What follows belongs to an exercise in optimizing a design on an open flow for small area, a short achievable clock period and few clock cycles per item; a production flow would make more cautious choices. RTL that was checked went through simulation tests only; none was proved equivalent to the original. The series may have gaps, and a smaller design here may also do less where the tests do not look. Function not checked in runs 5 to 8: the RTL went through the layout flow alone. No activity file was given, so power comes from the tool's default toggle rates.

Run 1, IR drop map:
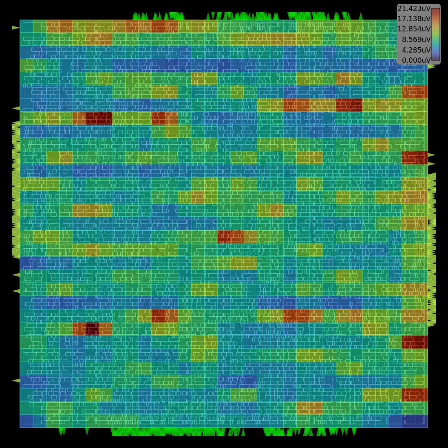
Run 1, clock network drawn from the DEF:
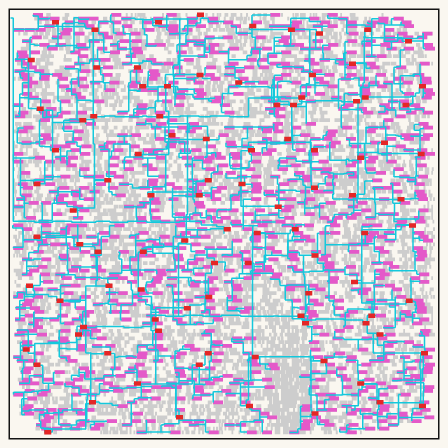
Run 1, placed cells, one color a class:
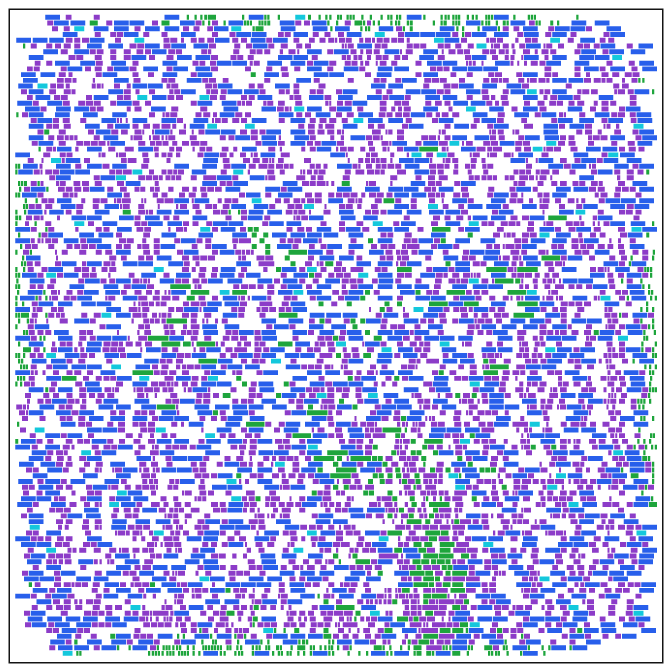
==> flow/design.v <==
module alu_pg(input gh, ph, gl, pl, output g, p);
  assign g = gh | (ph & gl);
  assign p = ph & pl;
endmodule
module bk_carry64(input [63:0] g, input [63:0] p, input cin, output [63:0] c);
  wire [63:0] G [0:6];
  wire [63:0] P [0:6];
  assign G[0] = {g[63:1], g[0] | (p[0] & cin)};
  assign P[0] = p;
  genvar l, i;
  for (l = 1; l <= 6; l = l + 1) begin : up
    for (i = 0; i < 64; i = i + 1) begin : b
      if ((i + 1) % (1 << l) == 0) begin : n
        alu_pg u(.gh(G[l-1][i]), .ph(P[l-1][i]),
                 .gl(G[l-1][i-(1<<(l-1))]), .pl(P[l-1][i-(1<<(l-1))]),
                 .g(G[l][i]), .p(P[l][i]));
      end else begin : k
        assign G[l][i] = G[l-1][i];
        assign P[l][i] = P[l-1][i];
      end
    end
  end
  wire [63:0] GD [1:6];
  wire [63:0] PD [1:6];
  assign GD[6] = G[6];
  assign PD[6] = P[6];
  for (l = 5; l >= 1; l = l - 1) begin : dn
    for (i = 0; i < 64; i = i + 1) begin : b
      if ((i + 1) % (1 << l) == (1 << (l - 1)) && i >= (1 << l)) begin : n
        alu_pg u(.gh(GD[l+1][i]), .ph(PD[l+1][i]),
                 .gl(GD[l+1][i-(1<<(l-1))]), .pl(PD[l+1][i-(1<<(l-1))]),
                 .g(GD[l][i]), .p(PD[l][i]));
      end else begin : k
        assign GD[l][i] = GD[l+1][i];
        assign PD[l][i] = PD[l+1][i];
      end
    end
  end
  assign c = {GD[1][62:0], cin};
endmodule
module alu64(
    input  [63:0] A,
    input  [63:0] X,
    input  [63:0] C,
    input         yA, yAn, yC, kneg, kany, cin, selS, selAnd, selP, selP3, selX3,
    output [63:0] sum,
    output [63:0] out,
    output        ovf
);
  wire [63:0] k = {{60{kneg}}, kany, 3'b000};
  wire [63:0] Y = ({64{yA}} & A) | ({64{yAn}} & ~A) | ({64{yC}} & C) | k;
  wire [63:0] p = X ^ Y;
  wire [63:0] g = X & Y;
  wire [63:0] c;
  bk_carry64 bk(.g(g), .p(p), .cin(cin), .c(c));
  assign sum = p ^ c;
  wire [63:0] o;
  genvar i;
  for (i = 0; i < 64; i = i + 1) begin : om
    mx33 u(.a(selS), .b(sum[i]), .c(selAnd), .d(g[i]), .e(i == 3 ? selP3 : selP), .f(p[i]), .y(o[i]));
  end
  assign out = {o[63:4], o[3] | (selX3 & X[3]), o[2:0]};
  assign ovf = (X[63] == Y[63]) & (sum[63] != X[63]);
endmodule
module rf_ao222n(input a, b, c, d, e, f, output y);
  assign y = ~((a & b) | (c & d) | (e & f));
endmodule
module rf_read(input [14:0] sel, input [959:0] r, output [63:0] q);
  genvar b, g;
  for (b = 0; b < 64; b = b + 1) begin : bits
    wire [4:0] t;
    for (g = 0; g < 5; g = g + 1) begin : grp
      rf_ao222n u(.a(sel[3*g]),   .b(r[64*(3*g)+b]),
                  .c(sel[3*g+1]), .d(r[64*(3*g+1)+b]),
                  .e(sel[3*g+2]), .f(r[64*(3*g+2)+b]), .y(t[g]));
    end
    assign q[b] = ~(&t);
  end
endmodule
module rf_readf(input [14:0] sel, input fsel, input [63:0] f, input [959:0] r, output [63:0] q);
  genvar b, g;
  for (b = 0; b < 64; b = b + 1) begin : bits
    wire [4:0] t;
    for (g = 0; g < 5; g = g + 1) begin : grp
      rf_ao222n u(.a(sel[3*g]),   .b(r[64*(3*g)+b]),
                  .c(sel[3*g+1]), .d(r[64*(3*g+1)+b]),
                  .e(sel[3*g+2]), .f(r[64*(3*g+2)+b]), .y(t[g]));
    end
    assign q[b] = ~(&t) | (fsel & f[b]);
  end
endmodule
module mx22(input s, sn, a, b, output y);
  assign y = (sn & a) | (s & b);
endmodule
module mx33(input a, b, c, d, e, f, output y);
  assign y = (a & b) | (c & d) | (e & f);
endmodule
module y86_cpu(
    input         clk,
    input         rst,
    output [63:0] imem_addr,
    input  [79:0] imem_data,
    output [63:0] dmem_addr,
    output [63:0] dmem_wdata,
    output        dmem_we,
    input  [63:0] dmem_rdata,
    input  [3:0]  dbg_reg,
    output [63:0] dbg_val,
    output        halted,
    output [1:0]  stat
);
  reg  [63:0] PC;
  reg  [2:0]  CC;           
  reg         halted_r;
  reg  [1:0]  stat_r;
  reg         s2_we;        
  reg         s2_ret;
  reg         s2_isM;       
  reg  [3:0]  s2_dst;       
  reg  [63:0] s2_val;       
  reg  [63:0] s2_wdata;
  reg  [63:0] R [0:14];
  genvar g;
  wire [63:0] fpc;
  for (g = 0; g < 64; g = g + 1) begin : fm
    mx22 u(.s(s2_ret), .sn(~s2_ret), .a(PC[g]), .b(dmem_rdata[g]), .y(fpc[g]));
  end
  assign imem_addr = fpc;
  wire [3:0]  icode = imem_data[79:76];
  wire [3:0]  ifun  = imem_data[75:72];
  wire [3:0]  rA    = imem_data[71:68];
  wire [3:0]  rB    = imem_data[67:64];
  wire [63:0] cimm  = imem_data[63:0];
  wire [63:0] dest  = imem_data[71:8];
  wire i_halt = (icode == 4'h0);
  wire i_cmov = (icode == 4'h2);
  wire i_irm  = (icode == 4'h3);
  wire i_rm   = (icode == 4'h4);
  wire i_mr   = (icode == 4'h5);
  wire i_op   = (icode == 4'h6);
  wire i_jxx  = (icode == 4'h7);
  wire i_call = (icode == 4'h8);
  wire i_ret  = (icode == 4'h9);
  wire i_push = (icode == 4'hA);
  wire i_pop  = (icode == 4'hB);
  wire i_bad  = (icode[3:2] == 2'b11);
  wire stk    = i_call | i_ret | i_push | i_pop;
  wire run = ~halted_r & ~i_halt & ~i_bad;
  reg [3:0] len;
  always @* begin
    case (icode)
      4'h2, 4'h6, 4'hA, 4'hB: len = 4'd2;
      4'h3, 4'h4, 4'h5:       len = 4'd10;
      4'h7, 4'h8:             len = 4'd9;
      default:                len = 4'd1;
    endcase
  end
  wire [4:0]  lo   = {1'b0, fpc[3:0]} + {1'b0, len};
  wire [59:0] hi   = fpc[63:4] + {59'd0, lo[4]};
  wire [63:0] valP = {hi, lo[3:0]};
  wire wM = s2_isM & ~rst;
  wire wV = ~s2_isM & ~rst;
  wire [63:0] Wz;
  for (g = 0; g < 64; g = g + 1) begin : wz
    mx22 u(.s(wM), .sn(wV), .a(s2_val[g]), .b(dmem_rdata[g]), .y(Wz[g]));
  end
  wire [959:0] rflat;
  for (g = 0; g < 15; g = g + 1) begin : fl
    assign rflat[64*g +: 64] = R[g];
  end
  wire [3:0] idxA = halted_r ? dbg_reg : rA;
  wire [14:0] selA;
  for (g = 0; g < 15; g = g + 1) begin : sla
    assign selA[g] = (idxA == g);
  end
  wire [63:0] portA;
  rf_read rdA(.sel(selA), .r(rflat), .q(portA));
  assign dbg_val = portA;
  wire fwdA = (s2_dst != 4'hF) & (s2_dst == rA);
  wire [63:0] A;
  for (g = 0; g < 64; g = g + 1) begin : am
    mx22 u(.s(fwdA), .sn(~fwdA), .a(portA[g]), .b(Wz[g]), .y(A[g]));
  end
  wire zB = i_irm | i_cmov;
  wire [3:0] idxB = stk ? 4'd4 : rB;
  wire fwdB = (s2_dst != 4'hF) & (s2_dst == idxB) & ~zB;
  wire [14:0] selB;
  for (g = 0; g < 15; g = g + 1) begin : slb
    assign selB[g] = (idxB == g) & ~fwdB & ~zB;
  end
  wire [63:0] X;
  rf_readf rdB(.sel(selB), .fsel(fwdB), .f(Wz), .r(rflat), .q(X));
  wire ZF = CC[0], SF = CC[1], OF = CC[2];
  reg cnd;
  always @* begin
    case (ifun)
      4'h0: cnd = 1'b1;
      4'h1: cnd = (SF ^ OF) | ZF;
      4'h2: cnd = SF ^ OF;
      4'h3: cnd = ZF;
      4'h4: cnd = ~ZF;
      4'h5: cnd = ~(SF ^ OF);
      4'h6: cnd = ~(SF ^ OF) & ~ZF;
      default: cnd = 1'b0;
    endcase
  end
  wire op_sub = i_op & (ifun[1:0] == 2'd1);
  wire op_and = i_op & (ifun[1:0] == 2'd2);
  wire op_xor = i_op & (ifun[1:0] == 2'd3);
  wire popret = i_pop | i_ret;
  wire [63:0] sum, out;
  wire ovf;
  alu64 alu(.A(A), .X(X), .C(cimm),
            .yA((i_op & ~op_sub) | i_cmov), .yAn(op_sub), .yC(i_irm | i_rm | i_mr),
            .kneg(i_push | i_call), .kany(stk), .cin(op_sub),
            .selS(~(popret | op_and | op_xor)), .selAnd(op_and), .selP(popret | op_xor),
            .selP3(op_xor), .selX3(popret),
            .sum(sum), .out(out), .ovf(ovf));
  reg [3:0] dst;
  always @* begin
    dst = 4'hF;
    if (i_cmov)            dst = cnd ? rB : 4'hF;
    else if (i_irm | i_op) dst = rB;
    else if (i_mr | i_pop) dst = rA;
  end
  wire taken = (i_jxx & cnd) | i_call;
  wire pc_t = taken & ~rst, pc_n = ~taken & ~rst;
  wire [63:0] pcM, pcD, wdD;
  wire stkw = run & stk & ~rst;
  for (g = 0; g < 64; g = g + 1) begin : nm
    mx22 up(.s(pc_t), .sn(pc_n), .a(valP[g]), .b(dest[g]), .y(pcM[g]));
    mx22 uw(.s(i_call), .sn(~i_call), .a(A[g]), .b(valP[g]), .y(wdD[g]));
  end
  assign pcD = pcM | {57'd0, rst, 6'd0};
  always @(posedge clk) begin
    if (rst) begin
      CC <= 3'b001;
      halted_r <= 1'b0;
      stat_r <= 2'b01;
      s2_we <= 1'b0;
      s2_ret <= 1'b0;
      s2_dst <= 4'hF;
    end else begin
      s2_we  <= run & (i_rm | i_call | i_push);
      s2_ret <= run & i_ret;
      s2_dst <= run ? dst : 4'hF;
      if (run & i_op)
        CC <= {~ifun[1] & ovf, out[63], out == 64'd0};
      if (~halted_r & (i_halt | i_bad)) begin
        halted_r <= 1'b1;
        stat_r <= i_halt ? 2'b10 : 2'b00;
      end
    end
    PC <= pcD;
    s2_isM   <= i_mr | i_pop;
    s2_val   <= out;
    s2_wdata <= wdD;
  end
  wire [14:0] rwe;
  wire [63:0] rD [0:14];
  for (g = 0; g < 15; g = g + 1) begin : rw
    assign rwe[g] = rst | (s2_dst == g);
    if (g == 4) begin : sp
      wire w4 = rwe[g] & ~stkw;
      wire h4 = ~rwe[g] & ~stkw;
      genvar b;
      for (b = 0; b < 64; b = b + 1) begin : bt
        mx33 u(.a(stkw), .b(sum[b]), .c(w4), .d(Wz[b]), .e(h4), .f(R[g][b]), .y(rD[g][b]));
      end
    end else begin : o
      genvar b;
      for (b = 0; b < 64; b = b + 1) begin : bt
        mx22 u(.s(rwe[g]), .sn(~rwe[g]), .a(R[g][b]), .b(Wz[b]), .y(rD[g][b]));
      end
    end
  end
  integer i;
  always @(posedge clk)
    for (i = 0; i < 15; i = i + 1)
      R[i] <= rD[i];
  assign dmem_addr  = s2_val;
  assign dmem_wdata = s2_wdata;
  assign dmem_we    = s2_we & ~rst;
  assign halted     = halted_r;
  assign stat       = stat_r;
endmodule
==> flow/flow/run.sh <==
#!/bin/bash
# Layout flow: the standard ORFS flow (standard.sh) with the standard
# synthesis, and these changes for the layout steps:
#  - the port buffers are plain buffers (sky130_fd_sc_hd__buf_1, which timing
#    repair may upsize) rather than the delay cells buffer_ports picks by
#    default;
#  - timing repair aims at a setup slack of REPAIR_MARGIN ns at the design's
#    clock period (the SDC is unchanged), so the resizer works on the paths
#    that set the achieved period;
set -euo pipefail
REPAIR_MARGIN=${REPAIR_MARGIN:-28.0}
CTS="-sink_clustering_enable -repair_clock_nets -sink_clustering_size 16"
CTS="$CTS -sink_clustering_max_diameter 60 -buf_list sky130_fd_sc_hd__clkbuf_8 -dont_use_dummy_load"
bash standard.sh synth > synth.log 2>&1
bash standard.sh "BUFFER_PORTS_ARGS=-buffer_cell sky130_fd_sc_hd__buf_1" \
  "SETUP_SLACK_MARGIN=$REPAIR_MARGIN" "CTS_ARGS=$CTS" finish > layout.log 2>&1
==> flow/standard.sh <==
#!/bin/bash
# synth_recipe.tcl (not shown) runs the flow's synth.tcl, then flattens the netlist and writes it again
# the make line also repeats each setting of config.mk as NAME=value (left out here)
make -C /OpenROAD-flow-scripts/flow DESIGN_CONFIG=/design/flow/config.mk WORK_HOME=/design/flow/orfs CLKGATE_MAP_FILE= SYNTH_SCRIPT=/design/flow/synth_recipe.tcl "${@:-finish}"
==> flow/config.mk <==
export PLATFORM = sky130hd
export DESIGN_NAME = y86_cpu
export DESIGN_NICKNAME = y86_cpu
export VERILOG_FILES = /design/flow/design.v
export SDC_FILE = /design/flow/constraint.sdc
export NUM_CORES = 8
export LEC_CHECK = 0
export ABC_CLOCK_PERIOD_IN_PS = 30000
export CAP_MARGIN = 20
export CORE_MARGIN = 2
export CORE_UTILIZATION = 55
export CTS_BUF_LIST = sky130_fd_sc_hd__clkbuf_8
export CTS_CLUSTER_DIAMETER = 60
export CTS_CLUSTER_SIZE = 16
export SETUP_SLACK_MARGIN = 3
export SLEW_MARGIN = 20
export SYNTH_HIERARCHICAL = 1
==> flow/constraint.sdc <==
create_clock -name core_clock -period 50.0 [get_ports {clk}]
set_input_delay 10.0000 -clock core_clock [delete_from_list [all_inputs] [get_ports {clk}]]
set_output_delay 10.0000 -clock core_clock [all_outputs]
set_load 0.01 [all_outputs]
==> summary.md, run 1 <==
| Metric | Value |
|---|---|
| Register-to-register setup slack | `39220 ps` |
| Core area | `92900 sq um` |
| Via density | `8.86` |
| Max Freq | `0.0452 GHz` |
| Synthesized instance count | `4652` |
| Worst R2R End | `CC[0]$_SDFFE_PP1P_` |
| Root Buffer Master | `clkbuf_8` |
| GPL Wtd Cong | `0.959` |
| Share of cells above drive strength 1 | `9.69%` |
| Clock Pin Slew Worst Setup and Hold Paths | `100 ps` |
| Filler instances | `7710` |
| Max_cap viols | `0` |
| Post-route setup TNS | `0 ps` |
| Hold path cells | `2` |
| Pin count of the biggest net entering global routing | `52` |
| Total track usage | `55.9%` |
| Run status | `no timing/DRC/antenna violations` |
| R2r startpoint | `halted_r$_SDFFE_PP0P_` |
| Final Skew | `69.7 ps` |
| Crit-path max FO | `22` |
| Hold Fails Final Rpt | `0` |
| Final worst path period need | `22120 ps` |
| Final instance area | `58600 sq um` |
| Warnings, synthesis | `10` |
| Drt first pass iters | `22` |
| Fin crit share | `44.2%` |
| Worst path required time | `40000 ps` |
| Sink Count | `1165` |
| Synth Area per Inst | `11.0 sq um` |
| Syn Nets | `4872` |
| Die height | `309 microns` |
| Leak Pwr | `23.8 nW` |
| Initial core utilization | `55.2%` |
| P&R area growth vs syn | `14.2%` |
| IO buf count | `409` |
| Ports | `410` |
| Startpoint type of the worst setup path | `primary input` |
| Hold Path End | `stat_r[0]$_SDFFE_PP1P_` |
| Final setup fails | `0` |
| Min-delay src | `stat_r[0]$_SDFFE_PP1P_` |
| Min Hold Slack | `494 ps` |
| GRT Residual Overflow | `0` |
| Max-slew violation count | `0` |
| Slew @ Worst Pin | `1280 ps` |
| Vias in the first global route | `51864` |
| CTS H-tree depth | `3` |
| Critical Path AT | `12120 ps` |
| Maximum vdd drop | `26.7 uV` |
| Clock latency (worst-skew pair) | `860 ps` |
| Hold WC Path Type | `flip-flop to flip-flop` |
| CTS tree | `yes` |
| Hold buffer count at cts | `0` |
| R2R cell count | `31` |
| Clk buf depth | `3` |
| Die area | `95800 sq um` |
| Critical Path Source | `imem_data[70]` |
| Final WL | `294000 microns` |
| Critical Path End Type | `output port` |
| Placed cells | `6315` |
| Relative slew slack | `14.6%` |
| Finished Layout Cells | `6513` |
| Vias | `57688` |
| Layout net count | `5464` |
| Cell Area, Synth | `51300 sq um` |
| Die Width | `309 microns` |
| Wire per inst | `45.1 microns` |
| DRC viols | `0` |
| Num CTS Buffers | `98` |
| Fin util | `63.1%` |
| First-pass GRT wire length | `385000 microns` |
| RSZ-0062 raised after global routing | `true` |
| Rows | `112` |
| Path type of the worst setup path | `primary input to output port` |
| Initial DRC count | `15721` |
| Post-DP HPWL | `154000 microns` |
| Antenna violations before repair | `25` |
| PD cells | `42.0 nW/um^2` |
| Placed cell areas | `54900 sq um` |
| ANT nets after route | `0` |
Testbench counts for the RTL of run 1, summed over its fixed seeds: cycles 90,757, instrs 90,437.
-- 'IR drop map' (at the start) --
Net Sw Power: 0.905 mW
Pwr Total: 2.46 mW

-- 'clock network drawn from the DEF' (at the start) --
[flip-flops] magenta | count: 1165
[clock drivers] red | count: 98
[clock wires] cyan | length: 13700 microns
flops lie: widely spread

-- 'placed cells, one color a class' (at the start) --
[other buffers and delay cells] green | cells: 624
[flops] blue | cells: 1165
[combinational and other logic] purple | cells: 3355
[clock drivers] cyan | cells: 98

==> run 1: layout make-up <==
class / instances / area [sq um] / area share, %
Antenna cell: 17 / 42.5 / 0.0726
Clock buffer: 98 / 1350 / 2.30
Inverter: 165 / 624 / 1.07
Multi-Input combinational cell: 3190 / 27300 / 46.6
Sequential cell: 1165 / 23300 / 39.8
Tap cell: 1254 / 1570 / 2.68
Timing Repair Buffer: 624 / 4390 / 7.48
==> run 1: worst max-delay path, stage by stage <==
cell      delay [ps]
buf_6            110
inv_1             80
o32a_4           510
nor2_4           460
buf_8            430
a222oi_1         150
nand3_2          170
buf_1            170
==> run 1: sequential cells by signal, summed over array words and instances, names as in the netlist <==
signal	cells
R	960
PC	64
s2_val	64
s2_wdata	64
s2_dst	4
CC	3
stat_r	2
halted_r	1
s2_isM	1
s2_ret	1
s2_we	1
==> run 1: metrics by stage <==
stage / worst slack [ps] / total power, mW
floorplan: 28200 / 1.66
global route: 27910 / 2.50
global placement: 26770 / 1.88
CTS: 27960 / 2.37
finish: 27880 / 2.46
detailed placement: 26700 / 1.89
==> run 1: worst max-delay path by stage <==
stage,to,slack (ps),cells past startpoint
after floorplan,dbg_val[10],28200,6
after global placement,dbg_val[0],26770,9
after detailed placement,dbg_val[0],26700,9
after CTS,dbg_val[19],27960,10
after global routing,dbg_val[55],27910,11
final,dbg_val[22],27880,8
==> run 1: where the power goes <==
group | total, mW | internal [mW] | switching, mW
combinational | 0.693 | 0.266 | 0.426
sequential | 1.27 | 1.12 | 0.149
clock | 0.504 | 0.174 | 0.330
==> run 1: layout by cell type (no fill, tap or decap), drive strengths merged, types with 34 or more instances in the layout <==
master  count
inv       161
and2       56
a222oi    768
nor3       34
a21o      125
nand2     155
a21oi      80
nor2       54
xor2       83
mux2i      64
a22o     1217
ha         69
xnor2      48
and3      140
nand3      90
buf       592
dfxtp    1165
nand4      88
clkbuf    130
==> run 1: layer usage <==
layer / track usage [%] / vias to the layer above / part of all wire [%] / routed length, microns
li1: - / 21450 / - / -
met1: 67.0 / 27031 / 32 / 94100
met2: 75.0 / 6923 / 37 / 108000
met3: 27.1 / 2259 / 19 / 57200
met4: 44.9 / 25 / 11 / 33700
met5: 1.37 / - / 0.13 / 379
==> run 1: what timing repair did <==
action / in CTS / in global routing
setup buffers: 22 / 18
endpoints found under the setup margin: 64 / 64
cloned: 12 / 29
pin swaps: 42 / 107
resized for setup: 157 / 120
==> run 2: changes to the inputs <==
--- a/flow/config.mk
+++ b/flow/config.mk
@@ -8,7 +8,7 @@
 export ABC_CLOCK_PERIOD_IN_PS = 30000
 export CAP_MARGIN = 20
 export CORE_MARGIN = 2
-export CORE_UTILIZATION = 55
+export CORE_UTILIZATION = 50
 export CTS_BUF_LIST = sky130_fd_sc_hd__clkbuf_8
 export CTS_CLUSTER_DIAMETER = 60
 export CTS_CLUSTER_SIZE = 16
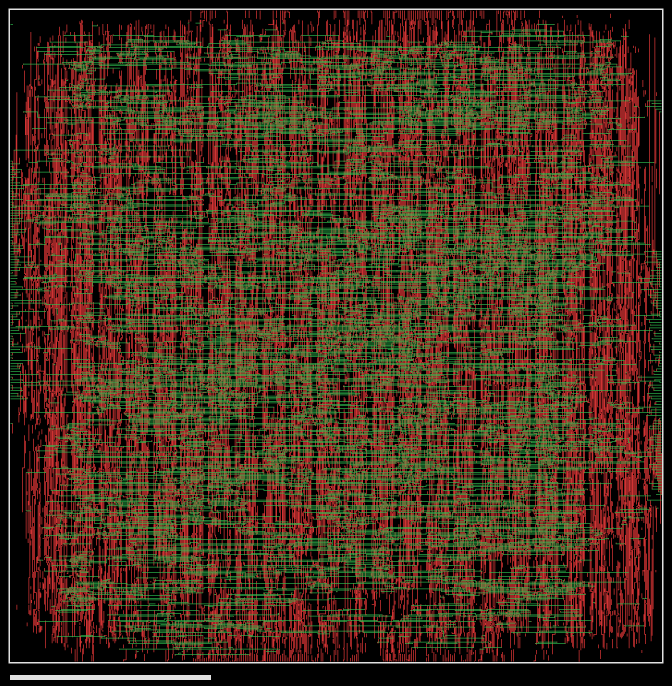
Run 2: signal wires by layer
The bar under the picture is 100 microns long. Only two layers are drawn.
[metal 2] red | wire length: 114 mm
[metal 3] green | wire length: 57.8 mm
wire per inst: 45.7 microns
final WL: 306000 microns
vias: 57914

==> run 2 against run 1 <==
Net effect:
- cell count up 2.9%
- wire length up 4.2%
- largest power group unchanged
- largest cell class unchanged
- first-iteration DRC count down 1.5%
- fmax down 0.12%
- cell area up 2.7%
==> summary.md, run 2 <==
| Metric | Value |
|---|---|
| Warnings, synthesis | `10 (unchanged)` |
| Rows | `117 (+4.5%)` |
| Final Skew | `85.8 ps (+16.1 ps)` |
| Sink Count | `1165 (unchanged)` |
| Biggest register | `R` |
| Most frequent cells in the layout | `1217 x a22o_1, 1164 x dfxtp_1, 768 x a222oi_1` |
| Hold Fails Final Rpt | `0 (unchanged)` |
| Maximum vdd drop | `25.6 uV (-4.0%)` |
| Die Width | `324 microns (+4.8%)` |
| Run status | `no timing/DRC/antenna violations` |
| DRC viols | `0 (unchanged)` |
| Post-DP HPWL | `162000 microns (+4.8%)` |
| Root Buffer Master | `clkbuf_8` |
| Path type of the worst setup path | `primary input to output port` |
| Pin count of the biggest net entering global routing | `67 (+29%)` |
| Share of cells above drive strength 1 | `11.2% (+1.5 points)` |
| Total track usage | `53.0% (-2.8 points)` |
| CTS H-tree depth | `3 (unchanged)` |
| Initial core utilization | `50.4% (-4.8 points)` |
| Antenna violations before repair | `24 (-4.0%)` |
| Vias in the first global route | `51843 (-0.040%)` |
| Number of flip-flops in the largest register | `960 (unchanged)` |
| Synthesized instance count | `4652 (unchanged)` |
| Layout net count | `5533 (+1.3%)` |
| Clock power share | `20.5% (about the same)` |
| Combinational Power Share | `28.6% (+0.5 points)` |
| Commonest non-fill, non-tap cell in the layout | `a22o_1` |
| Final instance area | `60200 sq um (+2.7%)` |
| Critical Path AT | `12150 ps (+30 ps)` |
| Area used by multi-input combinational logic | `27400 sq um (+0.28%)` |
| Syn Nets | `4872 (unchanged)` |
| First-pass GRT wire length | `404000 microns (+4.9%)` |
| Final worst path period need | `22150 ps (+27.3 ps)` |
| Synth Area per Inst | `11.0 sq um (unchanged)` |
| Max_cap viols | `0 (unchanged)` |
| Worst path required time | `40000 ps (about the same)` |
| RSZ-0062 raised after global routing | `true` |
| Max-slew violation count | `0 (unchanged)` |
| Sequential Area | `23300 sq um (unchanged)` |
| Clock latency (worst-skew pair) | `880 ps (+20 ps)` |
| GPL Wtd Cong | `0.941 (-1.9%)` |
| GRT Residual Overflow | `0 (unchanged)` |
| P&R area growth vs syn | `17.3%` |
| Startpoint type of the worst setup path | `primary input` |
| Filler instances | `8684 (+13%)` |
| Initial DRC count | `15478 (-1.5%)` |
| Via density | `8.64 (-2.5%)` |
| Die area | `105000 sq um (+9.9%)` |
| Max Freq | `0.0451 GHz (-0.12%)` |
| Sw Share | `36.9% (+0.12 points)` |
| Cell Area, Synth | `51300 sq um (unchanged)` |
| Internal | `1.58 mW (+1.3%)` |
| CTS tree | `yes` |
| ANT nets after route | `0 (unchanged)` |
| Ports | `410 (unchanged)` |
| Die height | `324 microns (+4.8%)` |
| Fin crit share | `44.3% (+0.055 points)` |
| Sequential Power Share | `50.9% (-0.5 points)` |
| Crit-path max FO | `11 (-50%)` |
| Final setup fails | `0 (unchanged)` |
| Leak Pwr | `24.5 nW (+2.9%)` |
| Core area | `102000 sq um (+9.5%)` |
| Post-route setup TNS | `0 ps (unchanged)` |
| Placed cell areas | `55200 sq um (+0.51%)` |
| Placed cells | `6431 (+1.8%)` |
| Clock Pin Slew Worst Setup and Hold Paths | `70 ps (-30 ps)` |
| Num CTS Buffers | `102 (+4.1%)` |
| Fin util | `59.2% (-3.9 points)` |
| Critical Path End Type | `output port` |
| Drt first pass iters | `19 (-14%)` |
| PD cells | `41.5 nW/um^2 (-1.1%)` |
| Hold WC Path Type | `flip-flop to flip-flop` |
| Slew @ Worst Pin | `1320 ps (+42.1 ps)` |
| IO buf count | `409 (unchanged)` |
| Finished Layout Cells | `6703 (+2.9%)` |
| Clk buf depth | `3 (unchanged)` |
| Net Sw Power | `0.922 mW (+1.8%)` |
| Relative slew slack | `11.8% (-2.8 points)` |
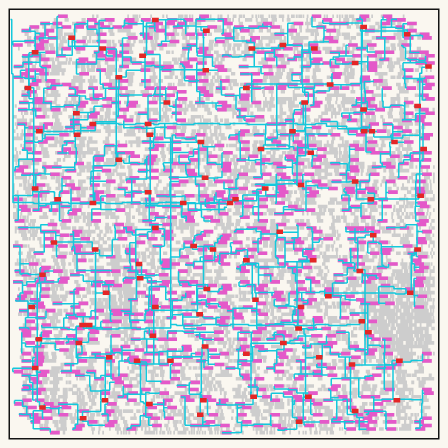
Run 2: clock network drawn from the DEF
[flip-flops] magenta | count: 1165
[clock wires] cyan | length: 13900 microns
[clock drivers] red | count: 102
flops lie: widely spread
routed clock nets: 103

==> run 2: changes by cell type in the layout (fill, tap and decap cells not counted), sizes merged <==
cell	delta
diode	+7
bufbuf	+6
buf	+70
nor2	-1
clkbuf	-6
==> run 2: metal layers <==
layer	GRT usage, %	up-vias	wire [microns]
met2	71.2	6602	114000
met4	37.2	28	30500
met3	24.8	1932	57800
met1	66.4	27739	103000
met5	0.589	-	293
li1	-	21613	-
==> run 2: critical path: stages <==
cell and delay, ps:
buf_12 100, nor2_1 70, a21oi_4 390, buf_6 160
nor2_4 40, buf_12 170, buf_12 180, a222oi_1 460
and3_1 270, nand3_2 120, buf_6 160
==> run 2: cell type report <==
type                            instances  share of cell area (%)
Antenna cell                           24                  0.0998
Sequential cell                      1165                    38.8
Timing Repair Buffer                  690                    9.39
Inverter                              165                    1.05
Multi-Input combinational cell       3189                    45.5
Clock buffer                          102                    2.33
Tap cell                             1368                    2.84
==> run 2: worst paths after layout <==
check,startpoint,end,slack [ps],cells after the start
worst min register to register,stat_r[0]$_SDFFE_PP1P_,stat_r[0]$_SDFFE_PP1P_,470,2
worst max register to register,halted_r$_SDFFE_PP0P_,CC[0]$_SDFFE_PP1P_,39730,29
worst max-delay path,imem_data[69],dbg_val[21],27850,11
worst min-delay path,stat_r[0]$_SDFFE_PP1P_,stat_r[0]$_SDFFE_PP1P_,470,2
==> run 2: what timing repair did <==
item / in CTS / in global routing
gates resized for setup: 218 / 140
setup endpoints to repair: 64 / 64
cloned: 25 / 23
hold buffers: 0 / 0
buffers inserted: 35 / 62
pin swaps: 91 / 160
==> run 2: power groups by stage <==
stage | registers (mW) | clock network (mW) | logic (mW)
after floorplan | 1.25 | 0 | 0.408
after global placement | 1.28 | 0 | 0.617
after detailed placement | 1.28 | 0 | 0.623
after CTS | 1.26 | 0.502 | 0.651
after global routing | 1.29 | 0.536 | 0.726
final | 1.27 | 0.512 | 0.714
==> run 2: metrics by stage <==
step | setup slack (ps) | power (mW) | hold slack, ps
floorplan | 28200 | 1.66 | 467
global placement | 26810 | 1.90 | 455
detailed placement | 26730 | 1.90 | 462
CTS | 27960 | 2.41 | 471
global route | 27870 | 2.55 | 508
finish | 27850 | 2.50 | 471
Run 2, placed cells, one color a class:
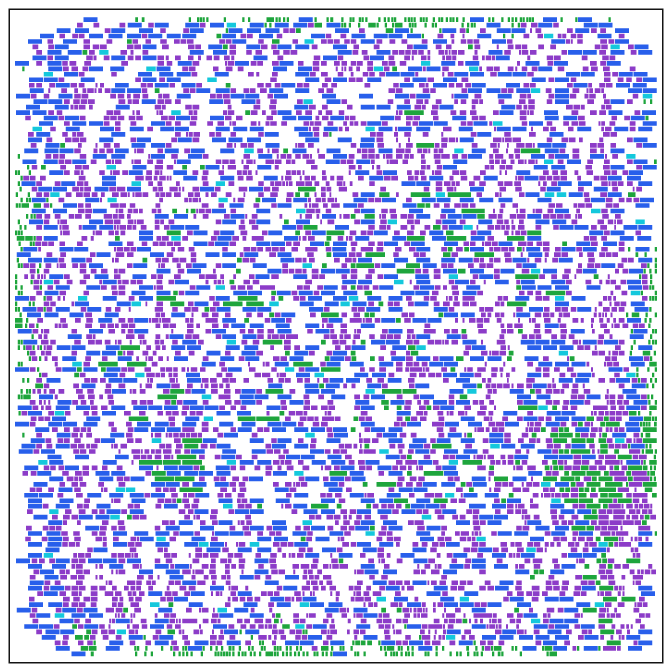

==> run 3: changes to the inputs <==
--- a/flow/design.v
+++ b/flow/design.v
@@ -91,6 +91,15 @@
 endmodule
 module mx22(input s, sn, a, b, output y);
   assign y = (sn & a) | (s & b);
+endmodule
+module mx22n(input s, sn, a, b, output y);
+  assign y = ~((sn & a) | (s & b));
+endmodule
+module nor2m(input a, b, output y);
+  assign y = ~(a | b);
+endmodule
+module and2m(input a, b, output y);
+  assign y = a & b;
 endmodule
 module mx33(input a, b, c, d, e, f, output y);
   assign y = (a & b) | (c & d) | (e & f);
@@ -168,10 +177,19 @@
   for (g = 0; g < 15; g = g + 1) begin : fl
     assign rflat[64*g +: 64] = R[g];
   end
-  wire [3:0] idxA = halted_r ? dbg_reg : rA;
+  wire [3:0] mp, mn;
+  for (g = 0; g < 4; g = g + 1) begin : sam
+    mx22  up(.s(halted_r), .sn(~halted_r), .a(rA[g]), .b(dbg_reg[g]), .y(mp[g]));
+    mx22n un(.s(halted_r), .sn(~halted_r), .a(rA[g]), .b(dbg_reg[g]), .y(mn[g]));
+  end
+  wire [3:0] plo, phi;
+  for (g = 0; g < 4; g = g + 1) begin : sap
+    nor2m ul(.a(g[0] ? mn[0] : mp[0]), .b(g[1] ? mn[1] : mp[1]), .y(plo[g]));
+    nor2m uh(.a(g[0] ? mn[2] : mp[2]), .b(g[1] ? mn[3] : mp[3]), .y(phi[g]));
+  end
   wire [14:0] selA;
   for (g = 0; g < 15; g = g + 1) begin : sla
-    assign selA[g] = (idxA == g);
+    and2m u(.a(plo[g % 4]), .b(phi[g / 4]), .y(selA[g]));
   end
   wire [63:0] portA;
   rf_read rdA(.sel(selA), .r(rflat), .q(portA));
--- a/flow/config.mk
+++ b/flow/config.mk
@@ -8,7 +8,7 @@
 export ABC_CLOCK_PERIOD_IN_PS = 30000
 export CAP_MARGIN = 20
 export CORE_MARGIN = 2
-export CORE_UTILIZATION = 50
+export CORE_UTILIZATION = 55
 export CTS_BUF_LIST = sky130_fd_sc_hd__clkbuf_8
 export CTS_CLUSTER_DIAMETER = 60
 export CTS_CLUSTER_SIZE = 16
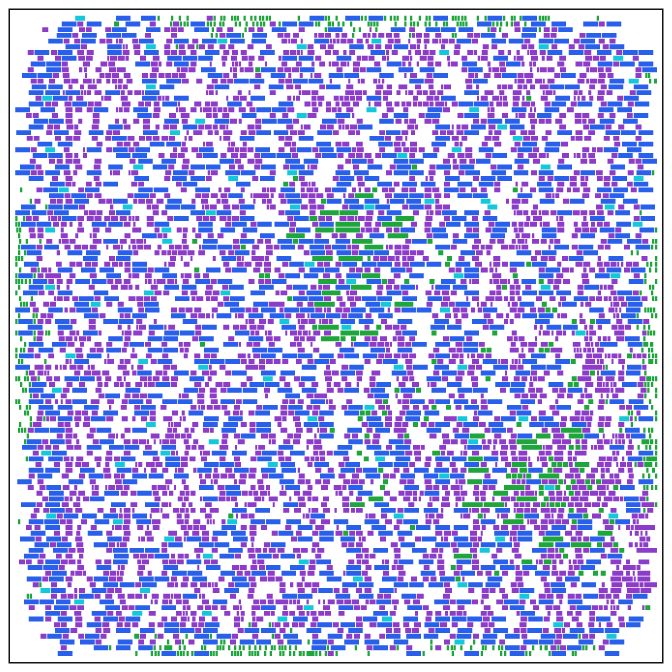
Run 3: placed cells, one color a class
[other buffers and delay cells] green | cells: 592
[combinational and other logic] purple | cells: 3362
[clock drivers] cyan | cells: 99
[flops] blue | cells: 1165

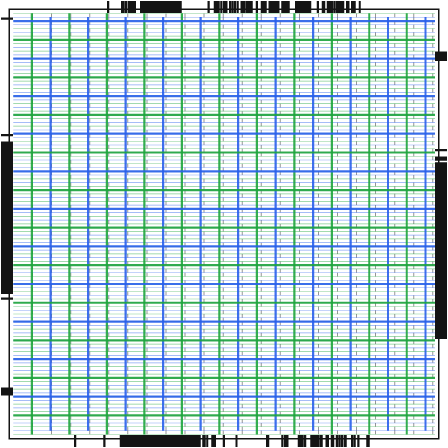
Run 3: power grid
Pins as bars on the die edge. Tap cells in gray.
[VDD] blue
[VSS] green
met4 straps: 22
met1 rails: 113
tap cells: 1254
rows: 112
met5 straps: 22

==> run 3 against run 2 <==
Net effect:
- clock skew decreased by 11 ps
- clock-buffer cell count decreased by 3
- largest cell class unchanged
- synthesized area grew 0.28%
- sequential share of layout area is 1.4 points higher
- fmax about the same
- register-to-register slack got worse by 80 ps
- cell area decreased by 3.5%
- synthesized cell count grew 0.15%
- global-route usage rose by 3.1 points
- power up 0.14%
- via count up 0.17%
- still clean on timing, DRC and antenna
==> summary.md, run 3 <==
| Metric | Value |
|---|---|
| Final WL | `291000 microns (-5.0%)` |
| Commonest non-fill, non-tap cell in the layout | `a22o_1` |
| Clk buf depth | `3 (unchanged)` |
| Min-delay src | `stat_r[0]$_SDFFE_PP1P_` |
| CTS H-tree depth | `3 (unchanged)` |
| IO buf count | `409 (unchanged)` |
| Crit-path max FO | `6 (-5)` |
| Total track usage | `56.1% (+3.1 points)` |
| Critical Path End Type | `output port` |
| Final Skew | `75.2 ps (-10.6 ps)` |
| Max_cap viols | `0 (unchanged)` |
| ANT nets after route | `0 (unchanged)` |
| Max Freq | `0.0452 GHz (about the same)` |
| Min Hold Slack | `483 ps (+12.3 ps)` |
| Clock Pin Slew Worst Setup and Hold Paths | `90 ps (+20 ps)` |
| Post-DP HPWL | `157000 microns (-2.6%)` |
| Die height | `310 microns (-4.5%)` |
| Startpoint type of the worst setup path | `primary input` |
| Root Buffer Master | `clkbuf_8` |
| Vias | `58015 (+0.17%)` |
| Die area | `96000 sq um (-8.7%)` |
| Clock latency (worst-skew pair) | `900 ps (+20 ps)` |
| Register-to-register setup slack | `39650 ps (-80 ps)` |
| Initial core utilization | `55.3% (+4.9 points)` |
| Finished Layout Cells | `6500 (-3.0%)` |
| Fin util | `62.4% (+3.2 points)` |
| Fin crit share | `44.3% (about the same)` |
| Vias in the first global route | `51612 (-0.45%)` |
| Warnings, synthesis | `10 (unchanged)` |
| Hold Fails Final Rpt | `0 (unchanged)` |
| Hold Path End | `stat_r[0]$_SDFFE_PP1P_` |
| Critical Path AT | `12150 ps (about the same)` |
| PD cells | `43.1 nW/um^2 (+3.8%)` |
| Initial DRC count | `17897 (+16%)` |
| Path type of the worst setup path | `primary input to output port` |
| GRT Residual Overflow | `0 (unchanged)` |
| Placed cells | `6307 (-1.9%)` |
| R2R cell count | `26 (-10%)` |
| Relative slew slack | `9.27% (-2.5 points)` |
| Worst R2R End | `CC[0]$_SDFFE_PP1P_` |
| Antenna violations before repair | `25 (+4.2%)` |
| Hold WC Path Type | `flip-flop to flip-flop` |
| Final setup fails | `0 (unchanged)` |
| Worst Path Buf+Inv | `3 (-2)` |
| Core area | `93000 sq um (-8.5%)` |
| Slew @ Worst Pin | `1360 ps (+37.5 ps)` |
| Leak Pwr | `23.5 nW (-4.2%)` |
| Synthesized instance count | `4659 (+0.15%)` |
| Crit-path most repeated cell | `buf_8` |
| P&R area growth vs syn | `12.8%` |
| Pin count of the biggest net entering global routing | `65 (-3.0%)` |
| RSZ-0062 raised after global routing | `true` |
| Worst path required time | `40000 ps (about the same)` |
| Filler instances | `7821 (-9.9%)` |
| Final worst path period need | `22150 ps (-4.20 ps)` |
| Biggest register | `R` |
| Syn Nets | `4879 (+0.14%)` |
| Run status | `no timing/DRC/antenna violations` |
| Cells along the critical path | `buf_8 -> a22oi_2 -> nor2_4 -> and2_4 -> buf_8 -> a222oi_1 -> and3_1 -> nand3_2 -> buf_6` |
| Cell Area, Synth | `51500 sq um (+0.28%)` |
| Post-route setup TNS | `0 ps (unchanged)` |
| GPL Wtd Cong | `0.985 (+4.7%)` |
| Layout net count | `5440 (-1.7%)` |
| Ports | `410 (unchanged)` |
| Pwr Total | `2.50 mW (+0.14%)` |
| Critical Path Source | `imem_data[68]` |
| Sink Count | `1165 (unchanged)` |
| First-pass GRT wire length | `389000 microns (-3.9%)` |
| Hold path cells | `2 (unchanged)` |
| R2r startpoint | `s2_dst[3]$_SDFF_PP1_` |
| DRC viols | `0 (unchanged)` |
| Critical path's top delay family | `compound AO/OA/AOI/OAI gates` |
| Wire per inst | `44.8 microns (-2.0%)` |
| Number of flip-flops in the largest register | `960 (unchanged)` |
| Drt first pass iters | `17 (-2)` |
| Maximum vdd drop | `28.3 uV (+11%)` |
| Max-slew violation count | `0 (unchanged)` |
| CTS tree | `yes` |
| Via density | `8.93 (+3.3%)` |
| Crit-path max cell delay | `620 ps (+160 ps)` |
| Synth Area per Inst | `11.0 sq um (+0.13%)` |
| Share of cells above drive strength 1 | `8.43% (-2.8 points)` |
| Die Width | `310 microns (-4.5%)` |
| Critical path's slowest cell | `a222oi_1` |
| Rows | `112 (-4.3%)` |
| Hold buffer count at cts | `0 (unchanged)` |
| Num CTS Buffers | `99 (-2.9%)` |
| Most frequent cells in the layout | `1217 x a22o_1, 1164 x dfxtp_1, 768 x a222oi_1` |
Testbench counts for the RTL of run 3, summed over its fixed seeds: cycles 90,757, instrs 90,437.
==> run 3: per-layer routing <==
layer | vias to the layer above | global-route usage, % | wire, microns
li1 | 21440 | - | -
met1 | 27343 | 69.0 | 96600
met2 | 7150 | 71.4 | 104000
met3 | 2054 | 31.4 | 59500
met4 | 28 | 42.4 | 29900
met5 | - | 2.02 | 681
==> run 3: power by group <==
group | leakage (nW) | switching (mW) | total [mW] | internal [mW]
logic | 13.2 | 0.448 | 0.721 | 0.274
clock network | 0.712 | 0.331 | 0.507 | 0.176
registers | 9.59 | 0.154 | 1.28 | 1.12
total | 23.5 | 0.933 | 2.50 | 1.57
==> run 3: cell type report <==
class                           instances  area [sq um]  area share [%]
Antenna cell                           28          70.1           0.121
Clock buffer                           99          1360            2.35
Inverter                              158           601            1.03
Multi-Input combinational cell       3204         27300            47.0
Sequential cell                      1165         23300            40.2
Tap cell                             1254          1570            2.70
Timing Repair Buffer                  592          3860            6.64
==> run 3: timing repair <==
action                                 4_1_cts  5_1_grt
cloned                                      15       16
endpoints found under the hold margin        0        0
buffers inserted                            22       12
pin swaps                                   26       58
setup endpoints to repair                   64       64
gates resized for setup                     96       62
==> run 3: tightest hold or removal path, cell delays in order (launching register included) <==
cell,delay (ps)
dfxtp_1,320
o21ai_0,70
nand2b_1,50
==> run 3: worst max path at each step <==
| stage | end | cells past startpoint |
|---|---|---|
| after CTS | dbg_val[54] | 9 |
| after detailed placement | dbg_val[2] | 9 |
| after floorplan | dbg_val[0] | 6 |
| after global placement | dbg_val[2] | 9 |
| after global routing | dbg_val[13] | 9 |
| final | dbg_val[13] | 9 |
==> run 3: metrics by stage <==
step,instance area (sq um),setup WS [ps]
finish,58100,27850
detailed placement,55000,26850
CTS,57300,27980
global route,58000,27900
floorplan,51500,28010
global placement,55000,26950
Run 3, clock network drawn from the DEF:
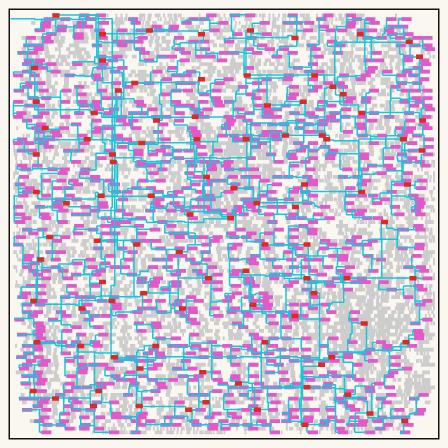

==> run 4: changes to the inputs <==
--- a/flow/config.mk
+++ b/flow/config.mk
@@ -8,7 +8,7 @@
 export ABC_CLOCK_PERIOD_IN_PS = 30000
 export CAP_MARGIN = 20
 export CORE_MARGIN = 2
-export CORE_UTILIZATION = 55
+export CORE_UTILIZATION = 58
 export CTS_BUF_LIST = sky130_fd_sc_hd__clkbuf_8
 export CTS_CLUSTER_DIAMETER = 60
 export CTS_CLUSTER_SIZE = 16
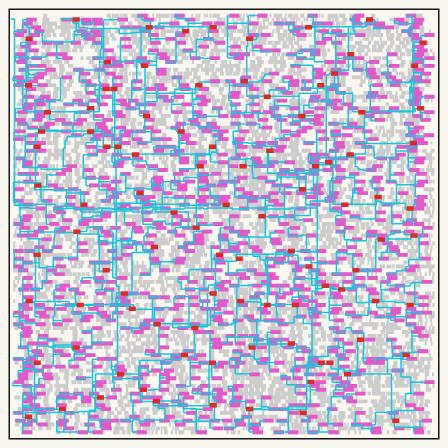
Run 4: clock network drawn from the DEF
[clock wires] cyan | length: 13500 microns
[flip-flops] magenta | count: 1165
[clock drivers] red | count: 100
routed clock nets: 101
flops lie: widely spread
clk pwr: 0.508 mW
Final Skew: 104 ps
clock power share: 20.2%
clock latency (worst-skew pair): 850 ps

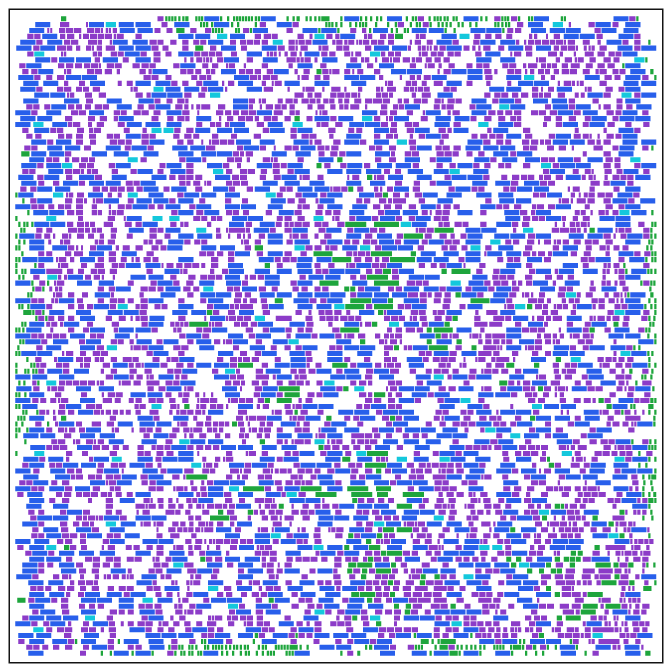
Run 4: placed cells, one color a class
[clock drivers] cyan | cells: 100
[combinational and other logic] purple | cells: 3363
[other buffers and delay cells] green | cells: 581
[flops] blue | cells: 1165

==> run 4 against run 3 <==
Net effect:
- non-clock buffer count is 11 lower
- clock-buffer cell count up 1
- worst hold slack improved by 25 ps
- core utilization is 3.4 points higher
- first-iteration DRC count fell by 3.4%
- sequential cell count stayed put
- cell area decreased by 0.20%
- largest power group unchanged
- highest routed layer unchanged
==> summary.md, run 4 <==
| Metric | Value |
|---|---|
| Run status | `no timing/DRC/antenna violations` |
| Final worst path period need | `22190 ps (+44.1 ps)` |
| Filler instances | `7186 (-8.1%)` |
| Sink Count | `1165 (unchanged)` |
| Slew @ Worst Pin | `1360 ps (+3.40 ps)` |
| Clk buf depth | `3 (unchanged)` |
| ANT nets after route | `0 (unchanged)` |
| Initial DRC count | `17293 (-3.4%)` |
| Antenna violations before repair | `20 (-20%)` |
| Sequential Area | `23300 sq um (unchanged)` |
| Fin crit share | `44.4% (+0.088 points)` |
| Synthesized instance count | `4659 (unchanged)` |
| Die area | `91100 sq um (-5.1%)` |
| Cell Area, Synth | `51500 sq um (unchanged)` |
| Vias in the first global route | `52659 (+2.0%)` |
| Critical Path AT | `12190 ps (+40 ps)` |
| Die Width | `302 microns (-2.6%)` |
| Startpoint type of the worst setup path | `primary input` |
| Hold buffer count at cts | `0 (unchanged)` |
| Rows | `109 (-2.7%)` |
| Die height | `302 microns (-2.6%)` |
| Layout net count | `5431 (-0.17%)` |
| Crit-path max FO | `8 (+2)` |
| Cells along the critical path | `buf_6 -> a22oi_2 -> buf_4 -> nor2_4 -> and2_4 -> buf_12 -> a222oi_1 -> nand3_2 -> buf_6` |
| Final setup fails | `0 (unchanged)` |
| PD cells | `43.3 nW/um^2 (+0.47%)` |
| Relative slew slack | `8.91% (-0.36 points)` |
| IO buf count | `409 (unchanged)` |
| Final instance area | `57900 sq um (-0.20%)` |
| Worst path required time | `40000 ps (about the same)` |
| GPL Wtd Cong | `0.983 (-0.24%)` |
| GRT Residual Overflow | `0 (unchanged)` |
| Path type of the worst setup path | `primary input to output port` |
| Via density | `9.06 (+1.5%)` |
| Pin count of the biggest net entering global routing | `65 (unchanged)` |
| Critical path's slowest cell | `a222oi_1` |
| Post-DP HPWL | `154000 microns (-1.9%)` |
| Share of cells above drive strength 1 | `8.62% (+0.19 points)` |
| Drt first pass iters | `17 (unchanged)` |
| Critical path's top delay family | `compound AO/OA/AOI/OAI gates` |
| Initial core utilization | `58.4% (+3.1 points)` |
| Crit-path max cell delay | `590 ps (-30 ps)` |
| Placed cell areas | `54800 sq um (-0.40%)` |
| Number of flip-flops in the largest register | `960 (unchanged)` |
| Hold WC Path Type | `flip-flop to flip-flop` |
| Most frequent cells in the layout | `1217 x a22o_1, 1164 x dfxtp_1, 768 x a222oi_1` |
| Biggest register | `R` |
| Max Freq | `0.0451 GHz (-0.20%)` |
| Max-slew violation count | `0 (unchanged)` |
| Num CTS Buffers | `100 (+1.0%)` |
| Vias | `57934 (-0.14%)` |
| Clock Pin Slew Worst Setup and Hold Paths | `100 ps (about the same)` |
| Max_cap viols | `0 (unchanged)` |
| Crit-path most repeated cell | `buf_6` |
| RSZ-0062 raised after global routing | `true` |
| Wire per inst | `45.0 microns (+0.61%)` |
| Total track usage | `59.0% (+2.9 points)` |
| Maximum vdd drop | `32.2 uV (+13%)` |
| Worst Path Buf+Inv | `4 (+1)` |
| DRC viols | `0 (unchanged)` |
| First-pass GRT wire length | `390000 microns (+0.33%)` |
| Warnings, synthesis | `10 (unchanged)` |
| Post-route setup TNS | `0 ps (unchanged)` |
| Core area | `88100 sq um (-5.3%)` |
| Leak Pwr | `23.5 nW (+0.27%)` |
| CTS tree | `yes` |
| Final WL | `288000 microns (-1.0%)` |
| Area used by multi-input combinational logic | `27300 sq um (about the same)` |
| Synth Area per Inst | `11.0 sq um (unchanged)` |
| Hold Fails Final Rpt | `0 (unchanged)` |
| CTS H-tree depth | `3 (unchanged)` |
| Critical Path End Type | `output port` |
| P&R area growth vs syn | `12.6%` |
| Ports | `410 (unchanged)` |
| Syn Nets | `4879 (unchanged)` |
| Commonest non-fill, non-tap cell in the layout | `a22o_1` |
| Root Buffer Master | `clkbuf_8` |
-- run 4: path summary, 6_finish.rpt --
kind,cells after the start,start,slack [ps],end
worst max-delay path,9,imem_data[71],27810,dbg_val[36]
worst max register to register,27,s2_dst[0]$_SDFF_PP1_,39110,CC[0]$_SDFFE_PP1P_
worst min-delay path,2,stat_r[1]$_SDFFE_PP0P_,510,stat_r[1]$_SDFFE_PP0P_
worst min register to register,2,stat_r[1]$_SDFFE_PP0P_,510,stat_r[1]$_SDFFE_PP0P_
-- run 4: power by group --
| group | leakage (nW) | switching, mW | total (mW) | internal (mW) |
|---|---|---|---|---|
| Sequential | 9.59 | 0.159 | 1.28 | 1.12 |
| Clock | 0.719 | 0.330 | 0.508 | 0.178 |
| Combinational | 13.2 | 0.446 | 0.722 | 0.276 |
| Total | 23.5 | 0.935 | 2.51 | 1.57 |
-- run 4: stage by stage --
step                power (mW)  utilization (%)  setup WS (ps)  hold WS, ps  cells
CTS                       2.42             64.9          28000          504   6346
detailed placement        1.92             62.2          26880          488   6206
global route              2.55             65.7          27860          525   6381
floorplan                 1.68                -          28010          467   4659
finish                    2.51             65.8          27810          509   6393
global placement          1.92             62.2          26940          478   6206
-- run 4: metal layers --
metal / part of all wire [%] / GRT usage [%] / wire (microns)
met2: 36 / 75.1 / 103000
met1: 32 / 71.3 / 92900
met5: 0.10 / 2.54 / 298
met3: 20 / 33.5 / 58900
met4: 11 / 47.1 / 32500
-- run 4: final cells by class --
type,count,area share [%]
well taps,1165,2.52
diodes,19,0.0820
multi-input cells,3205,47.1
clock buffers,100,2.38
inverters,158,1.04
flip-flops and latches,1165,40.3
repair buffers,581,6.64
-- run 4: tightest hold or removal path: cells and delay by family (launching register included) --
| family | cells | cell delay (ps) |
|---|---|---|
| flops | 1 | 340 |
| compound gates | 2 | 130 |
-- run 4: repair_timing --
item,4_1_cts,5_1_grt
gates resized for setup,129,64
hold endpoints to repair,0,0
cloned,12,17
setup buffers,28,11
pin swaps,42,58
endpoints found under the setup margin,64,63
==> run 5: changes to the inputs <==
--- a/flow/design.v
+++ b/flow/design.v
@@ -42,7 +42,7 @@
     input  [63:0] A,
     input  [63:0] X,
     input  [63:0] C,
-    input         yA, yAn, yC, kneg, kany, cin, selS, selAnd, selP, selP3, selX3,
+    input         yA, yAn, yC, kneg, kany, killg, cin, selS, selX, selAnd,
     output [63:0] sum,
     output [63:0] out,
     output        ovf
@@ -50,16 +50,11 @@
   wire [63:0] k = {{60{kneg}}, kany, 3'b000};
   wire [63:0] Y = ({64{yA}} & A) | ({64{yAn}} & ~A) | ({64{yC}} & C) | k;
   wire [63:0] p = X ^ Y;
-  wire [63:0] g = X & Y;
+  wire [63:0] g = X & Y & {64{~killg}};
   wire [63:0] c;
   bk_carry64 bk(.g(g), .p(p), .cin(cin), .c(c));
   assign sum = p ^ c;
-  wire [63:0] o;
-  genvar i;
-  for (i = 0; i < 64; i = i + 1) begin : om
-    mx33 u(.a(selS), .b(sum[i]), .c(selAnd), .d(g[i]), .e(i == 3 ? selP3 : selP), .f(p[i]), .y(o[i]));
-  end
-  assign out = {o[63:4], o[3] | (selX3 & X[3]), o[2:0]};
+  assign out = ({64{selS}} & sum) | ({64{selX}} & X) | ({64{selAnd}} & g);
   assign ovf = (X[63] == Y[63]) & (sum[63] != X[63]);
 endmodule
 module rf_ao222n(input a, b, c, d, e, f, output y);
@@ -91,15 +86,6 @@
 endmodule
 module mx22(input s, sn, a, b, output y);
   assign y = (sn & a) | (s & b);
-endmodule
-module mx22n(input s, sn, a, b, output y);
-  assign y = ~((sn & a) | (s & b));
-endmodule
-module nor2m(input a, b, output y);
-  assign y = ~(a | b);
-endmodule
-module and2m(input a, b, output y);
-  assign y = a & b;
 endmodule
 module mx33(input a, b, c, d, e, f, output y);
   assign y = (a & b) | (c & d) | (e & f);
@@ -129,8 +115,8 @@
   reg  [63:0] s2_val;       
   reg  [63:0] s2_wdata;
   reg  [63:0] R [0:14];
+  wire [63:0] fpc;
   genvar g;
-  wire [63:0] fpc;
   for (g = 0; g < 64; g = g + 1) begin : fm
     mx22 u(.s(s2_ret), .sn(~s2_ret), .a(PC[g]), .b(dmem_rdata[g]), .y(fpc[g]));
   end
@@ -169,27 +155,15 @@
   wire [63:0] valP = {hi, lo[3:0]};
   wire wM = s2_isM & ~rst;
   wire wV = ~s2_isM & ~rst;
-  wire [63:0] Wz;
-  for (g = 0; g < 64; g = g + 1) begin : wz
-    mx22 u(.s(wM), .sn(wV), .a(s2_val[g]), .b(dmem_rdata[g]), .y(Wz[g]));
-  end
+  wire [63:0] Wz = ({64{wM}} & dmem_rdata) | ({64{wV}} & s2_val);
   wire [959:0] rflat;
   for (g = 0; g < 15; g = g + 1) begin : fl
     assign rflat[64*g +: 64] = R[g];
   end
-  wire [3:0] mp, mn;
-  for (g = 0; g < 4; g = g + 1) begin : sam
-    mx22  up(.s(halted_r), .sn(~halted_r), .a(rA[g]), .b(dbg_reg[g]), .y(mp[g]));
-    mx22n un(.s(halted_r), .sn(~halted_r), .a(rA[g]), .b(dbg_reg[g]), .y(mn[g]));
-  end
-  wire [3:0] plo, phi;
-  for (g = 0; g < 4; g = g + 1) begin : sap
-    nor2m ul(.a(g[0] ? mn[0] : mp[0]), .b(g[1] ? mn[1] : mp[1]), .y(plo[g]));
-    nor2m uh(.a(g[0] ? mn[2] : mp[2]), .b(g[1] ? mn[3] : mp[3]), .y(phi[g]));
-  end
+  wire [3:0] idxA = halted_r ? dbg_reg : rA;
   wire [14:0] selA;
   for (g = 0; g < 15; g = g + 1) begin : sla
-    and2m u(.a(plo[g % 4]), .b(phi[g / 4]), .y(selA[g]));
+    assign selA[g] = (idxA == g);
   end
   wire [63:0] portA;
   rf_read rdA(.sel(selA), .r(rflat), .q(portA));
@@ -230,9 +204,8 @@
   wire ovf;
   alu64 alu(.A(A), .X(X), .C(cimm),
             .yA((i_op & ~op_sub) | i_cmov), .yAn(op_sub), .yC(i_irm | i_rm | i_mr),
-            .kneg(i_push | i_call), .kany(stk), .cin(op_sub),
-            .selS(~(popret | op_and | op_xor)), .selAnd(op_and), .selP(popret | op_xor),
-            .selP3(op_xor), .selX3(popret),
+            .kneg(i_push | i_call), .kany(stk), .killg(op_xor), .cin(op_sub),
+            .selS(~(popret | op_and)), .selX(popret), .selAnd(op_and),
             .sum(sum), .out(out), .ovf(ovf));
   reg [3:0] dst;
   always @* begin
@@ -298,7 +271,7 @@
       R[i] <= rD[i];
   assign dmem_addr  = s2_val;
   assign dmem_wdata = s2_wdata;
-  assign dmem_we    = s2_we & ~rst;
+  assign dmem_we    = s2_we;
   assign halted     = halted_r;
   assign stat       = stat_r;
 endmodule
==> flow/flow/run.sh (replaced) <==
#!/bin/bash
# Layout flow: the standard ORFS flow (standard.sh) with the standard
# synthesis, and two changes for the layout steps:
#  - the port buffers are plain buffers (sky130_fd_sc_hd__buf_1, which timing
#    repair may upsize) rather than the delay cells buffer_ports picks by
#    default;
#  - timing repair aims at a setup slack of REPAIR_MARGIN ns at the design's
#    clock period (the SDC is unchanged), so the resizer works on the paths
#    that set the achieved period.
# Each step's full output goes to a log file in this folder.
set -euo pipefail
REPAIR_MARGIN=${REPAIR_MARGIN:-28.0}
bash standard.sh synth > synth.log 2>&1
bash standard.sh "BUFFER_PORTS_ARGS=-buffer_cell sky130_fd_sc_hd__buf_1" \
  "SETUP_SLACK_MARGIN=$REPAIR_MARGIN" finish > layout.log 2>&1
--- a/flow/config.mk
+++ b/flow/config.mk
@@ -8,7 +8,7 @@
 export ABC_CLOCK_PERIOD_IN_PS = 30000
 export CAP_MARGIN = 20
 export CORE_MARGIN = 2
-export CORE_UTILIZATION = 58
+export CORE_UTILIZATION = 50
 export CTS_BUF_LIST = sky130_fd_sc_hd__clkbuf_8
 export CTS_CLUSTER_DIAMETER = 60
 export CTS_CLUSTER_SIZE = 16
==> run 5 against run 4 <==
Net effect:
- sequential cell count unchanged
- cell count up 7.9%
- worst hold slack worse by 2.9 ps
- fmax up 0.10%
- non-clock buffer count up 77
- synthesized area up 0.80%
- sequential power about the same
- wire length up 3.5%
- power up 4.0%
- critical path type unchanged
==> summary.md, run 5 <==
| Metric | Value |
|---|---|
| Warnings, synthesis | `10 (unchanged)` |
| Combinational Power Share | `26.4% (-2.4 points)` |
| Commonest non-fill, non-tap cell in the layout | `dfxtp_1` |
| Critical Path Source | `dbg_reg[3]` |
| ANT nets after route | `0 (unchanged)` |
| DRC viols | `0 (unchanged)` |
| Pin count of the biggest net entering global routing | `68 (+4.6%)` |
| Vias | `57622 (-0.54%)` |
| Root Buffer Master | `clkbuf_8` |
| Cell Area, Synth | `51900 sq um (+0.80%)` |
| Run status | `no timing/DRC/antenna violations` |
| Leak Pwr | `24.4 nW (+3.8%)` |
| GPL Wtd Cong | `0.940 (-4.4%)` |
| Finished Layout Cells | `6896 (+7.9%)` |
| Vias in the first global route | `52849 (+0.36%)` |
| Worst path required time | `40000 ps (about the same)` |
| Die area | `106000 sq um (+17%)` |
| CTS H-tree depth | `3 (unchanged)` |
| Via density | `8.36 (-7.8%)` |
| Sw Share | `36.5% (-0.81 points)` |
| CTS tree | `yes` |
| Drt first pass iters | `17 (unchanged)` |
| Post-DP HPWL | `167000 microns (+8.3%)` |
| Initial core utilization | `50.3% (-8.1 points)` |
| Synth Area per Inst | `10.9 sq um (-1.5%)` |
| First-pass GRT wire length | `402000 microns (+3.1%)` |
| Synthesized instance count | `4768 (+2.3%)` |
| Clock power share | `25.4% (+5.2 points)` |
| Slew @ Worst Pin | `1340 ps (-21.8 ps)` |
| Path type of the worst setup path | `primary input to output port` |
| Syn Nets | `4988 (+2.2%)` |
| Area used by multi-input combinational logic | `28400 sq um (+4.1%)` |
| R2r startpoint | `halted_r$_SDFFE_PP0P_` |
| Final worst path period need | `22170 ps (-22.5 ps)` |
| Biggest register | `R` |
| Sequential Power Share | `48.2% (-2.8 points)` |
| Max_cap viols | `0 (unchanged)` |
| IO buf count | `409 (unchanged)` |
| GRT Residual Overflow | `0 (unchanged)` |
| Final worst slack | `27830 ps (+22.5 ps)` |
| Number of flip-flops in the largest register | `960 (unchanged)` |
| Worst slack at placement | `26540 ps (-347 ps)` |
| Relative slew slack | `10.3% (+1.4 points)` |
| Final Skew | `60.6 ps (-43.6 ps)` |
| Max Freq | `0.0451 GHz (+0.10%)` |
| Num CTS Buffers | `106 (+6.0%)` |
| Filler instances | `9037 (+26%)` |
| Startpoint type of the worst setup path | `primary input` |
| Sink Count | `1165 (unchanged)` |
| Critical Path AT | `12170 ps (-20 ps)` |
| Critical Path End Type | `output port` |
| R2R cell count | `29 (+7.4%)` |
| P&R area growth vs syn | `16.7%` |
| Min Hold Slack | `506 ps (-2.86 ps)` |
| Total track usage | `52.1% (-6.9 points)` |
| Placed cells | `6646 (+7.1%)` |
| Antenna violations before repair | `17 (-15%)` |
| Wire per inst | `43.2 microns (-4.1%)` |
| Min-delay src | `stat_r[0]$_SDFFE_PP1P_` |
| Hold WC Path Type | `flip-flop to flip-flop` |
| Final WL | `298000 microns (+3.5%)` |
| Most frequent cells in the layout | `1163 x dfxtp_1, 1153 x a22o_1, 705 x a222oi_1` |
| Fin crit share | `44.3% (-0.045 points)` |
| Max-slew violation count | `0 (unchanged)` |
| Sequential Area | `23300 sq um (about the same)` |
| Post-route setup TNS | `0 ps (unchanged)` |
| Clock Pin Slew Worst Setup and Hold Paths | `100 ps (about the same)` |
| Crit-path max FO | `9 (+1)` |
| Final setup fails | `0 (unchanged)` |
| Hold path cells | `2 (unchanged)` |
| RSZ-0062 raised after global routing | `true` |
| Layout net count | `5643 (+3.9%)` |
| Clock latency (worst-skew pair) | `890 ps (+40 ps)` |
| Hold Fails Final Rpt | `0 (unchanged)` |
| Share of cells above drive strength 1 | `11.0% (+2.4 points)` |
| Clk buf depth | `3 (unchanged)` |
| Rows | `118 (+8.3%)` |
| Ports | `410 (unchanged)` |
| Initial DRC count | `14675 (-15%)` |
-- run 5: cell type report --
cell class / instances / area share, %
Inverter: 103 / 0.662
Multi-Input combinational cell: 3389 / 46.9
Clock inverter: 72 / 1.35
Sequential cell: 1165 / 38.5
Clock buffer: 116 / 2.64
Antenna cell: 13 / 0.0538
Tap cell: 1380 / 2.85
Timing Repair Buffer: 658 / 6.95
-- run 5: path summary, 6_finish.rpt --
check	end	slack, ps
hold / removal	stat_r[0]$_SDFFE_PP1P_	510
setup reg to reg	CC[0]$_SDFFE_PP1P_	40510
setup / recovery	dbg_val[48]	27830
hold reg to reg	stat_r[0]$_SDFFE_PP1P_	510
-- run 5: power groups by stage --
stage,registers [mW],clock network (mW),logic [mW]
floorplan,1.24,0,0.376
global placement,1.27,0,0.619
detailed placement,1.27,0,0.625
CTS,1.25,0.657,0.639
global route,1.28,0.692,0.700
finish,1.26,0.663,0.688
-- run 5: critical path, stage by stage --
cell	delay [ps]
buf_1	160
and3_1	260
a31oi_4	280
buf_4	190
nor2_4	70
buf_4	260
a222oi_1	430
nand3_1	300
buf_1	200
-- run 5: through the flow --
step | area, sq um | power (mW) | util (%)
floorplan | 52000 | 1.61 | -
global placement | 56600 | 1.89 | 54.8
detailed placement | 56600 | 1.89 | 54.8
CTS | 59800 | 2.54 | 57.9
global route | 60500 | 2.67 | 58.6
finish | 60500 | 2.61 | 58.6
-- run 5: timing repair --
item | 4_1_cts | 5_1_grt
pin swaps | 40 | 74
gates cloned | 5 | 11
hold endpoints to repair | 0 | 0
gates resized for setup | 115 | 98
buffers inserted | 24 | 8
setup endpoints to repair | 64 | 64
hold buffers | 0 | 0
-- run 5: layer usage --
layer | track usage (%) | up-vias | wire (microns)
met4 | 36.9 | 23 | 27200
met5 | 0.0444 | - | 247
met1 | 65.2 | 27609 | 103000
met3 | 24.8 | 1715 | 53500
met2 | 69.6 | 6278 | 113000
li1 | - | 21997 | -
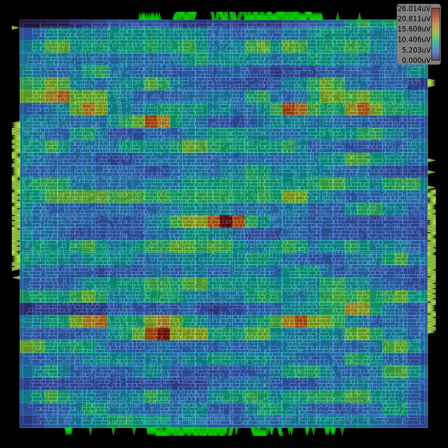
Run 5: IR drop map
Pwr Total: 2.61 mW
Internal: 1.66 mW
Net Sw Power: 0.952 mW
PD cells: 43.1 nW/um^2

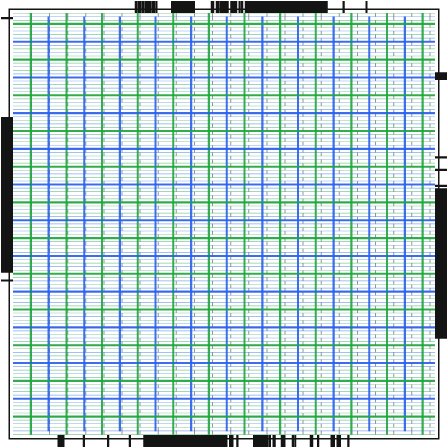
Run 5: power grid
Pins as bars on the die edge. Tap cells in gray.
[VDD] blue
[VSS] green
met1 rails: 119
met5 straps: 23
core area: 103000 sq um
Die Width: 326 microns
die height: 326 microns
maximum vdd drop: 30.4 uV

==> run 6: changes to the inputs <==
--- a/flow/design.v
+++ b/flow/design.v
@@ -83,12 +83,6 @@
     end
     assign q[b] = ~(&t) | (fsel & f[b]);
   end
-endmodule
-module mx22(input s, sn, a, b, output y);
-  assign y = (sn & a) | (s & b);
-endmodule
-module mx33(input a, b, c, d, e, f, output y);
-  assign y = (a & b) | (c & d) | (e & f);
 endmodule
 module y86_cpu(
     input         clk,
@@ -115,11 +109,7 @@
   reg  [63:0] s2_val;       
   reg  [63:0] s2_wdata;
   reg  [63:0] R [0:14];
-  wire [63:0] fpc;
-  genvar g;
-  for (g = 0; g < 64; g = g + 1) begin : fm
-    mx22 u(.s(s2_ret), .sn(~s2_ret), .a(PC[g]), .b(dmem_rdata[g]), .y(fpc[g]));
-  end
+  wire [63:0] fpc = s2_ret ? dmem_rdata : PC;
   assign imem_addr = fpc;
   wire [3:0]  icode = imem_data[79:76];
   wire [3:0]  ifun  = imem_data[75:72];
@@ -157,6 +147,7 @@
   wire wV = ~s2_isM & ~rst;
   wire [63:0] Wz = ({64{wM}} & dmem_rdata) | ({64{wV}} & s2_val);
   wire [959:0] rflat;
+  genvar g;
   for (g = 0; g < 15; g = g + 1) begin : fl
     assign rflat[64*g +: 64] = R[g];
   end
@@ -169,10 +160,7 @@
   rf_read rdA(.sel(selA), .r(rflat), .q(portA));
   assign dbg_val = portA;
   wire fwdA = (s2_dst != 4'hF) & (s2_dst == rA);
-  wire [63:0] A;
-  for (g = 0; g < 64; g = g + 1) begin : am
-    mx22 u(.s(fwdA), .sn(~fwdA), .a(portA[g]), .b(Wz[g]), .y(A[g]));
-  end
+  wire [63:0] A = fwdA ? Wz : portA;
   wire zB = i_irm | i_cmov;
   wire [3:0] idxB = stk ? 4'd4 : rB;
   wire fwdB = (s2_dst != 4'hF) & (s2_dst == idxB) & ~zB;
@@ -214,15 +202,6 @@
     else if (i_irm | i_op) dst = rB;
     else if (i_mr | i_pop) dst = rA;
   end
-  wire taken = (i_jxx & cnd) | i_call;
-  wire pc_t = taken & ~rst, pc_n = ~taken & ~rst;
-  wire [63:0] pcM, pcD, wdD;
-  wire stkw = run & stk & ~rst;
-  for (g = 0; g < 64; g = g + 1) begin : nm
-    mx22 up(.s(pc_t), .sn(pc_n), .a(valP[g]), .b(dest[g]), .y(pcM[g]));
-    mx22 uw(.s(i_call), .sn(~i_call), .a(A[g]), .b(valP[g]), .y(wdD[g]));
-  end
-  assign pcD = pcM | {57'd0, rst, 6'd0};
   always @(posedge clk) begin
     if (rst) begin
       CC <= 3'b001;
@@ -242,33 +221,22 @@
         stat_r <= i_halt ? 2'b10 : 2'b00;
       end
     end
-    PC <= pcD;
+    PC <= rst ? 64'd64 : ((i_jxx & cnd) | i_call) ? dest : valP;
     s2_isM   <= i_mr | i_pop;
     s2_val   <= out;
-    s2_wdata <= wdD;
-  end
-  wire [14:0] rwe;
-  wire [63:0] rD [0:14];
-  for (g = 0; g < 15; g = g + 1) begin : rw
-    assign rwe[g] = rst | (s2_dst == g);
-    if (g == 4) begin : sp
-      wire w4 = rwe[g] & ~stkw;
-      wire h4 = ~rwe[g] & ~stkw;
-      genvar b;
-      for (b = 0; b < 64; b = b + 1) begin : bt
-        mx33 u(.a(stkw), .b(sum[b]), .c(w4), .d(Wz[b]), .e(h4), .f(R[g][b]), .y(rD[g][b]));
-      end
-    end else begin : o
-      genvar b;
-      for (b = 0; b < 64; b = b + 1) begin : bt
-        mx22 u(.s(rwe[g]), .sn(~rwe[g]), .a(R[g][b]), .b(Wz[b]), .y(rD[g][b]));
-      end
-    end
-  end
+    s2_wdata <= i_call ? valP : A;
+  end
+  wire stkw = run & stk & ~rst;
   integer i;
-  always @(posedge clk)
-    for (i = 0; i < 15; i = i + 1)
-      R[i] <= rD[i];
+  always @(posedge clk) begin
+    for (i = 0; i < 15; i = i + 1) begin
+      if (i == 4) begin
+        if (stkw | rst | (s2_dst == i[3:0]))
+          R[i] <= stkw ? sum : Wz;
+      end else if (rst | (s2_dst == i[3:0]))
+        R[i] <= Wz;
+    end
+  end
   assign dmem_addr  = s2_val;
   assign dmem_wdata = s2_wdata;
   assign dmem_we    = s2_we;
==> flow/flow/run.sh (replaced) <==
#!/bin/bash
# Layout flow: the standard ORFS flow (standard.sh), unchanged synthesis,
# with two changes for the layout steps:
#  - the port buffers are plain buffers (sky130_fd_sc_hd__buf_2) rather than
#    the delay cells buffer_ports picks by default;
#  - timing repair aims at a setup slack of REPAIR_MARGIN ns at the design's
#    clock period (the SDC is unchanged), so the resizer works on the paths
#    that set the achieved period.
# Each step's full output goes to a log file in this folder.
set -euo pipefail
REPAIR_MARGIN=${REPAIR_MARGIN:-28.5}
bash standard.sh synth > synth.log 2>&1
bash standard.sh "BUFFER_PORTS_ARGS=-buffer_cell sky130_fd_sc_hd__buf_2" \
  "SETUP_SLACK_MARGIN=$REPAIR_MARGIN" finish > layout.log 2>&1
--- a/flow/config.mk
+++ b/flow/config.mk
@@ -9,9 +9,7 @@
 export CAP_MARGIN = 20
 export CORE_MARGIN = 2
 export CORE_UTILIZATION = 50
-export CTS_BUF_LIST = sky130_fd_sc_hd__clkbuf_8
-export CTS_CLUSTER_DIAMETER = 60
-export CTS_CLUSTER_SIZE = 16
+export CTS_BUF_LIST = sky130_fd_sc_hd__clkbuf_4 sky130_fd_sc_hd__clkbuf_8
 export SETUP_SLACK_MARGIN = 3
 export SLEW_MARGIN = 20
 export SYNTH_HIERARCHICAL = 1
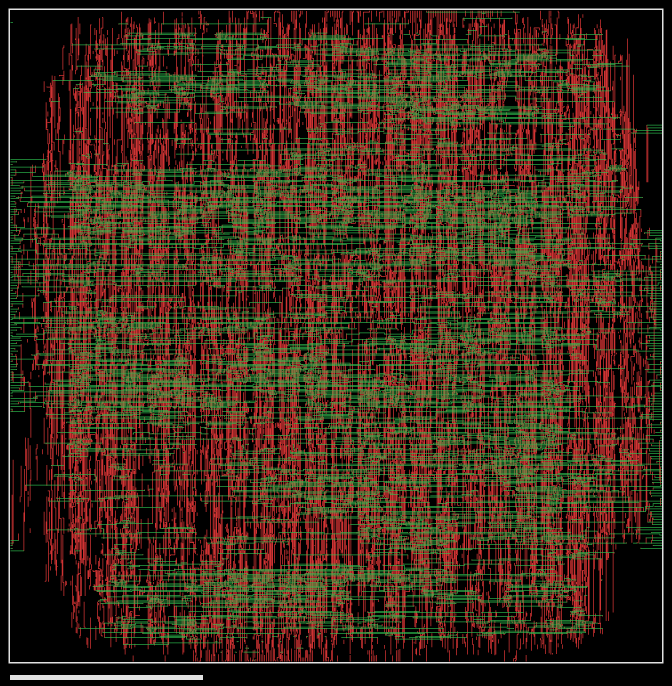
Run 6: signal wires by layer
The bar under the picture is 100 microns long. Only two layers are drawn.
[metal 2] red | wire length: 107 mm
[metal 3] green | wire length: 54.4 mm
total track usage: 46.2%
vias: 50986
final WL: 276000 microns
wire per inst: 41.9 microns

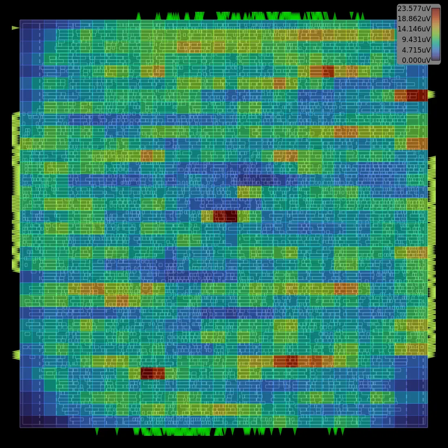
Run 6: IR drop map
Pwr Total: 2.91 mW
Net Sw Power: 0.917 mW

==> run 6 against run 5 <==
Net effect:
- die area is 7.0% higher
- sequential cell count is the same
- register-to-register slack improved by 260 ps
- wire length fell by 7.3%
- power is 11% higher
- largest cell class is now sequential cells
- largest power group unchanged
==> summary.md, run 6 <==
| Metric | Value |
|---|---|
| Die Width | `337 microns (+3.4%)` |
| Synthesized instance count | `4243 (-11%)` |
| Clock Pin Slew Worst Setup and Hold Paths | `50 ps (-50 ps)` |
| Filler instances | `8738 (-3.3%)` |
| Critical Path Source | `dbg_reg[1]` |
| Clk buf depth | `3 (unchanged)` |
| Vias in the first global route | `46216 (-13%)` |
| Cell Area, Synth | `55600 sq um (+7.1%)` |
| Maximum vdd drop | `26.5 uV (-13%)` |
| PD cells | `43.2 nW/um^2 (about the same)` |
| Startpoint type of the worst setup path | `primary input` |
| Clock latency (worst-skew pair) | `920 ps (+30 ps)` |
| Worst path required time | `40000 ps (about the same)` |
| IO buf count | `409 (unchanged)` |
| Slew @ Worst Pin | `1320 ps (-20.7 ps)` |
| CTS H-tree depth | `4 (+1)` |
| Warnings, synthesis | `9 (-1)` |
| Num CTS Buffers | `193 (+82%)` |
| GRT Residual Overflow | `0 (unchanged)` |
| Die height | `337 microns (+3.4%)` |
| Fin crit share | `44.2% (-0.16 points)` |
| Sink Count | `1165 (unchanged)` |
| Drt first pass iters | `17 (unchanged)` |
| RSZ-0062 raised after global routing | `true` |
| Leak Pwr | `26.1 nW (+6.8%)` |
| Crit-path max FO | `14 (+5)` |
| Core area | `111000 sq um (+7.1%)` |
| DRC viols | `0 (unchanged)` |
| Relative slew slack | `11.1% (+0.76 points)` |
| First-pass GRT wire length | `362000 microns (-9.9%)` |
| Post-route setup TNS | `0 ps (unchanged)` |
| Min-delay src | `stat_r[0]$_SDFFE_PP1P_` |
| Syn Nets | `4464 (-11%)` |
| Final Skew | `42.8 ps (-17.8 ps)` |
| Max Freq | `0.0453 GHz (+0.35%)` |
| Post-DP HPWL | `153000 microns (-8.8%)` |
| Layout net count | `5147 (-8.8%)` |
| Die area | `114000 sq um (+7.0%)` |
| Root Buffer Master | `clkbuf_8` |
| P&R area growth vs syn | `21.2%` |
| Path type of the worst setup path | `primary input to output port` |
| Via density | `7.73 (-7.5%)` |
| Max-slew violation count | `0 (unchanged)` |
| R2r startpoint | `s2_dst[0]$_SDFF_PP1_` |
| Hold buffer count at cts | `0 (unchanged)` |
| ANT nets after route | `0 (unchanged)` |
| CTS tree | `yes` |
| Final setup fails | `0 (unchanged)` |
| Max_cap viols | `0 (unchanged)` |
| Share of cells above drive strength 1 | `25.7% (+15 points)` |
| Pin count of the biggest net entering global routing | `66 (-2.9%)` |
| Initial core utilization | `50.3% (about the same)` |
| GPL Wtd Cong | `0.977 (+3.9%)` |
| Most frequent cells in the layout | `960 x edfxtp_1, 646 x a222oi_1, 354 x buf_2` |
| Critical Path AT | `12090 ps (-80 ps)` |
| Final worst path period need | `22090 ps (-77.8 ps)` |
| Critical Path End Type | `output port` |
| Biggest register | `R` |
| Rows | `122 (+3.4%)` |
| Number of flip-flops in the largest register | `960 (unchanged)` |
| Synth Area per Inst | `13.1 sq um (+20%)` |
| Hold WC Path Type | `flip-flop to flip-flop` |
| Ports | `410 (unchanged)` |
| Sequential Area | `32900 sq um (+41%)` |
| Hold Fails Final Rpt | `0 (unchanged)` |
| Commonest non-fill, non-tap cell in the layout | `edfxtp_1` |
| Initial DRC count | `13534 (-7.8%)` |
| Antenna violations before repair | `22 (+5)` |
| Run status | `no timing/DRC/antenna violations` |
| Area used by multi-input combinational logic | `22500 sq um (-21%)` |
## run 6: repair_timing
item	CTS	global route
gates cloned	29	10
pin swaps	172	93
endpoints found under the setup margin	64	64
endpoints found under the hold margin	0	0
buffers inserted	69	25
resized for setup	244	20
## run 6: report_power, final
| group | total (mW) | switching [mW] | internal [mW] |
|---|---|---|---|
| combinational | 0.628 | 0.402 | 0.226 |
| sequential | 1.37 | 0.101 | 1.27 |
| clock | 0.912 | 0.414 | 0.498 |
| total | 2.91 | 0.917 | 1.99 |
## run 6: final cells by class
class	count	area share, %
clock buffers	278	5.13
inverters	48	0.269
multi-input cells	2853	33.4
diodes	14	0.0520
clock inverters	85	1.02
repair buffers	665	8.47
well taps	1488	2.76
flip-flops and latches	1165	48.9
## run 6: metrics by stage
stage	cells	area [sq um]	setup slack (ps)	hold slack, ps	util, %
after floorplan	4243	55700	28230	461	-
after global placement	6083	60000	26840	476	54.3
after detailed placement	6086	60100	26790	474	54.4
after CTS	6547	66700	28050	484	60.4
after global routing	6586	67300	27910	525	60.9
final	6596	67400	27910	481	61.0
## run 6: final timing paths
check / end / slack (ps) / depth (start not counted)
worst min-delay path: stat_r[0]$_SDFFE_PP1P_ / 480 / 2
worst max register to register: CC[0]$_SDFFE_PP1P_ / 40770 / 27
worst min register to register: stat_r[0]$_SDFFE_PP1P_ / 480 / 2
worst max-delay path: dbg_val[36] / 27910 / 11
## run 6: routing by layer
metal | part of all wire [%] | wire (microns) | up-vias | GRT usage [%]
met4 | 7.6 | 20900 | 26 | 27.6
met2 | 39 | 107000 | 5680 | 61.6
met1 | 34 | 93700 | 24510 | 59.9
li1 | - | - | 19540 | -
met5 | 0.14 | 378 | - | 1.57
met3 | 20 | 54400 | 1230 | 22.8
## run 6: worst max-delay path, stage by stage
cell and delay [ps]:
buf_6 110, and3_4 170, a31oi_4 220, buf_6 160, nor2_4 50, buf_12 150, buf_12 180, a222oi_1 440
and3_1 260, nand3_2 130, buf_2 200
==> run 7: changes to the inputs <==
==> flow/run.sh (new file) <==
#!/bin/bash
# synth_recipe.tcl (not shown) runs the flow's synth.tcl, then flattens the netlist and writes it again
# the make line also repeats each setting of config.mk as NAME=value (left out here)
make -C /OpenROAD-flow-scripts/flow DESIGN_CONFIG=/design/flow/config.mk WORK_HOME=/design/flow/orfs CLKGATE_MAP_FILE= SYNTH_SCRIPT=/design/flow/synth_recipe.tcl finish
removed: flow/flow/run.sh
removed: flow/standard.sh
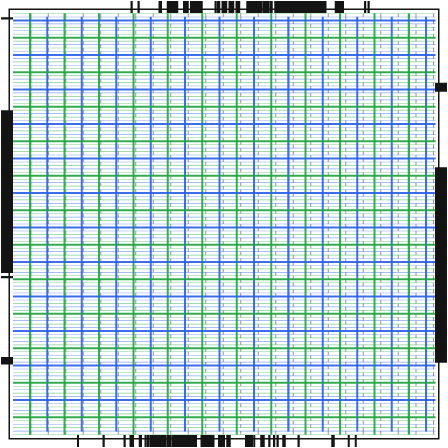
Run 7: power grid
Pins as bars on the die edge. Tap cells in gray.
[VDD] blue
[VSS] green
met1 rails: 123
met5 straps: 24
rows: 122
maximum vdd drop: 29.8 uV
Die Width: 337 microns
core area: 111000 sq um
die height: 337 microns

==> run 7 against run 6 <==
Net effect:
- cell area shrank 1.6%
- clock-buffer cell count grew 9
- clock skew shrank 2.0 ps
- sequential power is essentially flat
- worst setup slack lost 2500 ps
- global-route usage shrank 1.9 points
- fmax shrank 10%
- sequential cell count is the same
- clock power shrank 0.5%
- wire length shrank 6.0%
- highest routed layer unchanged
==> summary.md, run 7 <==
| Metric | Value |
|---|---|
| Drt first pass iters | `13 (-4)` |
| Path type of the worst setup path | `primary input to output port` |
| Leak Pwr | `24.5 nW (-6.3%)` |
| DRC viols | `0 (unchanged)` |
| GRT Residual Overflow | `0 (unchanged)` |
| Antenna violations before repair | `10 (-55%)` |
| First-pass GRT wire length | `351000 microns (-2.9%)` |
| Pin count of the biggest net entering global routing | `73 (+11%)` |
| RSZ-0062 raised after global routing | `false` |
| PD cells | `43.8 nW/um^2 (+1.6%)` |
| Hold path cells | `2 (unchanged)` |
| Filler instances | `9022 (+3.3%)` |
| Net Sw Power | `0.897 mW (-2.1%)` |
| Critical Path AT | `14600 ps (+2510 ps)` |
| Post-route setup TNS | `0 ps (unchanged)` |
| Initial core utilization | `50.3% (unchanged)` |
| Worst R2R End | `CC[0]$_SDFFE_PP1P_` |
| R2r startpoint | `halted_r$_SDFFE_PP0P_` |
| Combinational Power Share | `21.7% (about the same)` |
| Final setup fails | `0 (unchanged)` |
| CTS tree | `yes` |
| Share of cells above drive strength 1 | `14.5% (-11 points)` |
| Setup Fix Bufs, Post-CTS | `0 (-100%)` |
| Final worst path period need | `24600 ps (+2510 ps)` |
| P&R area growth vs syn | `19.3%` |
| R2R cell count | `28 (+3.7%)` |
| Vias in the first global route | `46427 (+0.46%)` |
| Cell Area, Synth | `55600 sq um (unchanged)` |
| Clk buf depth | `3 (unchanged)` |
| Register-to-register setup slack | `40280 ps (-490 ps)` |
| Layout net count | `5032 (-2.2%)` |
| Internal | `2.01 mW (+0.91%)` |
| Crit-path max FO | `40 (+26)` |
| Vias | `49378 (-3.2%)` |
| Sink Count | `1165 (unchanged)` |
| Worst path required time | `40000 ps (about the same)` |
| Most frequent cells in the layout | `960 x edfxtp_1, 646 x a222oi_1, 408 x clkdlybuf4s50_1` |
| Root Buffer Master | `clkbuf_8` |
| Sequential Power Share | `47.1% (about the same)` |
| Run status | `no timing/DRC/antenna violations` |
| Finished Layout Cells | `6477 (-1.8%)` |
| ANT nets after route | `0 (unchanged)` |
| Commonest non-fill, non-tap cell in the layout | `edfxtp_1` |
| Max_cap viols | `0 (unchanged)` |
| Fin crit share | `49.2% (+5.0 points)` |
| Max-slew violation count | `0 (unchanged)` |
| Biggest register | `R` |
| Final Skew | `40.8 ps (-1.98 ps)` |
| Clock Pin Slew Worst Setup and Hold Paths | `60 ps (about the same)` |
| Via density | `7.62 (-1.4%)` |
| Post-DP HPWL | `160000 microns (+4.8%)` |
| Hold WC Path Type | `flip-flop to flip-flop` |
| Clock latency (worst-skew pair) | `920 ps (about the same)` |
| Min-delay src | `stat_r[0]$_SDFFE_PP1P_` |
| Hold Path End | `stat_r[0]$_SDFFE_PP1P_` |
| Synth Area per Inst | `13.1 sq um (unchanged)` |
| # resized after CTS | `0 (-100%)` |
| Hold Fails Final Rpt | `0 (unchanged)` |
| CTS H-tree depth | `4 (unchanged)` |
| Slew @ Worst Pin | `1280 ps (-43.1 ps)` |
| Initial DRC count | `11847 (-12%)` |
| IO buf count | `409 (unchanged)` |
| Die area | `114000 sq um (unchanged)` |
| Critical Path End Type | `output port` |
| Number of flip-flops in the largest register | `960 (unchanged)` |
| Placed cell areas | `62100 sq um (+3.4%)` |
| Clock power share | `31.2% (about the same)` |
| Wire per inst | `40.1 microns (-4.3%)` |
| Max Freq | `0.0406 GHz (-10%)` |
| Num CTS Buffers | `193 (unchanged)` |
| Hold buffer count at cts | `0 (unchanged)` |
| Ports | `410 (unchanged)` |
| Startpoint type of the worst setup path | `primary input` |
| Final WL | `260000 microns (-6.0%)` |
| Sw Share | `30.9% (-0.66 points)` |
| Relative slew slack | `14.8% (+3.7 points)` |
| GPL Wtd Cong | `1.00 (+2.8%)` |
| Pwr Total | `2.91 mW (about the same)` |
| Synthesized instance count | `4243 (unchanged)` |
| Placed cells | `6104 (+0.30%)` |
| Syn Nets | `4464 (unchanged)` |
| Total track usage | `44.3% (-1.9 points)` |
| Warnings, synthesis | `9 (unchanged)` |
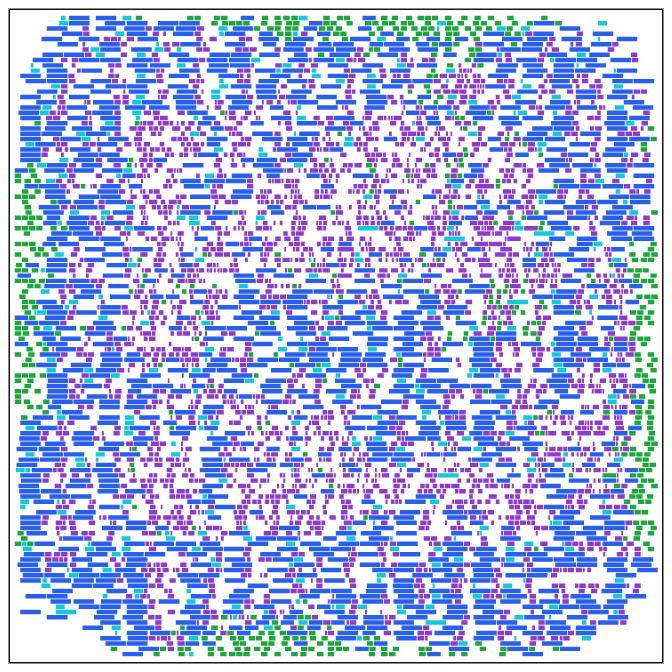
Run 7: placed cells, one color a class
[combinational and other logic] purple | cells: 2896
[flops] blue | cells: 1165
[other buffers and delay cells] green | cells: 555
[clock drivers and dummy loads] cyan | cells: 367
Rows: 122
fin util: 60.0%
fraction of area in registers: 49.7%
final instance area: 66300 sq um

run 7: changes by cell type in the layout (fill, tap and decap cells not counted), sizes merged, moves of 3 or more:
cell           delta
buf             -504
clkdlybuf4s50   +408
diode             -8
clkinvlp          -5
nor2              -5
bufbuf            -4
clkinv            +4
bufinv            -3
run 7: how the worst max path moves through the flow:
stage	endpoint	start	slack, ps
after floorplan	dbg_val[0]	imem_data[68]	26890
after global placement	dbg_val[48]	imem_data[70]	25850
after detailed placement	dbg_val[60]	imem_data[70]	25780
after CTS	dbg_val[60]	imem_data[70]	25770
after global routing	dbg_val[49]	imem_data[70]	25590
final	dbg_val[49]	imem_data[70]	25400
run 7: through the flow:
stage / hold WS [ps] / worst slack, ps / util [%]
finish: 475 / 25400 / 60.0
global route: 496 / 25590 / 60.0
CTS: 477 / 25770 / 60.0
detailed placement: 467 / 25780 / 56.2
global placement: 453 / 25850 / 56.2
floorplan: 461 / 26890 / -
run 7: final cells by class:
cell class / instances / area [sq um] / share of cell area [%]
Tap cell: 1488 / 1860 / 2.81
Clock inverter: 80 / 584 / 0.881
Timing Repair Buffer: 555 / 5200 / 7.84
Sequential cell: 1165 / 32900 / 49.7
Antenna cell: 6 / 15.0 / 0.0226
Clock buffer: 287 / 3560 / 5.36
Inverter: 48 / 181 / 0.274
Multi-Input combinational cell: 2848 / 22000 / 33.1
run 7: metal layers:
| layer | GRT usage, % | vias to the layer above | share of wire [%] |
|---|---|---|---|
| li1 | - | 19308 | - |
| met1 | 57.6 | 24045 | 35 |
| met2 | 63.2 | 4916 | 41 |
| met3 | 17.1 | 1099 | 17 |
| met4 | 25.2 | 10 | 6.7 |
| met5 | 0.340 | - | 0.026 |
run 7: power groups by stage:
stage	Sequential [mW]	Clock [mW]	Combinational [mW]
floorplan	1.36	0	0.292
global placement	1.38	0	0.605
detailed placement	1.38	0	0.607
CTS	1.36	0.903	0.610
global route	1.38	0.947	0.653
finish	1.37	0.907	0.631
run 7: critical path, cell delays in order:
cell and delay, ps:
clkdlybuf4s50_1 660, inv_1 100, o32a_1 500, nor2_4 970, buf_4 910, a222oi_1 300
nand3_1 370, clkdlybuf4s50_1 620
==> run 8: a larger rewrite; changed files in full <==
==> flow/design.v <==
module rf_ao222n(input a, b, c, d, e, f, output y);
  assign y = ~((a & b) | (c & d) | (e & f));
endmodule
module rf_read(input [14:0] sel, input [959:0] r, output [63:0] q);
  genvar b, g;
  for (b = 0; b < 64; b = b + 1) begin : bits
    wire [4:0] t;
    for (g = 0; g < 5; g = g + 1) begin : grp
      rf_ao222n u(.a(sel[3*g]),   .b(r[64*(3*g)+b]),
                  .c(sel[3*g+1]), .d(r[64*(3*g+1)+b]),
                  .e(sel[3*g+2]), .f(r[64*(3*g+2)+b]), .y(t[g]));
    end
    assign q[b] = ~(&t);
  end
endmodule
module y86_cpu(
    input         clk,
    input         rst,
    output [63:0] imem_addr,
    input  [79:0] imem_data,
    output [63:0] dmem_addr,
    output [63:0] dmem_wdata,
    output        dmem_we,
    input  [63:0] dmem_rdata,
    input  [3:0]  dbg_reg,
    output [63:0] dbg_val,
    output        halted,
    output [1:0]  stat
);
  reg  [63:0] PC;
  reg  [2:0]  CC;           
  reg         halted_r;
  reg  [1:0]  stat_r;
  reg         s2_we;        
  reg         s2_ret;
  reg         s2_isM;       
  reg  [3:0]  s2_dst;       
  reg  [63:0] s2_val;       
  reg  [63:0] s2_wdata;
  reg  [63:0] R [0:14];
  wire [63:0] fpc = s2_ret ? dmem_rdata : PC;
  assign imem_addr = fpc;
  wire [3:0]  icode = imem_data[79:76];
  wire [3:0]  ifun  = imem_data[75:72];
  wire [3:0]  rA    = imem_data[71:68];
  wire [3:0]  rB    = imem_data[67:64];
  wire [63:0] cimm  = imem_data[63:0];
  wire [63:0] dest  = imem_data[71:8];
  wire i_halt = (icode == 4'h0);
  wire i_cmov = (icode == 4'h2);
  wire i_irm  = (icode == 4'h3);
  wire i_rm   = (icode == 4'h4);
  wire i_mr   = (icode == 4'h5);
  wire i_op   = (icode == 4'h6);
  wire i_jxx  = (icode == 4'h7);
  wire i_call = (icode == 4'h8);
  wire i_ret  = (icode == 4'h9);
  wire i_push = (icode == 4'hA);
  wire i_pop  = (icode == 4'hB);
  wire i_bad  = (icode[3:2] == 2'b11);
  wire stk    = i_call | i_ret | i_push | i_pop;
  wire run = ~halted_r & ~i_halt & ~i_bad;
  reg [3:0] len;
  always @* begin
    case (icode)
      4'h2, 4'h6, 4'hA, 4'hB: len = 4'd2;
      4'h3, 4'h4, 4'h5:       len = 4'd10;
      4'h7, 4'h8:             len = 4'd9;
      default:                len = 4'd1;
    endcase
  end
  wire [63:0] valP = fpc + {60'd0, len};
  wire [63:0] W = s2_isM ? dmem_rdata : s2_val;    
  wire [959:0] rflat;
  genvar g;
  for (g = 0; g < 15; g = g + 1) begin : fl
    assign rflat[64*g +: 64] = R[g];
  end
  wire [3:0] idxA = halted_r ? dbg_reg : rA;
  wire [3:0] idxB = stk ? 4'd4 : rB;
  wire [14:0] selA, selB;
  for (g = 0; g < 15; g = g + 1) begin : sl
    assign selA[g] = (idxA == g);
    assign selB[g] = (idxB == g);
  end
  wire [63:0] portA, portB;
  rf_read rdA(.sel(selA), .r(rflat), .q(portA));
  rf_read rdB(.sel(selB), .r(rflat), .q(portB));
  assign dbg_val = portA;
  wire fwdA = (s2_dst != 4'hF) & (s2_dst == rA);
  wire fwdB = (s2_dst != 4'hF) & (s2_dst == idxB);
  wire [63:0] valA = fwdA ? W : portA;
  wire [63:0] valB = fwdB ? W : portB;
  wire ZF = CC[0], SF = CC[1], OF = CC[2];
  reg cnd;
  always @* begin
    case (ifun)
      4'h0: cnd = 1'b1;
      4'h1: cnd = (SF ^ OF) | ZF;
      4'h2: cnd = SF ^ OF;
      4'h3: cnd = ZF;
      4'h4: cnd = ~ZF;
      4'h5: cnd = ~(SF ^ OF);
      4'h6: cnd = ~(SF ^ OF) & ~ZF;
      default: cnd = 1'b0;
    endcase
  end
  wire op_sub = i_op & (ifun[1:0] == 2'd1);
  wire op_and = i_op & (ifun[1:0] == 2'd2);
  wire op_xor = i_op & (ifun[1:0] == 2'd3);
  wire [63:0] Y = i_op ? (op_sub ? ~valA : valA) :
                  (i_rm | i_mr) ? cimm :
                  (i_call | i_push) ? 64'hFFFF_FFFF_FFFF_FFF8 : 64'd8;
  wire [63:0] sum = valB + Y + {63'd0, op_sub};
  wire [63:0] valE = i_irm  ? cimm :
                     i_cmov ? valA :
                     op_and ? (valB & valA) :
                     op_xor ? (valB ^ valA) : sum;
  wire addOF = (valB[63] == Y[63]) & (sum[63] != valB[63]);
  wire newOF = (op_and | op_xor) ? 1'b0 : addOF;
  reg [3:0] dst;
  always @* begin
    dst = 4'hF;
    if (i_cmov)            dst = cnd ? rB : 4'hF;
    else if (i_irm | i_op) dst = rB;
    else if (i_mr | i_pop) dst = rA;
  end
  always @(posedge clk) begin
    if (rst) begin
      PC <= 64'd64;
      CC <= 3'b001;
      halted_r <= 1'b0;
      stat_r <= 2'b01;
      s2_we <= 1'b0;
      s2_ret <= 1'b0;
      s2_dst <= 4'hF;
    end else begin
      s2_we  <= run & (i_rm | i_call | i_push);
      s2_ret <= run & i_ret;
      s2_dst <= run ? dst : 4'hF;
      if (run) begin
        PC <= ((i_jxx & cnd) | i_call) ? dest : valP;
        if (i_op) CC <= {newOF, valE[63], valE == 64'd0};
      end
      if (~halted_r & (i_halt | i_bad)) begin
        halted_r <= 1'b1;
        stat_r <= i_halt ? 2'b10 : 2'b00;
      end
    end
    s2_isM   <= i_mr | i_pop;
    s2_val   <= (i_ret | i_pop) ? valB : valE;
    s2_wdata <= i_call ? valP : valA;
  end
  wire [63:0] Wz = rst ? 64'd0 : W;
  wire stkw = run & stk & ~rst;
  integer i;
  always @(posedge clk) begin
    for (i = 0; i < 15; i = i + 1) begin
      if (i == 4) begin
        if (stkw)
          R[i] <= valE;
        else if (rst | (s2_dst == i[3:0]))
          R[i] <= Wz;
      end else if (rst | (s2_dst == i[3:0]))
        R[i] <= Wz;
    end
  end
  assign dmem_addr  = s2_val;
  assign dmem_wdata = s2_wdata;
  assign dmem_we    = s2_we;
  assign halted     = halted_r;
  assign stat       = stat_r;
endmodule
==> flow/config.mk <==
export PLATFORM = sky130hd
export DESIGN_NAME = y86_cpu
export DESIGN_NICKNAME = y86_cpu
export VERILOG_FILES = /design/flow/design.v
export SDC_FILE = /design/flow/constraint.sdc
export NUM_CORES = 8
export LEC_CHECK = 0
export ABC_CLOCK_PERIOD_IN_PS = 30000
export CAP_MARGIN = 20
export CORE_MARGIN = 2
export CORE_UTILIZATION = 30
export SETUP_SLACK_MARGIN = 3
export SLEW_MARGIN = 20
export SYNTH_HIERARCHICAL = 1
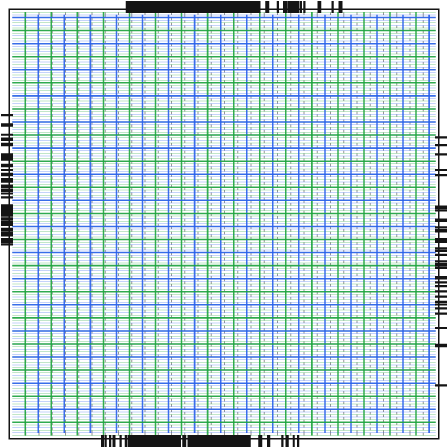
Run 8: power grid
Pins as bars on the die edge. Tap cells in gray.
[VSS] green
[VDD] blue
met5 straps: 32
met1 rails: 163
maximum vdd drop: 32.9 uV
core area: 194000 sq um
die height: 446 microns

==> run 8 against run 7 <==
Net effect:
- global-route usage is 14 points lower
- power rose by 9.3%
- highest routed layer unchanged
- synthesized cell count grew 19%
- wire length up 22%
- synthesized area grew 5.4%
- clock power is 1% higher
- worst hold slack got worse by 11 ps
- cell area grew 6.4%
- combinational power increased by about 40%
- sequential share of layout area shrank 3.0 points
- cell count up 26%
- clock-buffer cell count decreased by 134
- critical endpoint is now dbg_val[26]
==> summary.md, run 8 <==
| Metric | Value |
|---|---|
| Leak Pwr | `24.4 nW (about the same)` |
| Top layer in use | `met5` |
| Hold WC Path Type | `flip-flop to flip-flop` |
| CTS H-tree depth | `3 (-1)` |
| Warnings, synthesis | `8 (-1)` |
| Worst Path Buf+Inv | `5 (+1)` |
| Placed cells | `7936 (+30%)` |
| Finished Layout Cells | `8171 (+26%)` |
| Total track usage | `30.5% (-14 points)` |
| Vias in the first global route | `51263 (+10%)` |
| GRT Residual Overflow | `0 (unchanged)` |
| Commonest non-fill, non-tap cell in the layout | `edfxtp_1` |
| Min-delay src | `PC[3]$_SDFFE_PP0P_` |
| Relative slew slack | `14.0% (-0.72 points)` |
| Biggest register | `R` |
| R2r startpoint | `halted_r$_SDFFE_PP0P_` |
| Register-to-register setup slack | `39230 ps (-1050 ps)` |
| Vias | `55152 (+12%)` |
| Max Freq | `0.0414 GHz (+2.0%)` |
| Filler instances | `18926 (+110%)` |
| Yosys top cell by area | `edfxtp_1` |
| First-pass GRT wire length | `421000 microns (+20%)` |
| Most frequent cells in the layout | `960 x edfxtp_1, 651 x a222oi_1, 459 x o21ai_0` |
| Wire length on met1 | `111000 microns (+21%)` |
| Final WL | `317000 microns (+22%)` |
| Cell Area, Synth | `58500 sq um (+5.4%)` |
| Crit-path max cell delay | `810 ps (-160 ps)` |
| Final Skew | `70.2 ps (+29.4 ps)` |
| DRC viols | `0 (unchanged)` |
| Root Buffer Master | `clkbuf_16` |
| CTS tree | `yes` |
| Max-slew violation count | `0 (unchanged)` |
| Fin crit share | `48.3% (-0.94 points)` |
| Antenna violations before repair | `41 (+31)` |
| Metal3 WL | `45900 microns (+5.0%)` |
| Max_cap viols | `0 (unchanged)` |
| RSZ-0062 raised after global routing | `false` |
| P&R area growth vs syn | `20.4%` |
| Synth unique cells | `97` |
| Hold Fails Final Rpt | `0 (unchanged)` |
| Post-route setup TNS | `0 ps (unchanged)` |
| Wire per inst | `38.8 microns (-3.3%)` |
| Area used by multi-input combinational logic | `24800 sq um (+13%)` |
| Yosys reg bits | `1165` |
| Layout net count | `5795 (+15%)` |
| Pwr Total | `3.18 mW (+9.3%)` |
| # resized after CTS | `0 (unchanged)` |
| IO buf count | `409 (unchanged)` |
| Top-count cell post-synth | `edfxtp_1` |
| Hold buffer count at cts | `0 (unchanged)` |
| Critical Path End Type | `output port` |
| Synthesized instance count | `5051 (+19%)` |
| Post-DP HPWL | `213000 microns (+33%)` |
| Critical Path AT | `14130 ps (-470 ps)` |
| Placed cell areas | `66600 sq um (+7.1%)` |
| Drt first pass iters | `17 (+4)` |
| Via density | `6.75 (-11%)` |
| GPL Wtd Cong | `1.06 (+5.3%)` |
| Sink Count | `1165 (unchanged)` |
| Slew @ Worst Pin | `1280 ps (-2.63 ps)` |
| Critical path's slowest cell | `clkdlybuf4s50_1` |
| Number of flip-flops in the largest register | `960 (unchanged)` |
| Initial core utilization | `30.1% (-20 points)` |
| Hold Path End | `PC[3]$_SDFFE_PP0P_` |
| Setup Fix Bufs, Post-CTS | `0 (unchanged)` |
| R2R cell count | `25 (-11%)` |
| Pin count of the biggest net entering global routing | `74 (+1.4%)` |
| Path type of the worst setup path | `primary input to output port` |
| Met2 Wirelength | `132000 microns (+24%)` |
| Min Hold Slack | `463 ps (-11.2 ps)` |
| Clk buf depth | `3 (unchanged)` |
| Final worst path period need | `24130 ps (-471 ps)` |
| Final setup fails | `0 (unchanged)` |
| Initial DRC count | `13475 (+14%)` |
| Crit-path max FO | `34 (-15%)` |
| Worst R2R End | `CC[0]$_SDFFE_PP1P_` |
| Die Width | `446 microns (+32%)` |
| ANT nets after route | `0 (unchanged)` |
| Clock Pin Slew Worst Setup and Hold Paths | `70 ps (about the same)` |
| Sequential Area | `32900 sq um (unchanged)` |
| Share of cells above drive strength 1 | `9.73% (-4.8 points)` |
| Cells along the critical path | `clkdlybuf4s50_1 -> inv_1 -> o32a_1 -> nor2_4 -> buf_4 -> buf_4 -> a222oi_1 -> and3_1 -> nand3_1 -> clkdlybuf4s50_1` |
| Syn Nets | `5333 (+19%)` |
| Worst path required time | `40000 ps (about the same)` |
| Run status | `no timing/DRC/antenna violations` |
| Hold path cells | `2 (unchanged)` |
| Ports | `410 (unchanged)` |
| Synth Area in XOR/XNOR | `1.66%` |
| Startpoint type of the worst setup path | `primary input` |
| Critical path's top delay family | `buffers and inverters` |
| Clock latency (worst-skew pair) | `840 ps (-80 ps)` |
| Synth Area per Inst | `11.6 sq um (-11%)` |
| Num CTS Buffers | `116 (-40%)` |
| PD cells | `45.1 nW/um^2 (+2.8%)` |
| Die area | `199000 sq um (+75%)` |
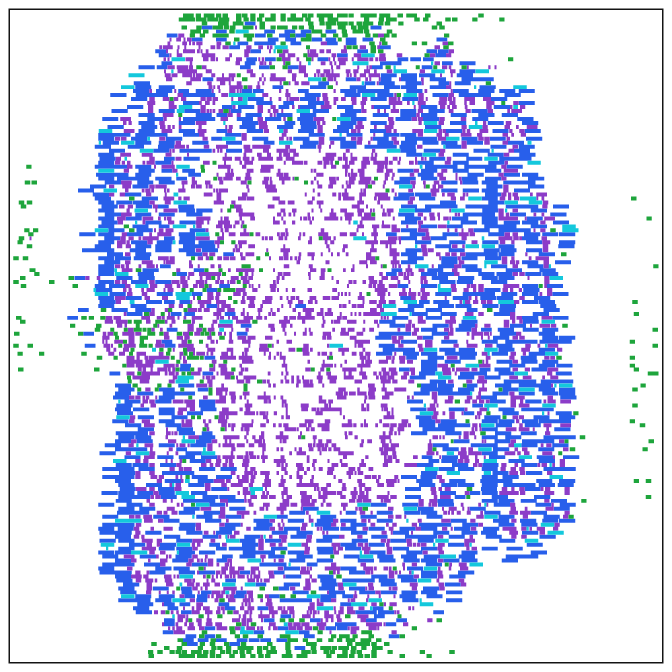
Run 8: placed cells, one color a class
[other buffers and delay cells] green | cells: 590
[clock drivers and dummy loads] cyan | cells: 219
[combinational and other logic] purple | cells: 3640
[flops] blue | cells: 1165
fin util: 36.3%
final instance area: 70500 sq um
fraction of area in registers: 46.7%
Rows: 162

==> run 8: stage by stage <==
step           util (%)  setup WS [ps]
2_1_floorplan         -          26860
3_3_place_gp       34.2          26100
3_5_place_dp       34.2          26040
4_1_cts            36.2          26030
5_1_grt            36.3          25830
6_report           36.3          25870
==> run 8: report_power, final <==
part           internal [mW]  switching [mW]  total [mW]
clock                  0.514           0.404       0.918
sequential              1.27           0.109        1.38
combinational          0.288           0.593       0.882
total                   2.07            1.11        3.18
==> run 8: logic make-up after synthesis <==
group	Yosys count
muxes	213
AOI/OAI and AO/OA	1721
adders and majority gates	132
DFF	1165
xor gates and xnor gates	110
buffers and inverters	303
and+or+nand+nor	1407
==> run 8: worst min-delay path: cells and delay by family, from the launching register on <==
| family | cells | cell delay, ps |
|---|---|---|
| AO/OA/AOI/OAI | 1 | 50 |
| flip-flops | 1 | 310 |
| AND/OR/NAND/NOR | 1 | 50 |
==> run 8: worst max-delay path by stage <==
stage | from | to | slack [ps] | cells past startpoint
3_3_place_gp | imem_data[70] | dbg_val[26] | 26100 | 10
5_1_grt | imem_data[70] | dbg_val[26] | 25830 | 10
4_1_cts | imem_data[70] | dbg_val[26] | 26030 | 10
6_report | imem_data[70] | dbg_val[26] | 25870 | 10
2_1_floorplan | imem_data[70] | dbg_val[21] | 26860 | 7
3_5_place_dp | imem_data[70] | dbg_val[26] | 26040 | 10
==> run 8: cell type report <==
class | count | share of cell area [%]
clock buffers | 153 | 4.44
repair buffers | 590 | 7.72
diodes | 15 | 0.0532
multi-input cells | 3583 | 35.2
inverters | 57 | 0.303
clock inverters | 66 | 1.08
well taps | 2542 | 4.51
flip-flops and latches | 1165 | 46.7
==> run 8: modules after synthesis (local to each module, per instance) <==
module	times used	cell area (sq um)	flops+latches	cells inside
rf_read	2	721	0	128
y86_cpu	1	50700	1165	4155
rf_ao222n	640	10.0	0	1
==> run 8: per-layer routing <==
| layer | vias up | global-route usage [%] |
|---|---|---|
| li1 | 21984 | - |
| met3 | 1154 | 10.8 |
| met2 | 5149 | 44.4 |
| met1 | 26819 | 37.2 |
| met4 | 46 | 21.9 |
| met5 | - | 0 |

==> gallery <==
IR drop map.
image #1
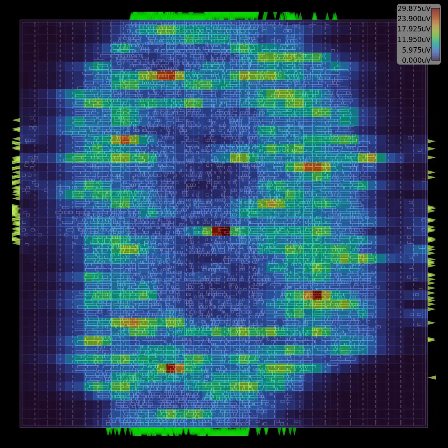
image #2
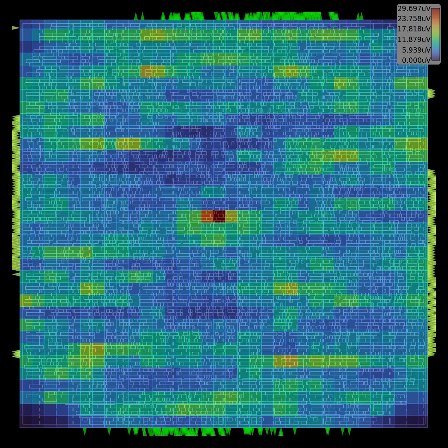
image #3
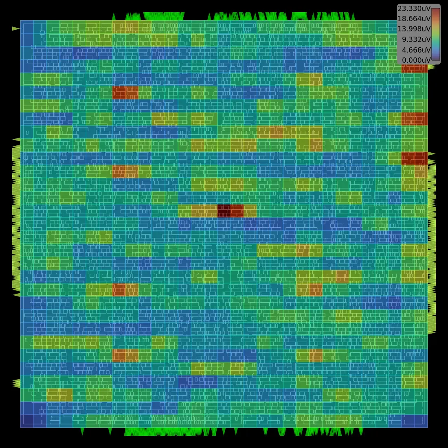
image #4
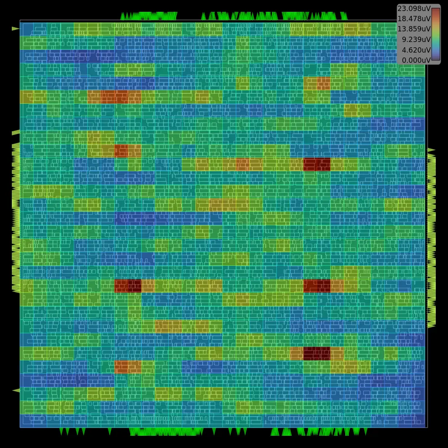
- run 7 = image #2
- run 8 = image #1
- run 4 = image #4
- run 3 = image #3

-- what the ideal ports hide --
Ports are ideal in the flow. The routed layouts listed here were re-timed in OpenROAD. Step 1 assumes that a clkbuf_16 drives the clock port and a buf_2 every other input. Step 2 times the ports against the registers' clock, not the clock port: input delays grow and output delays shrink by t, the midpoint of the rising clock arrivals with the driver on. Three values: ideal, step 1, step 2; two values: the first two.
| run | t, ns | setup slack, ns | worst register clock-pin slew, ns | cell pins on the clock port's net |
|---|---|---|---|---|
| run 1 | 0.905 | 27.876 / 27.835 / 27.835 | 0.12 / 0.12 | 1 |
| run 2 | 0.914 | 27.849 / 27.778 / 27.778 | 0.11 / 0.11 | 1 |
| run 3 | 0.941 | 27.853 / 27.811 / 27.811 | 0.11 / 0.11 | 1 |
| run 4 | 0.874 | 27.809 / 27.755 / 27.755 | 0.11 / 0.11 | 1 |
| run 5 | 0.934 | 27.831 / 27.698 / 27.698 | 0.11 / 0.11 | 1 |
| run 6 | 0.976 | 27.909 / 27.855 / 27.855 | 0.08 / 0.08 | 1 |
| run 7 | 0.976 | 25.399 / 25.371 / 25.371 | 0.07 / 0.07 | 1 |
| run 8 | 0.891 | 25.870 / 25.812 / 25.812 | 0.09 / 0.09 | 1 |
After both steps setup and hold are still met in every run listed. The setup slack of run 5, which loses most, moves by -0.133 ns with the drivers and by -0.133 ns with both steps.
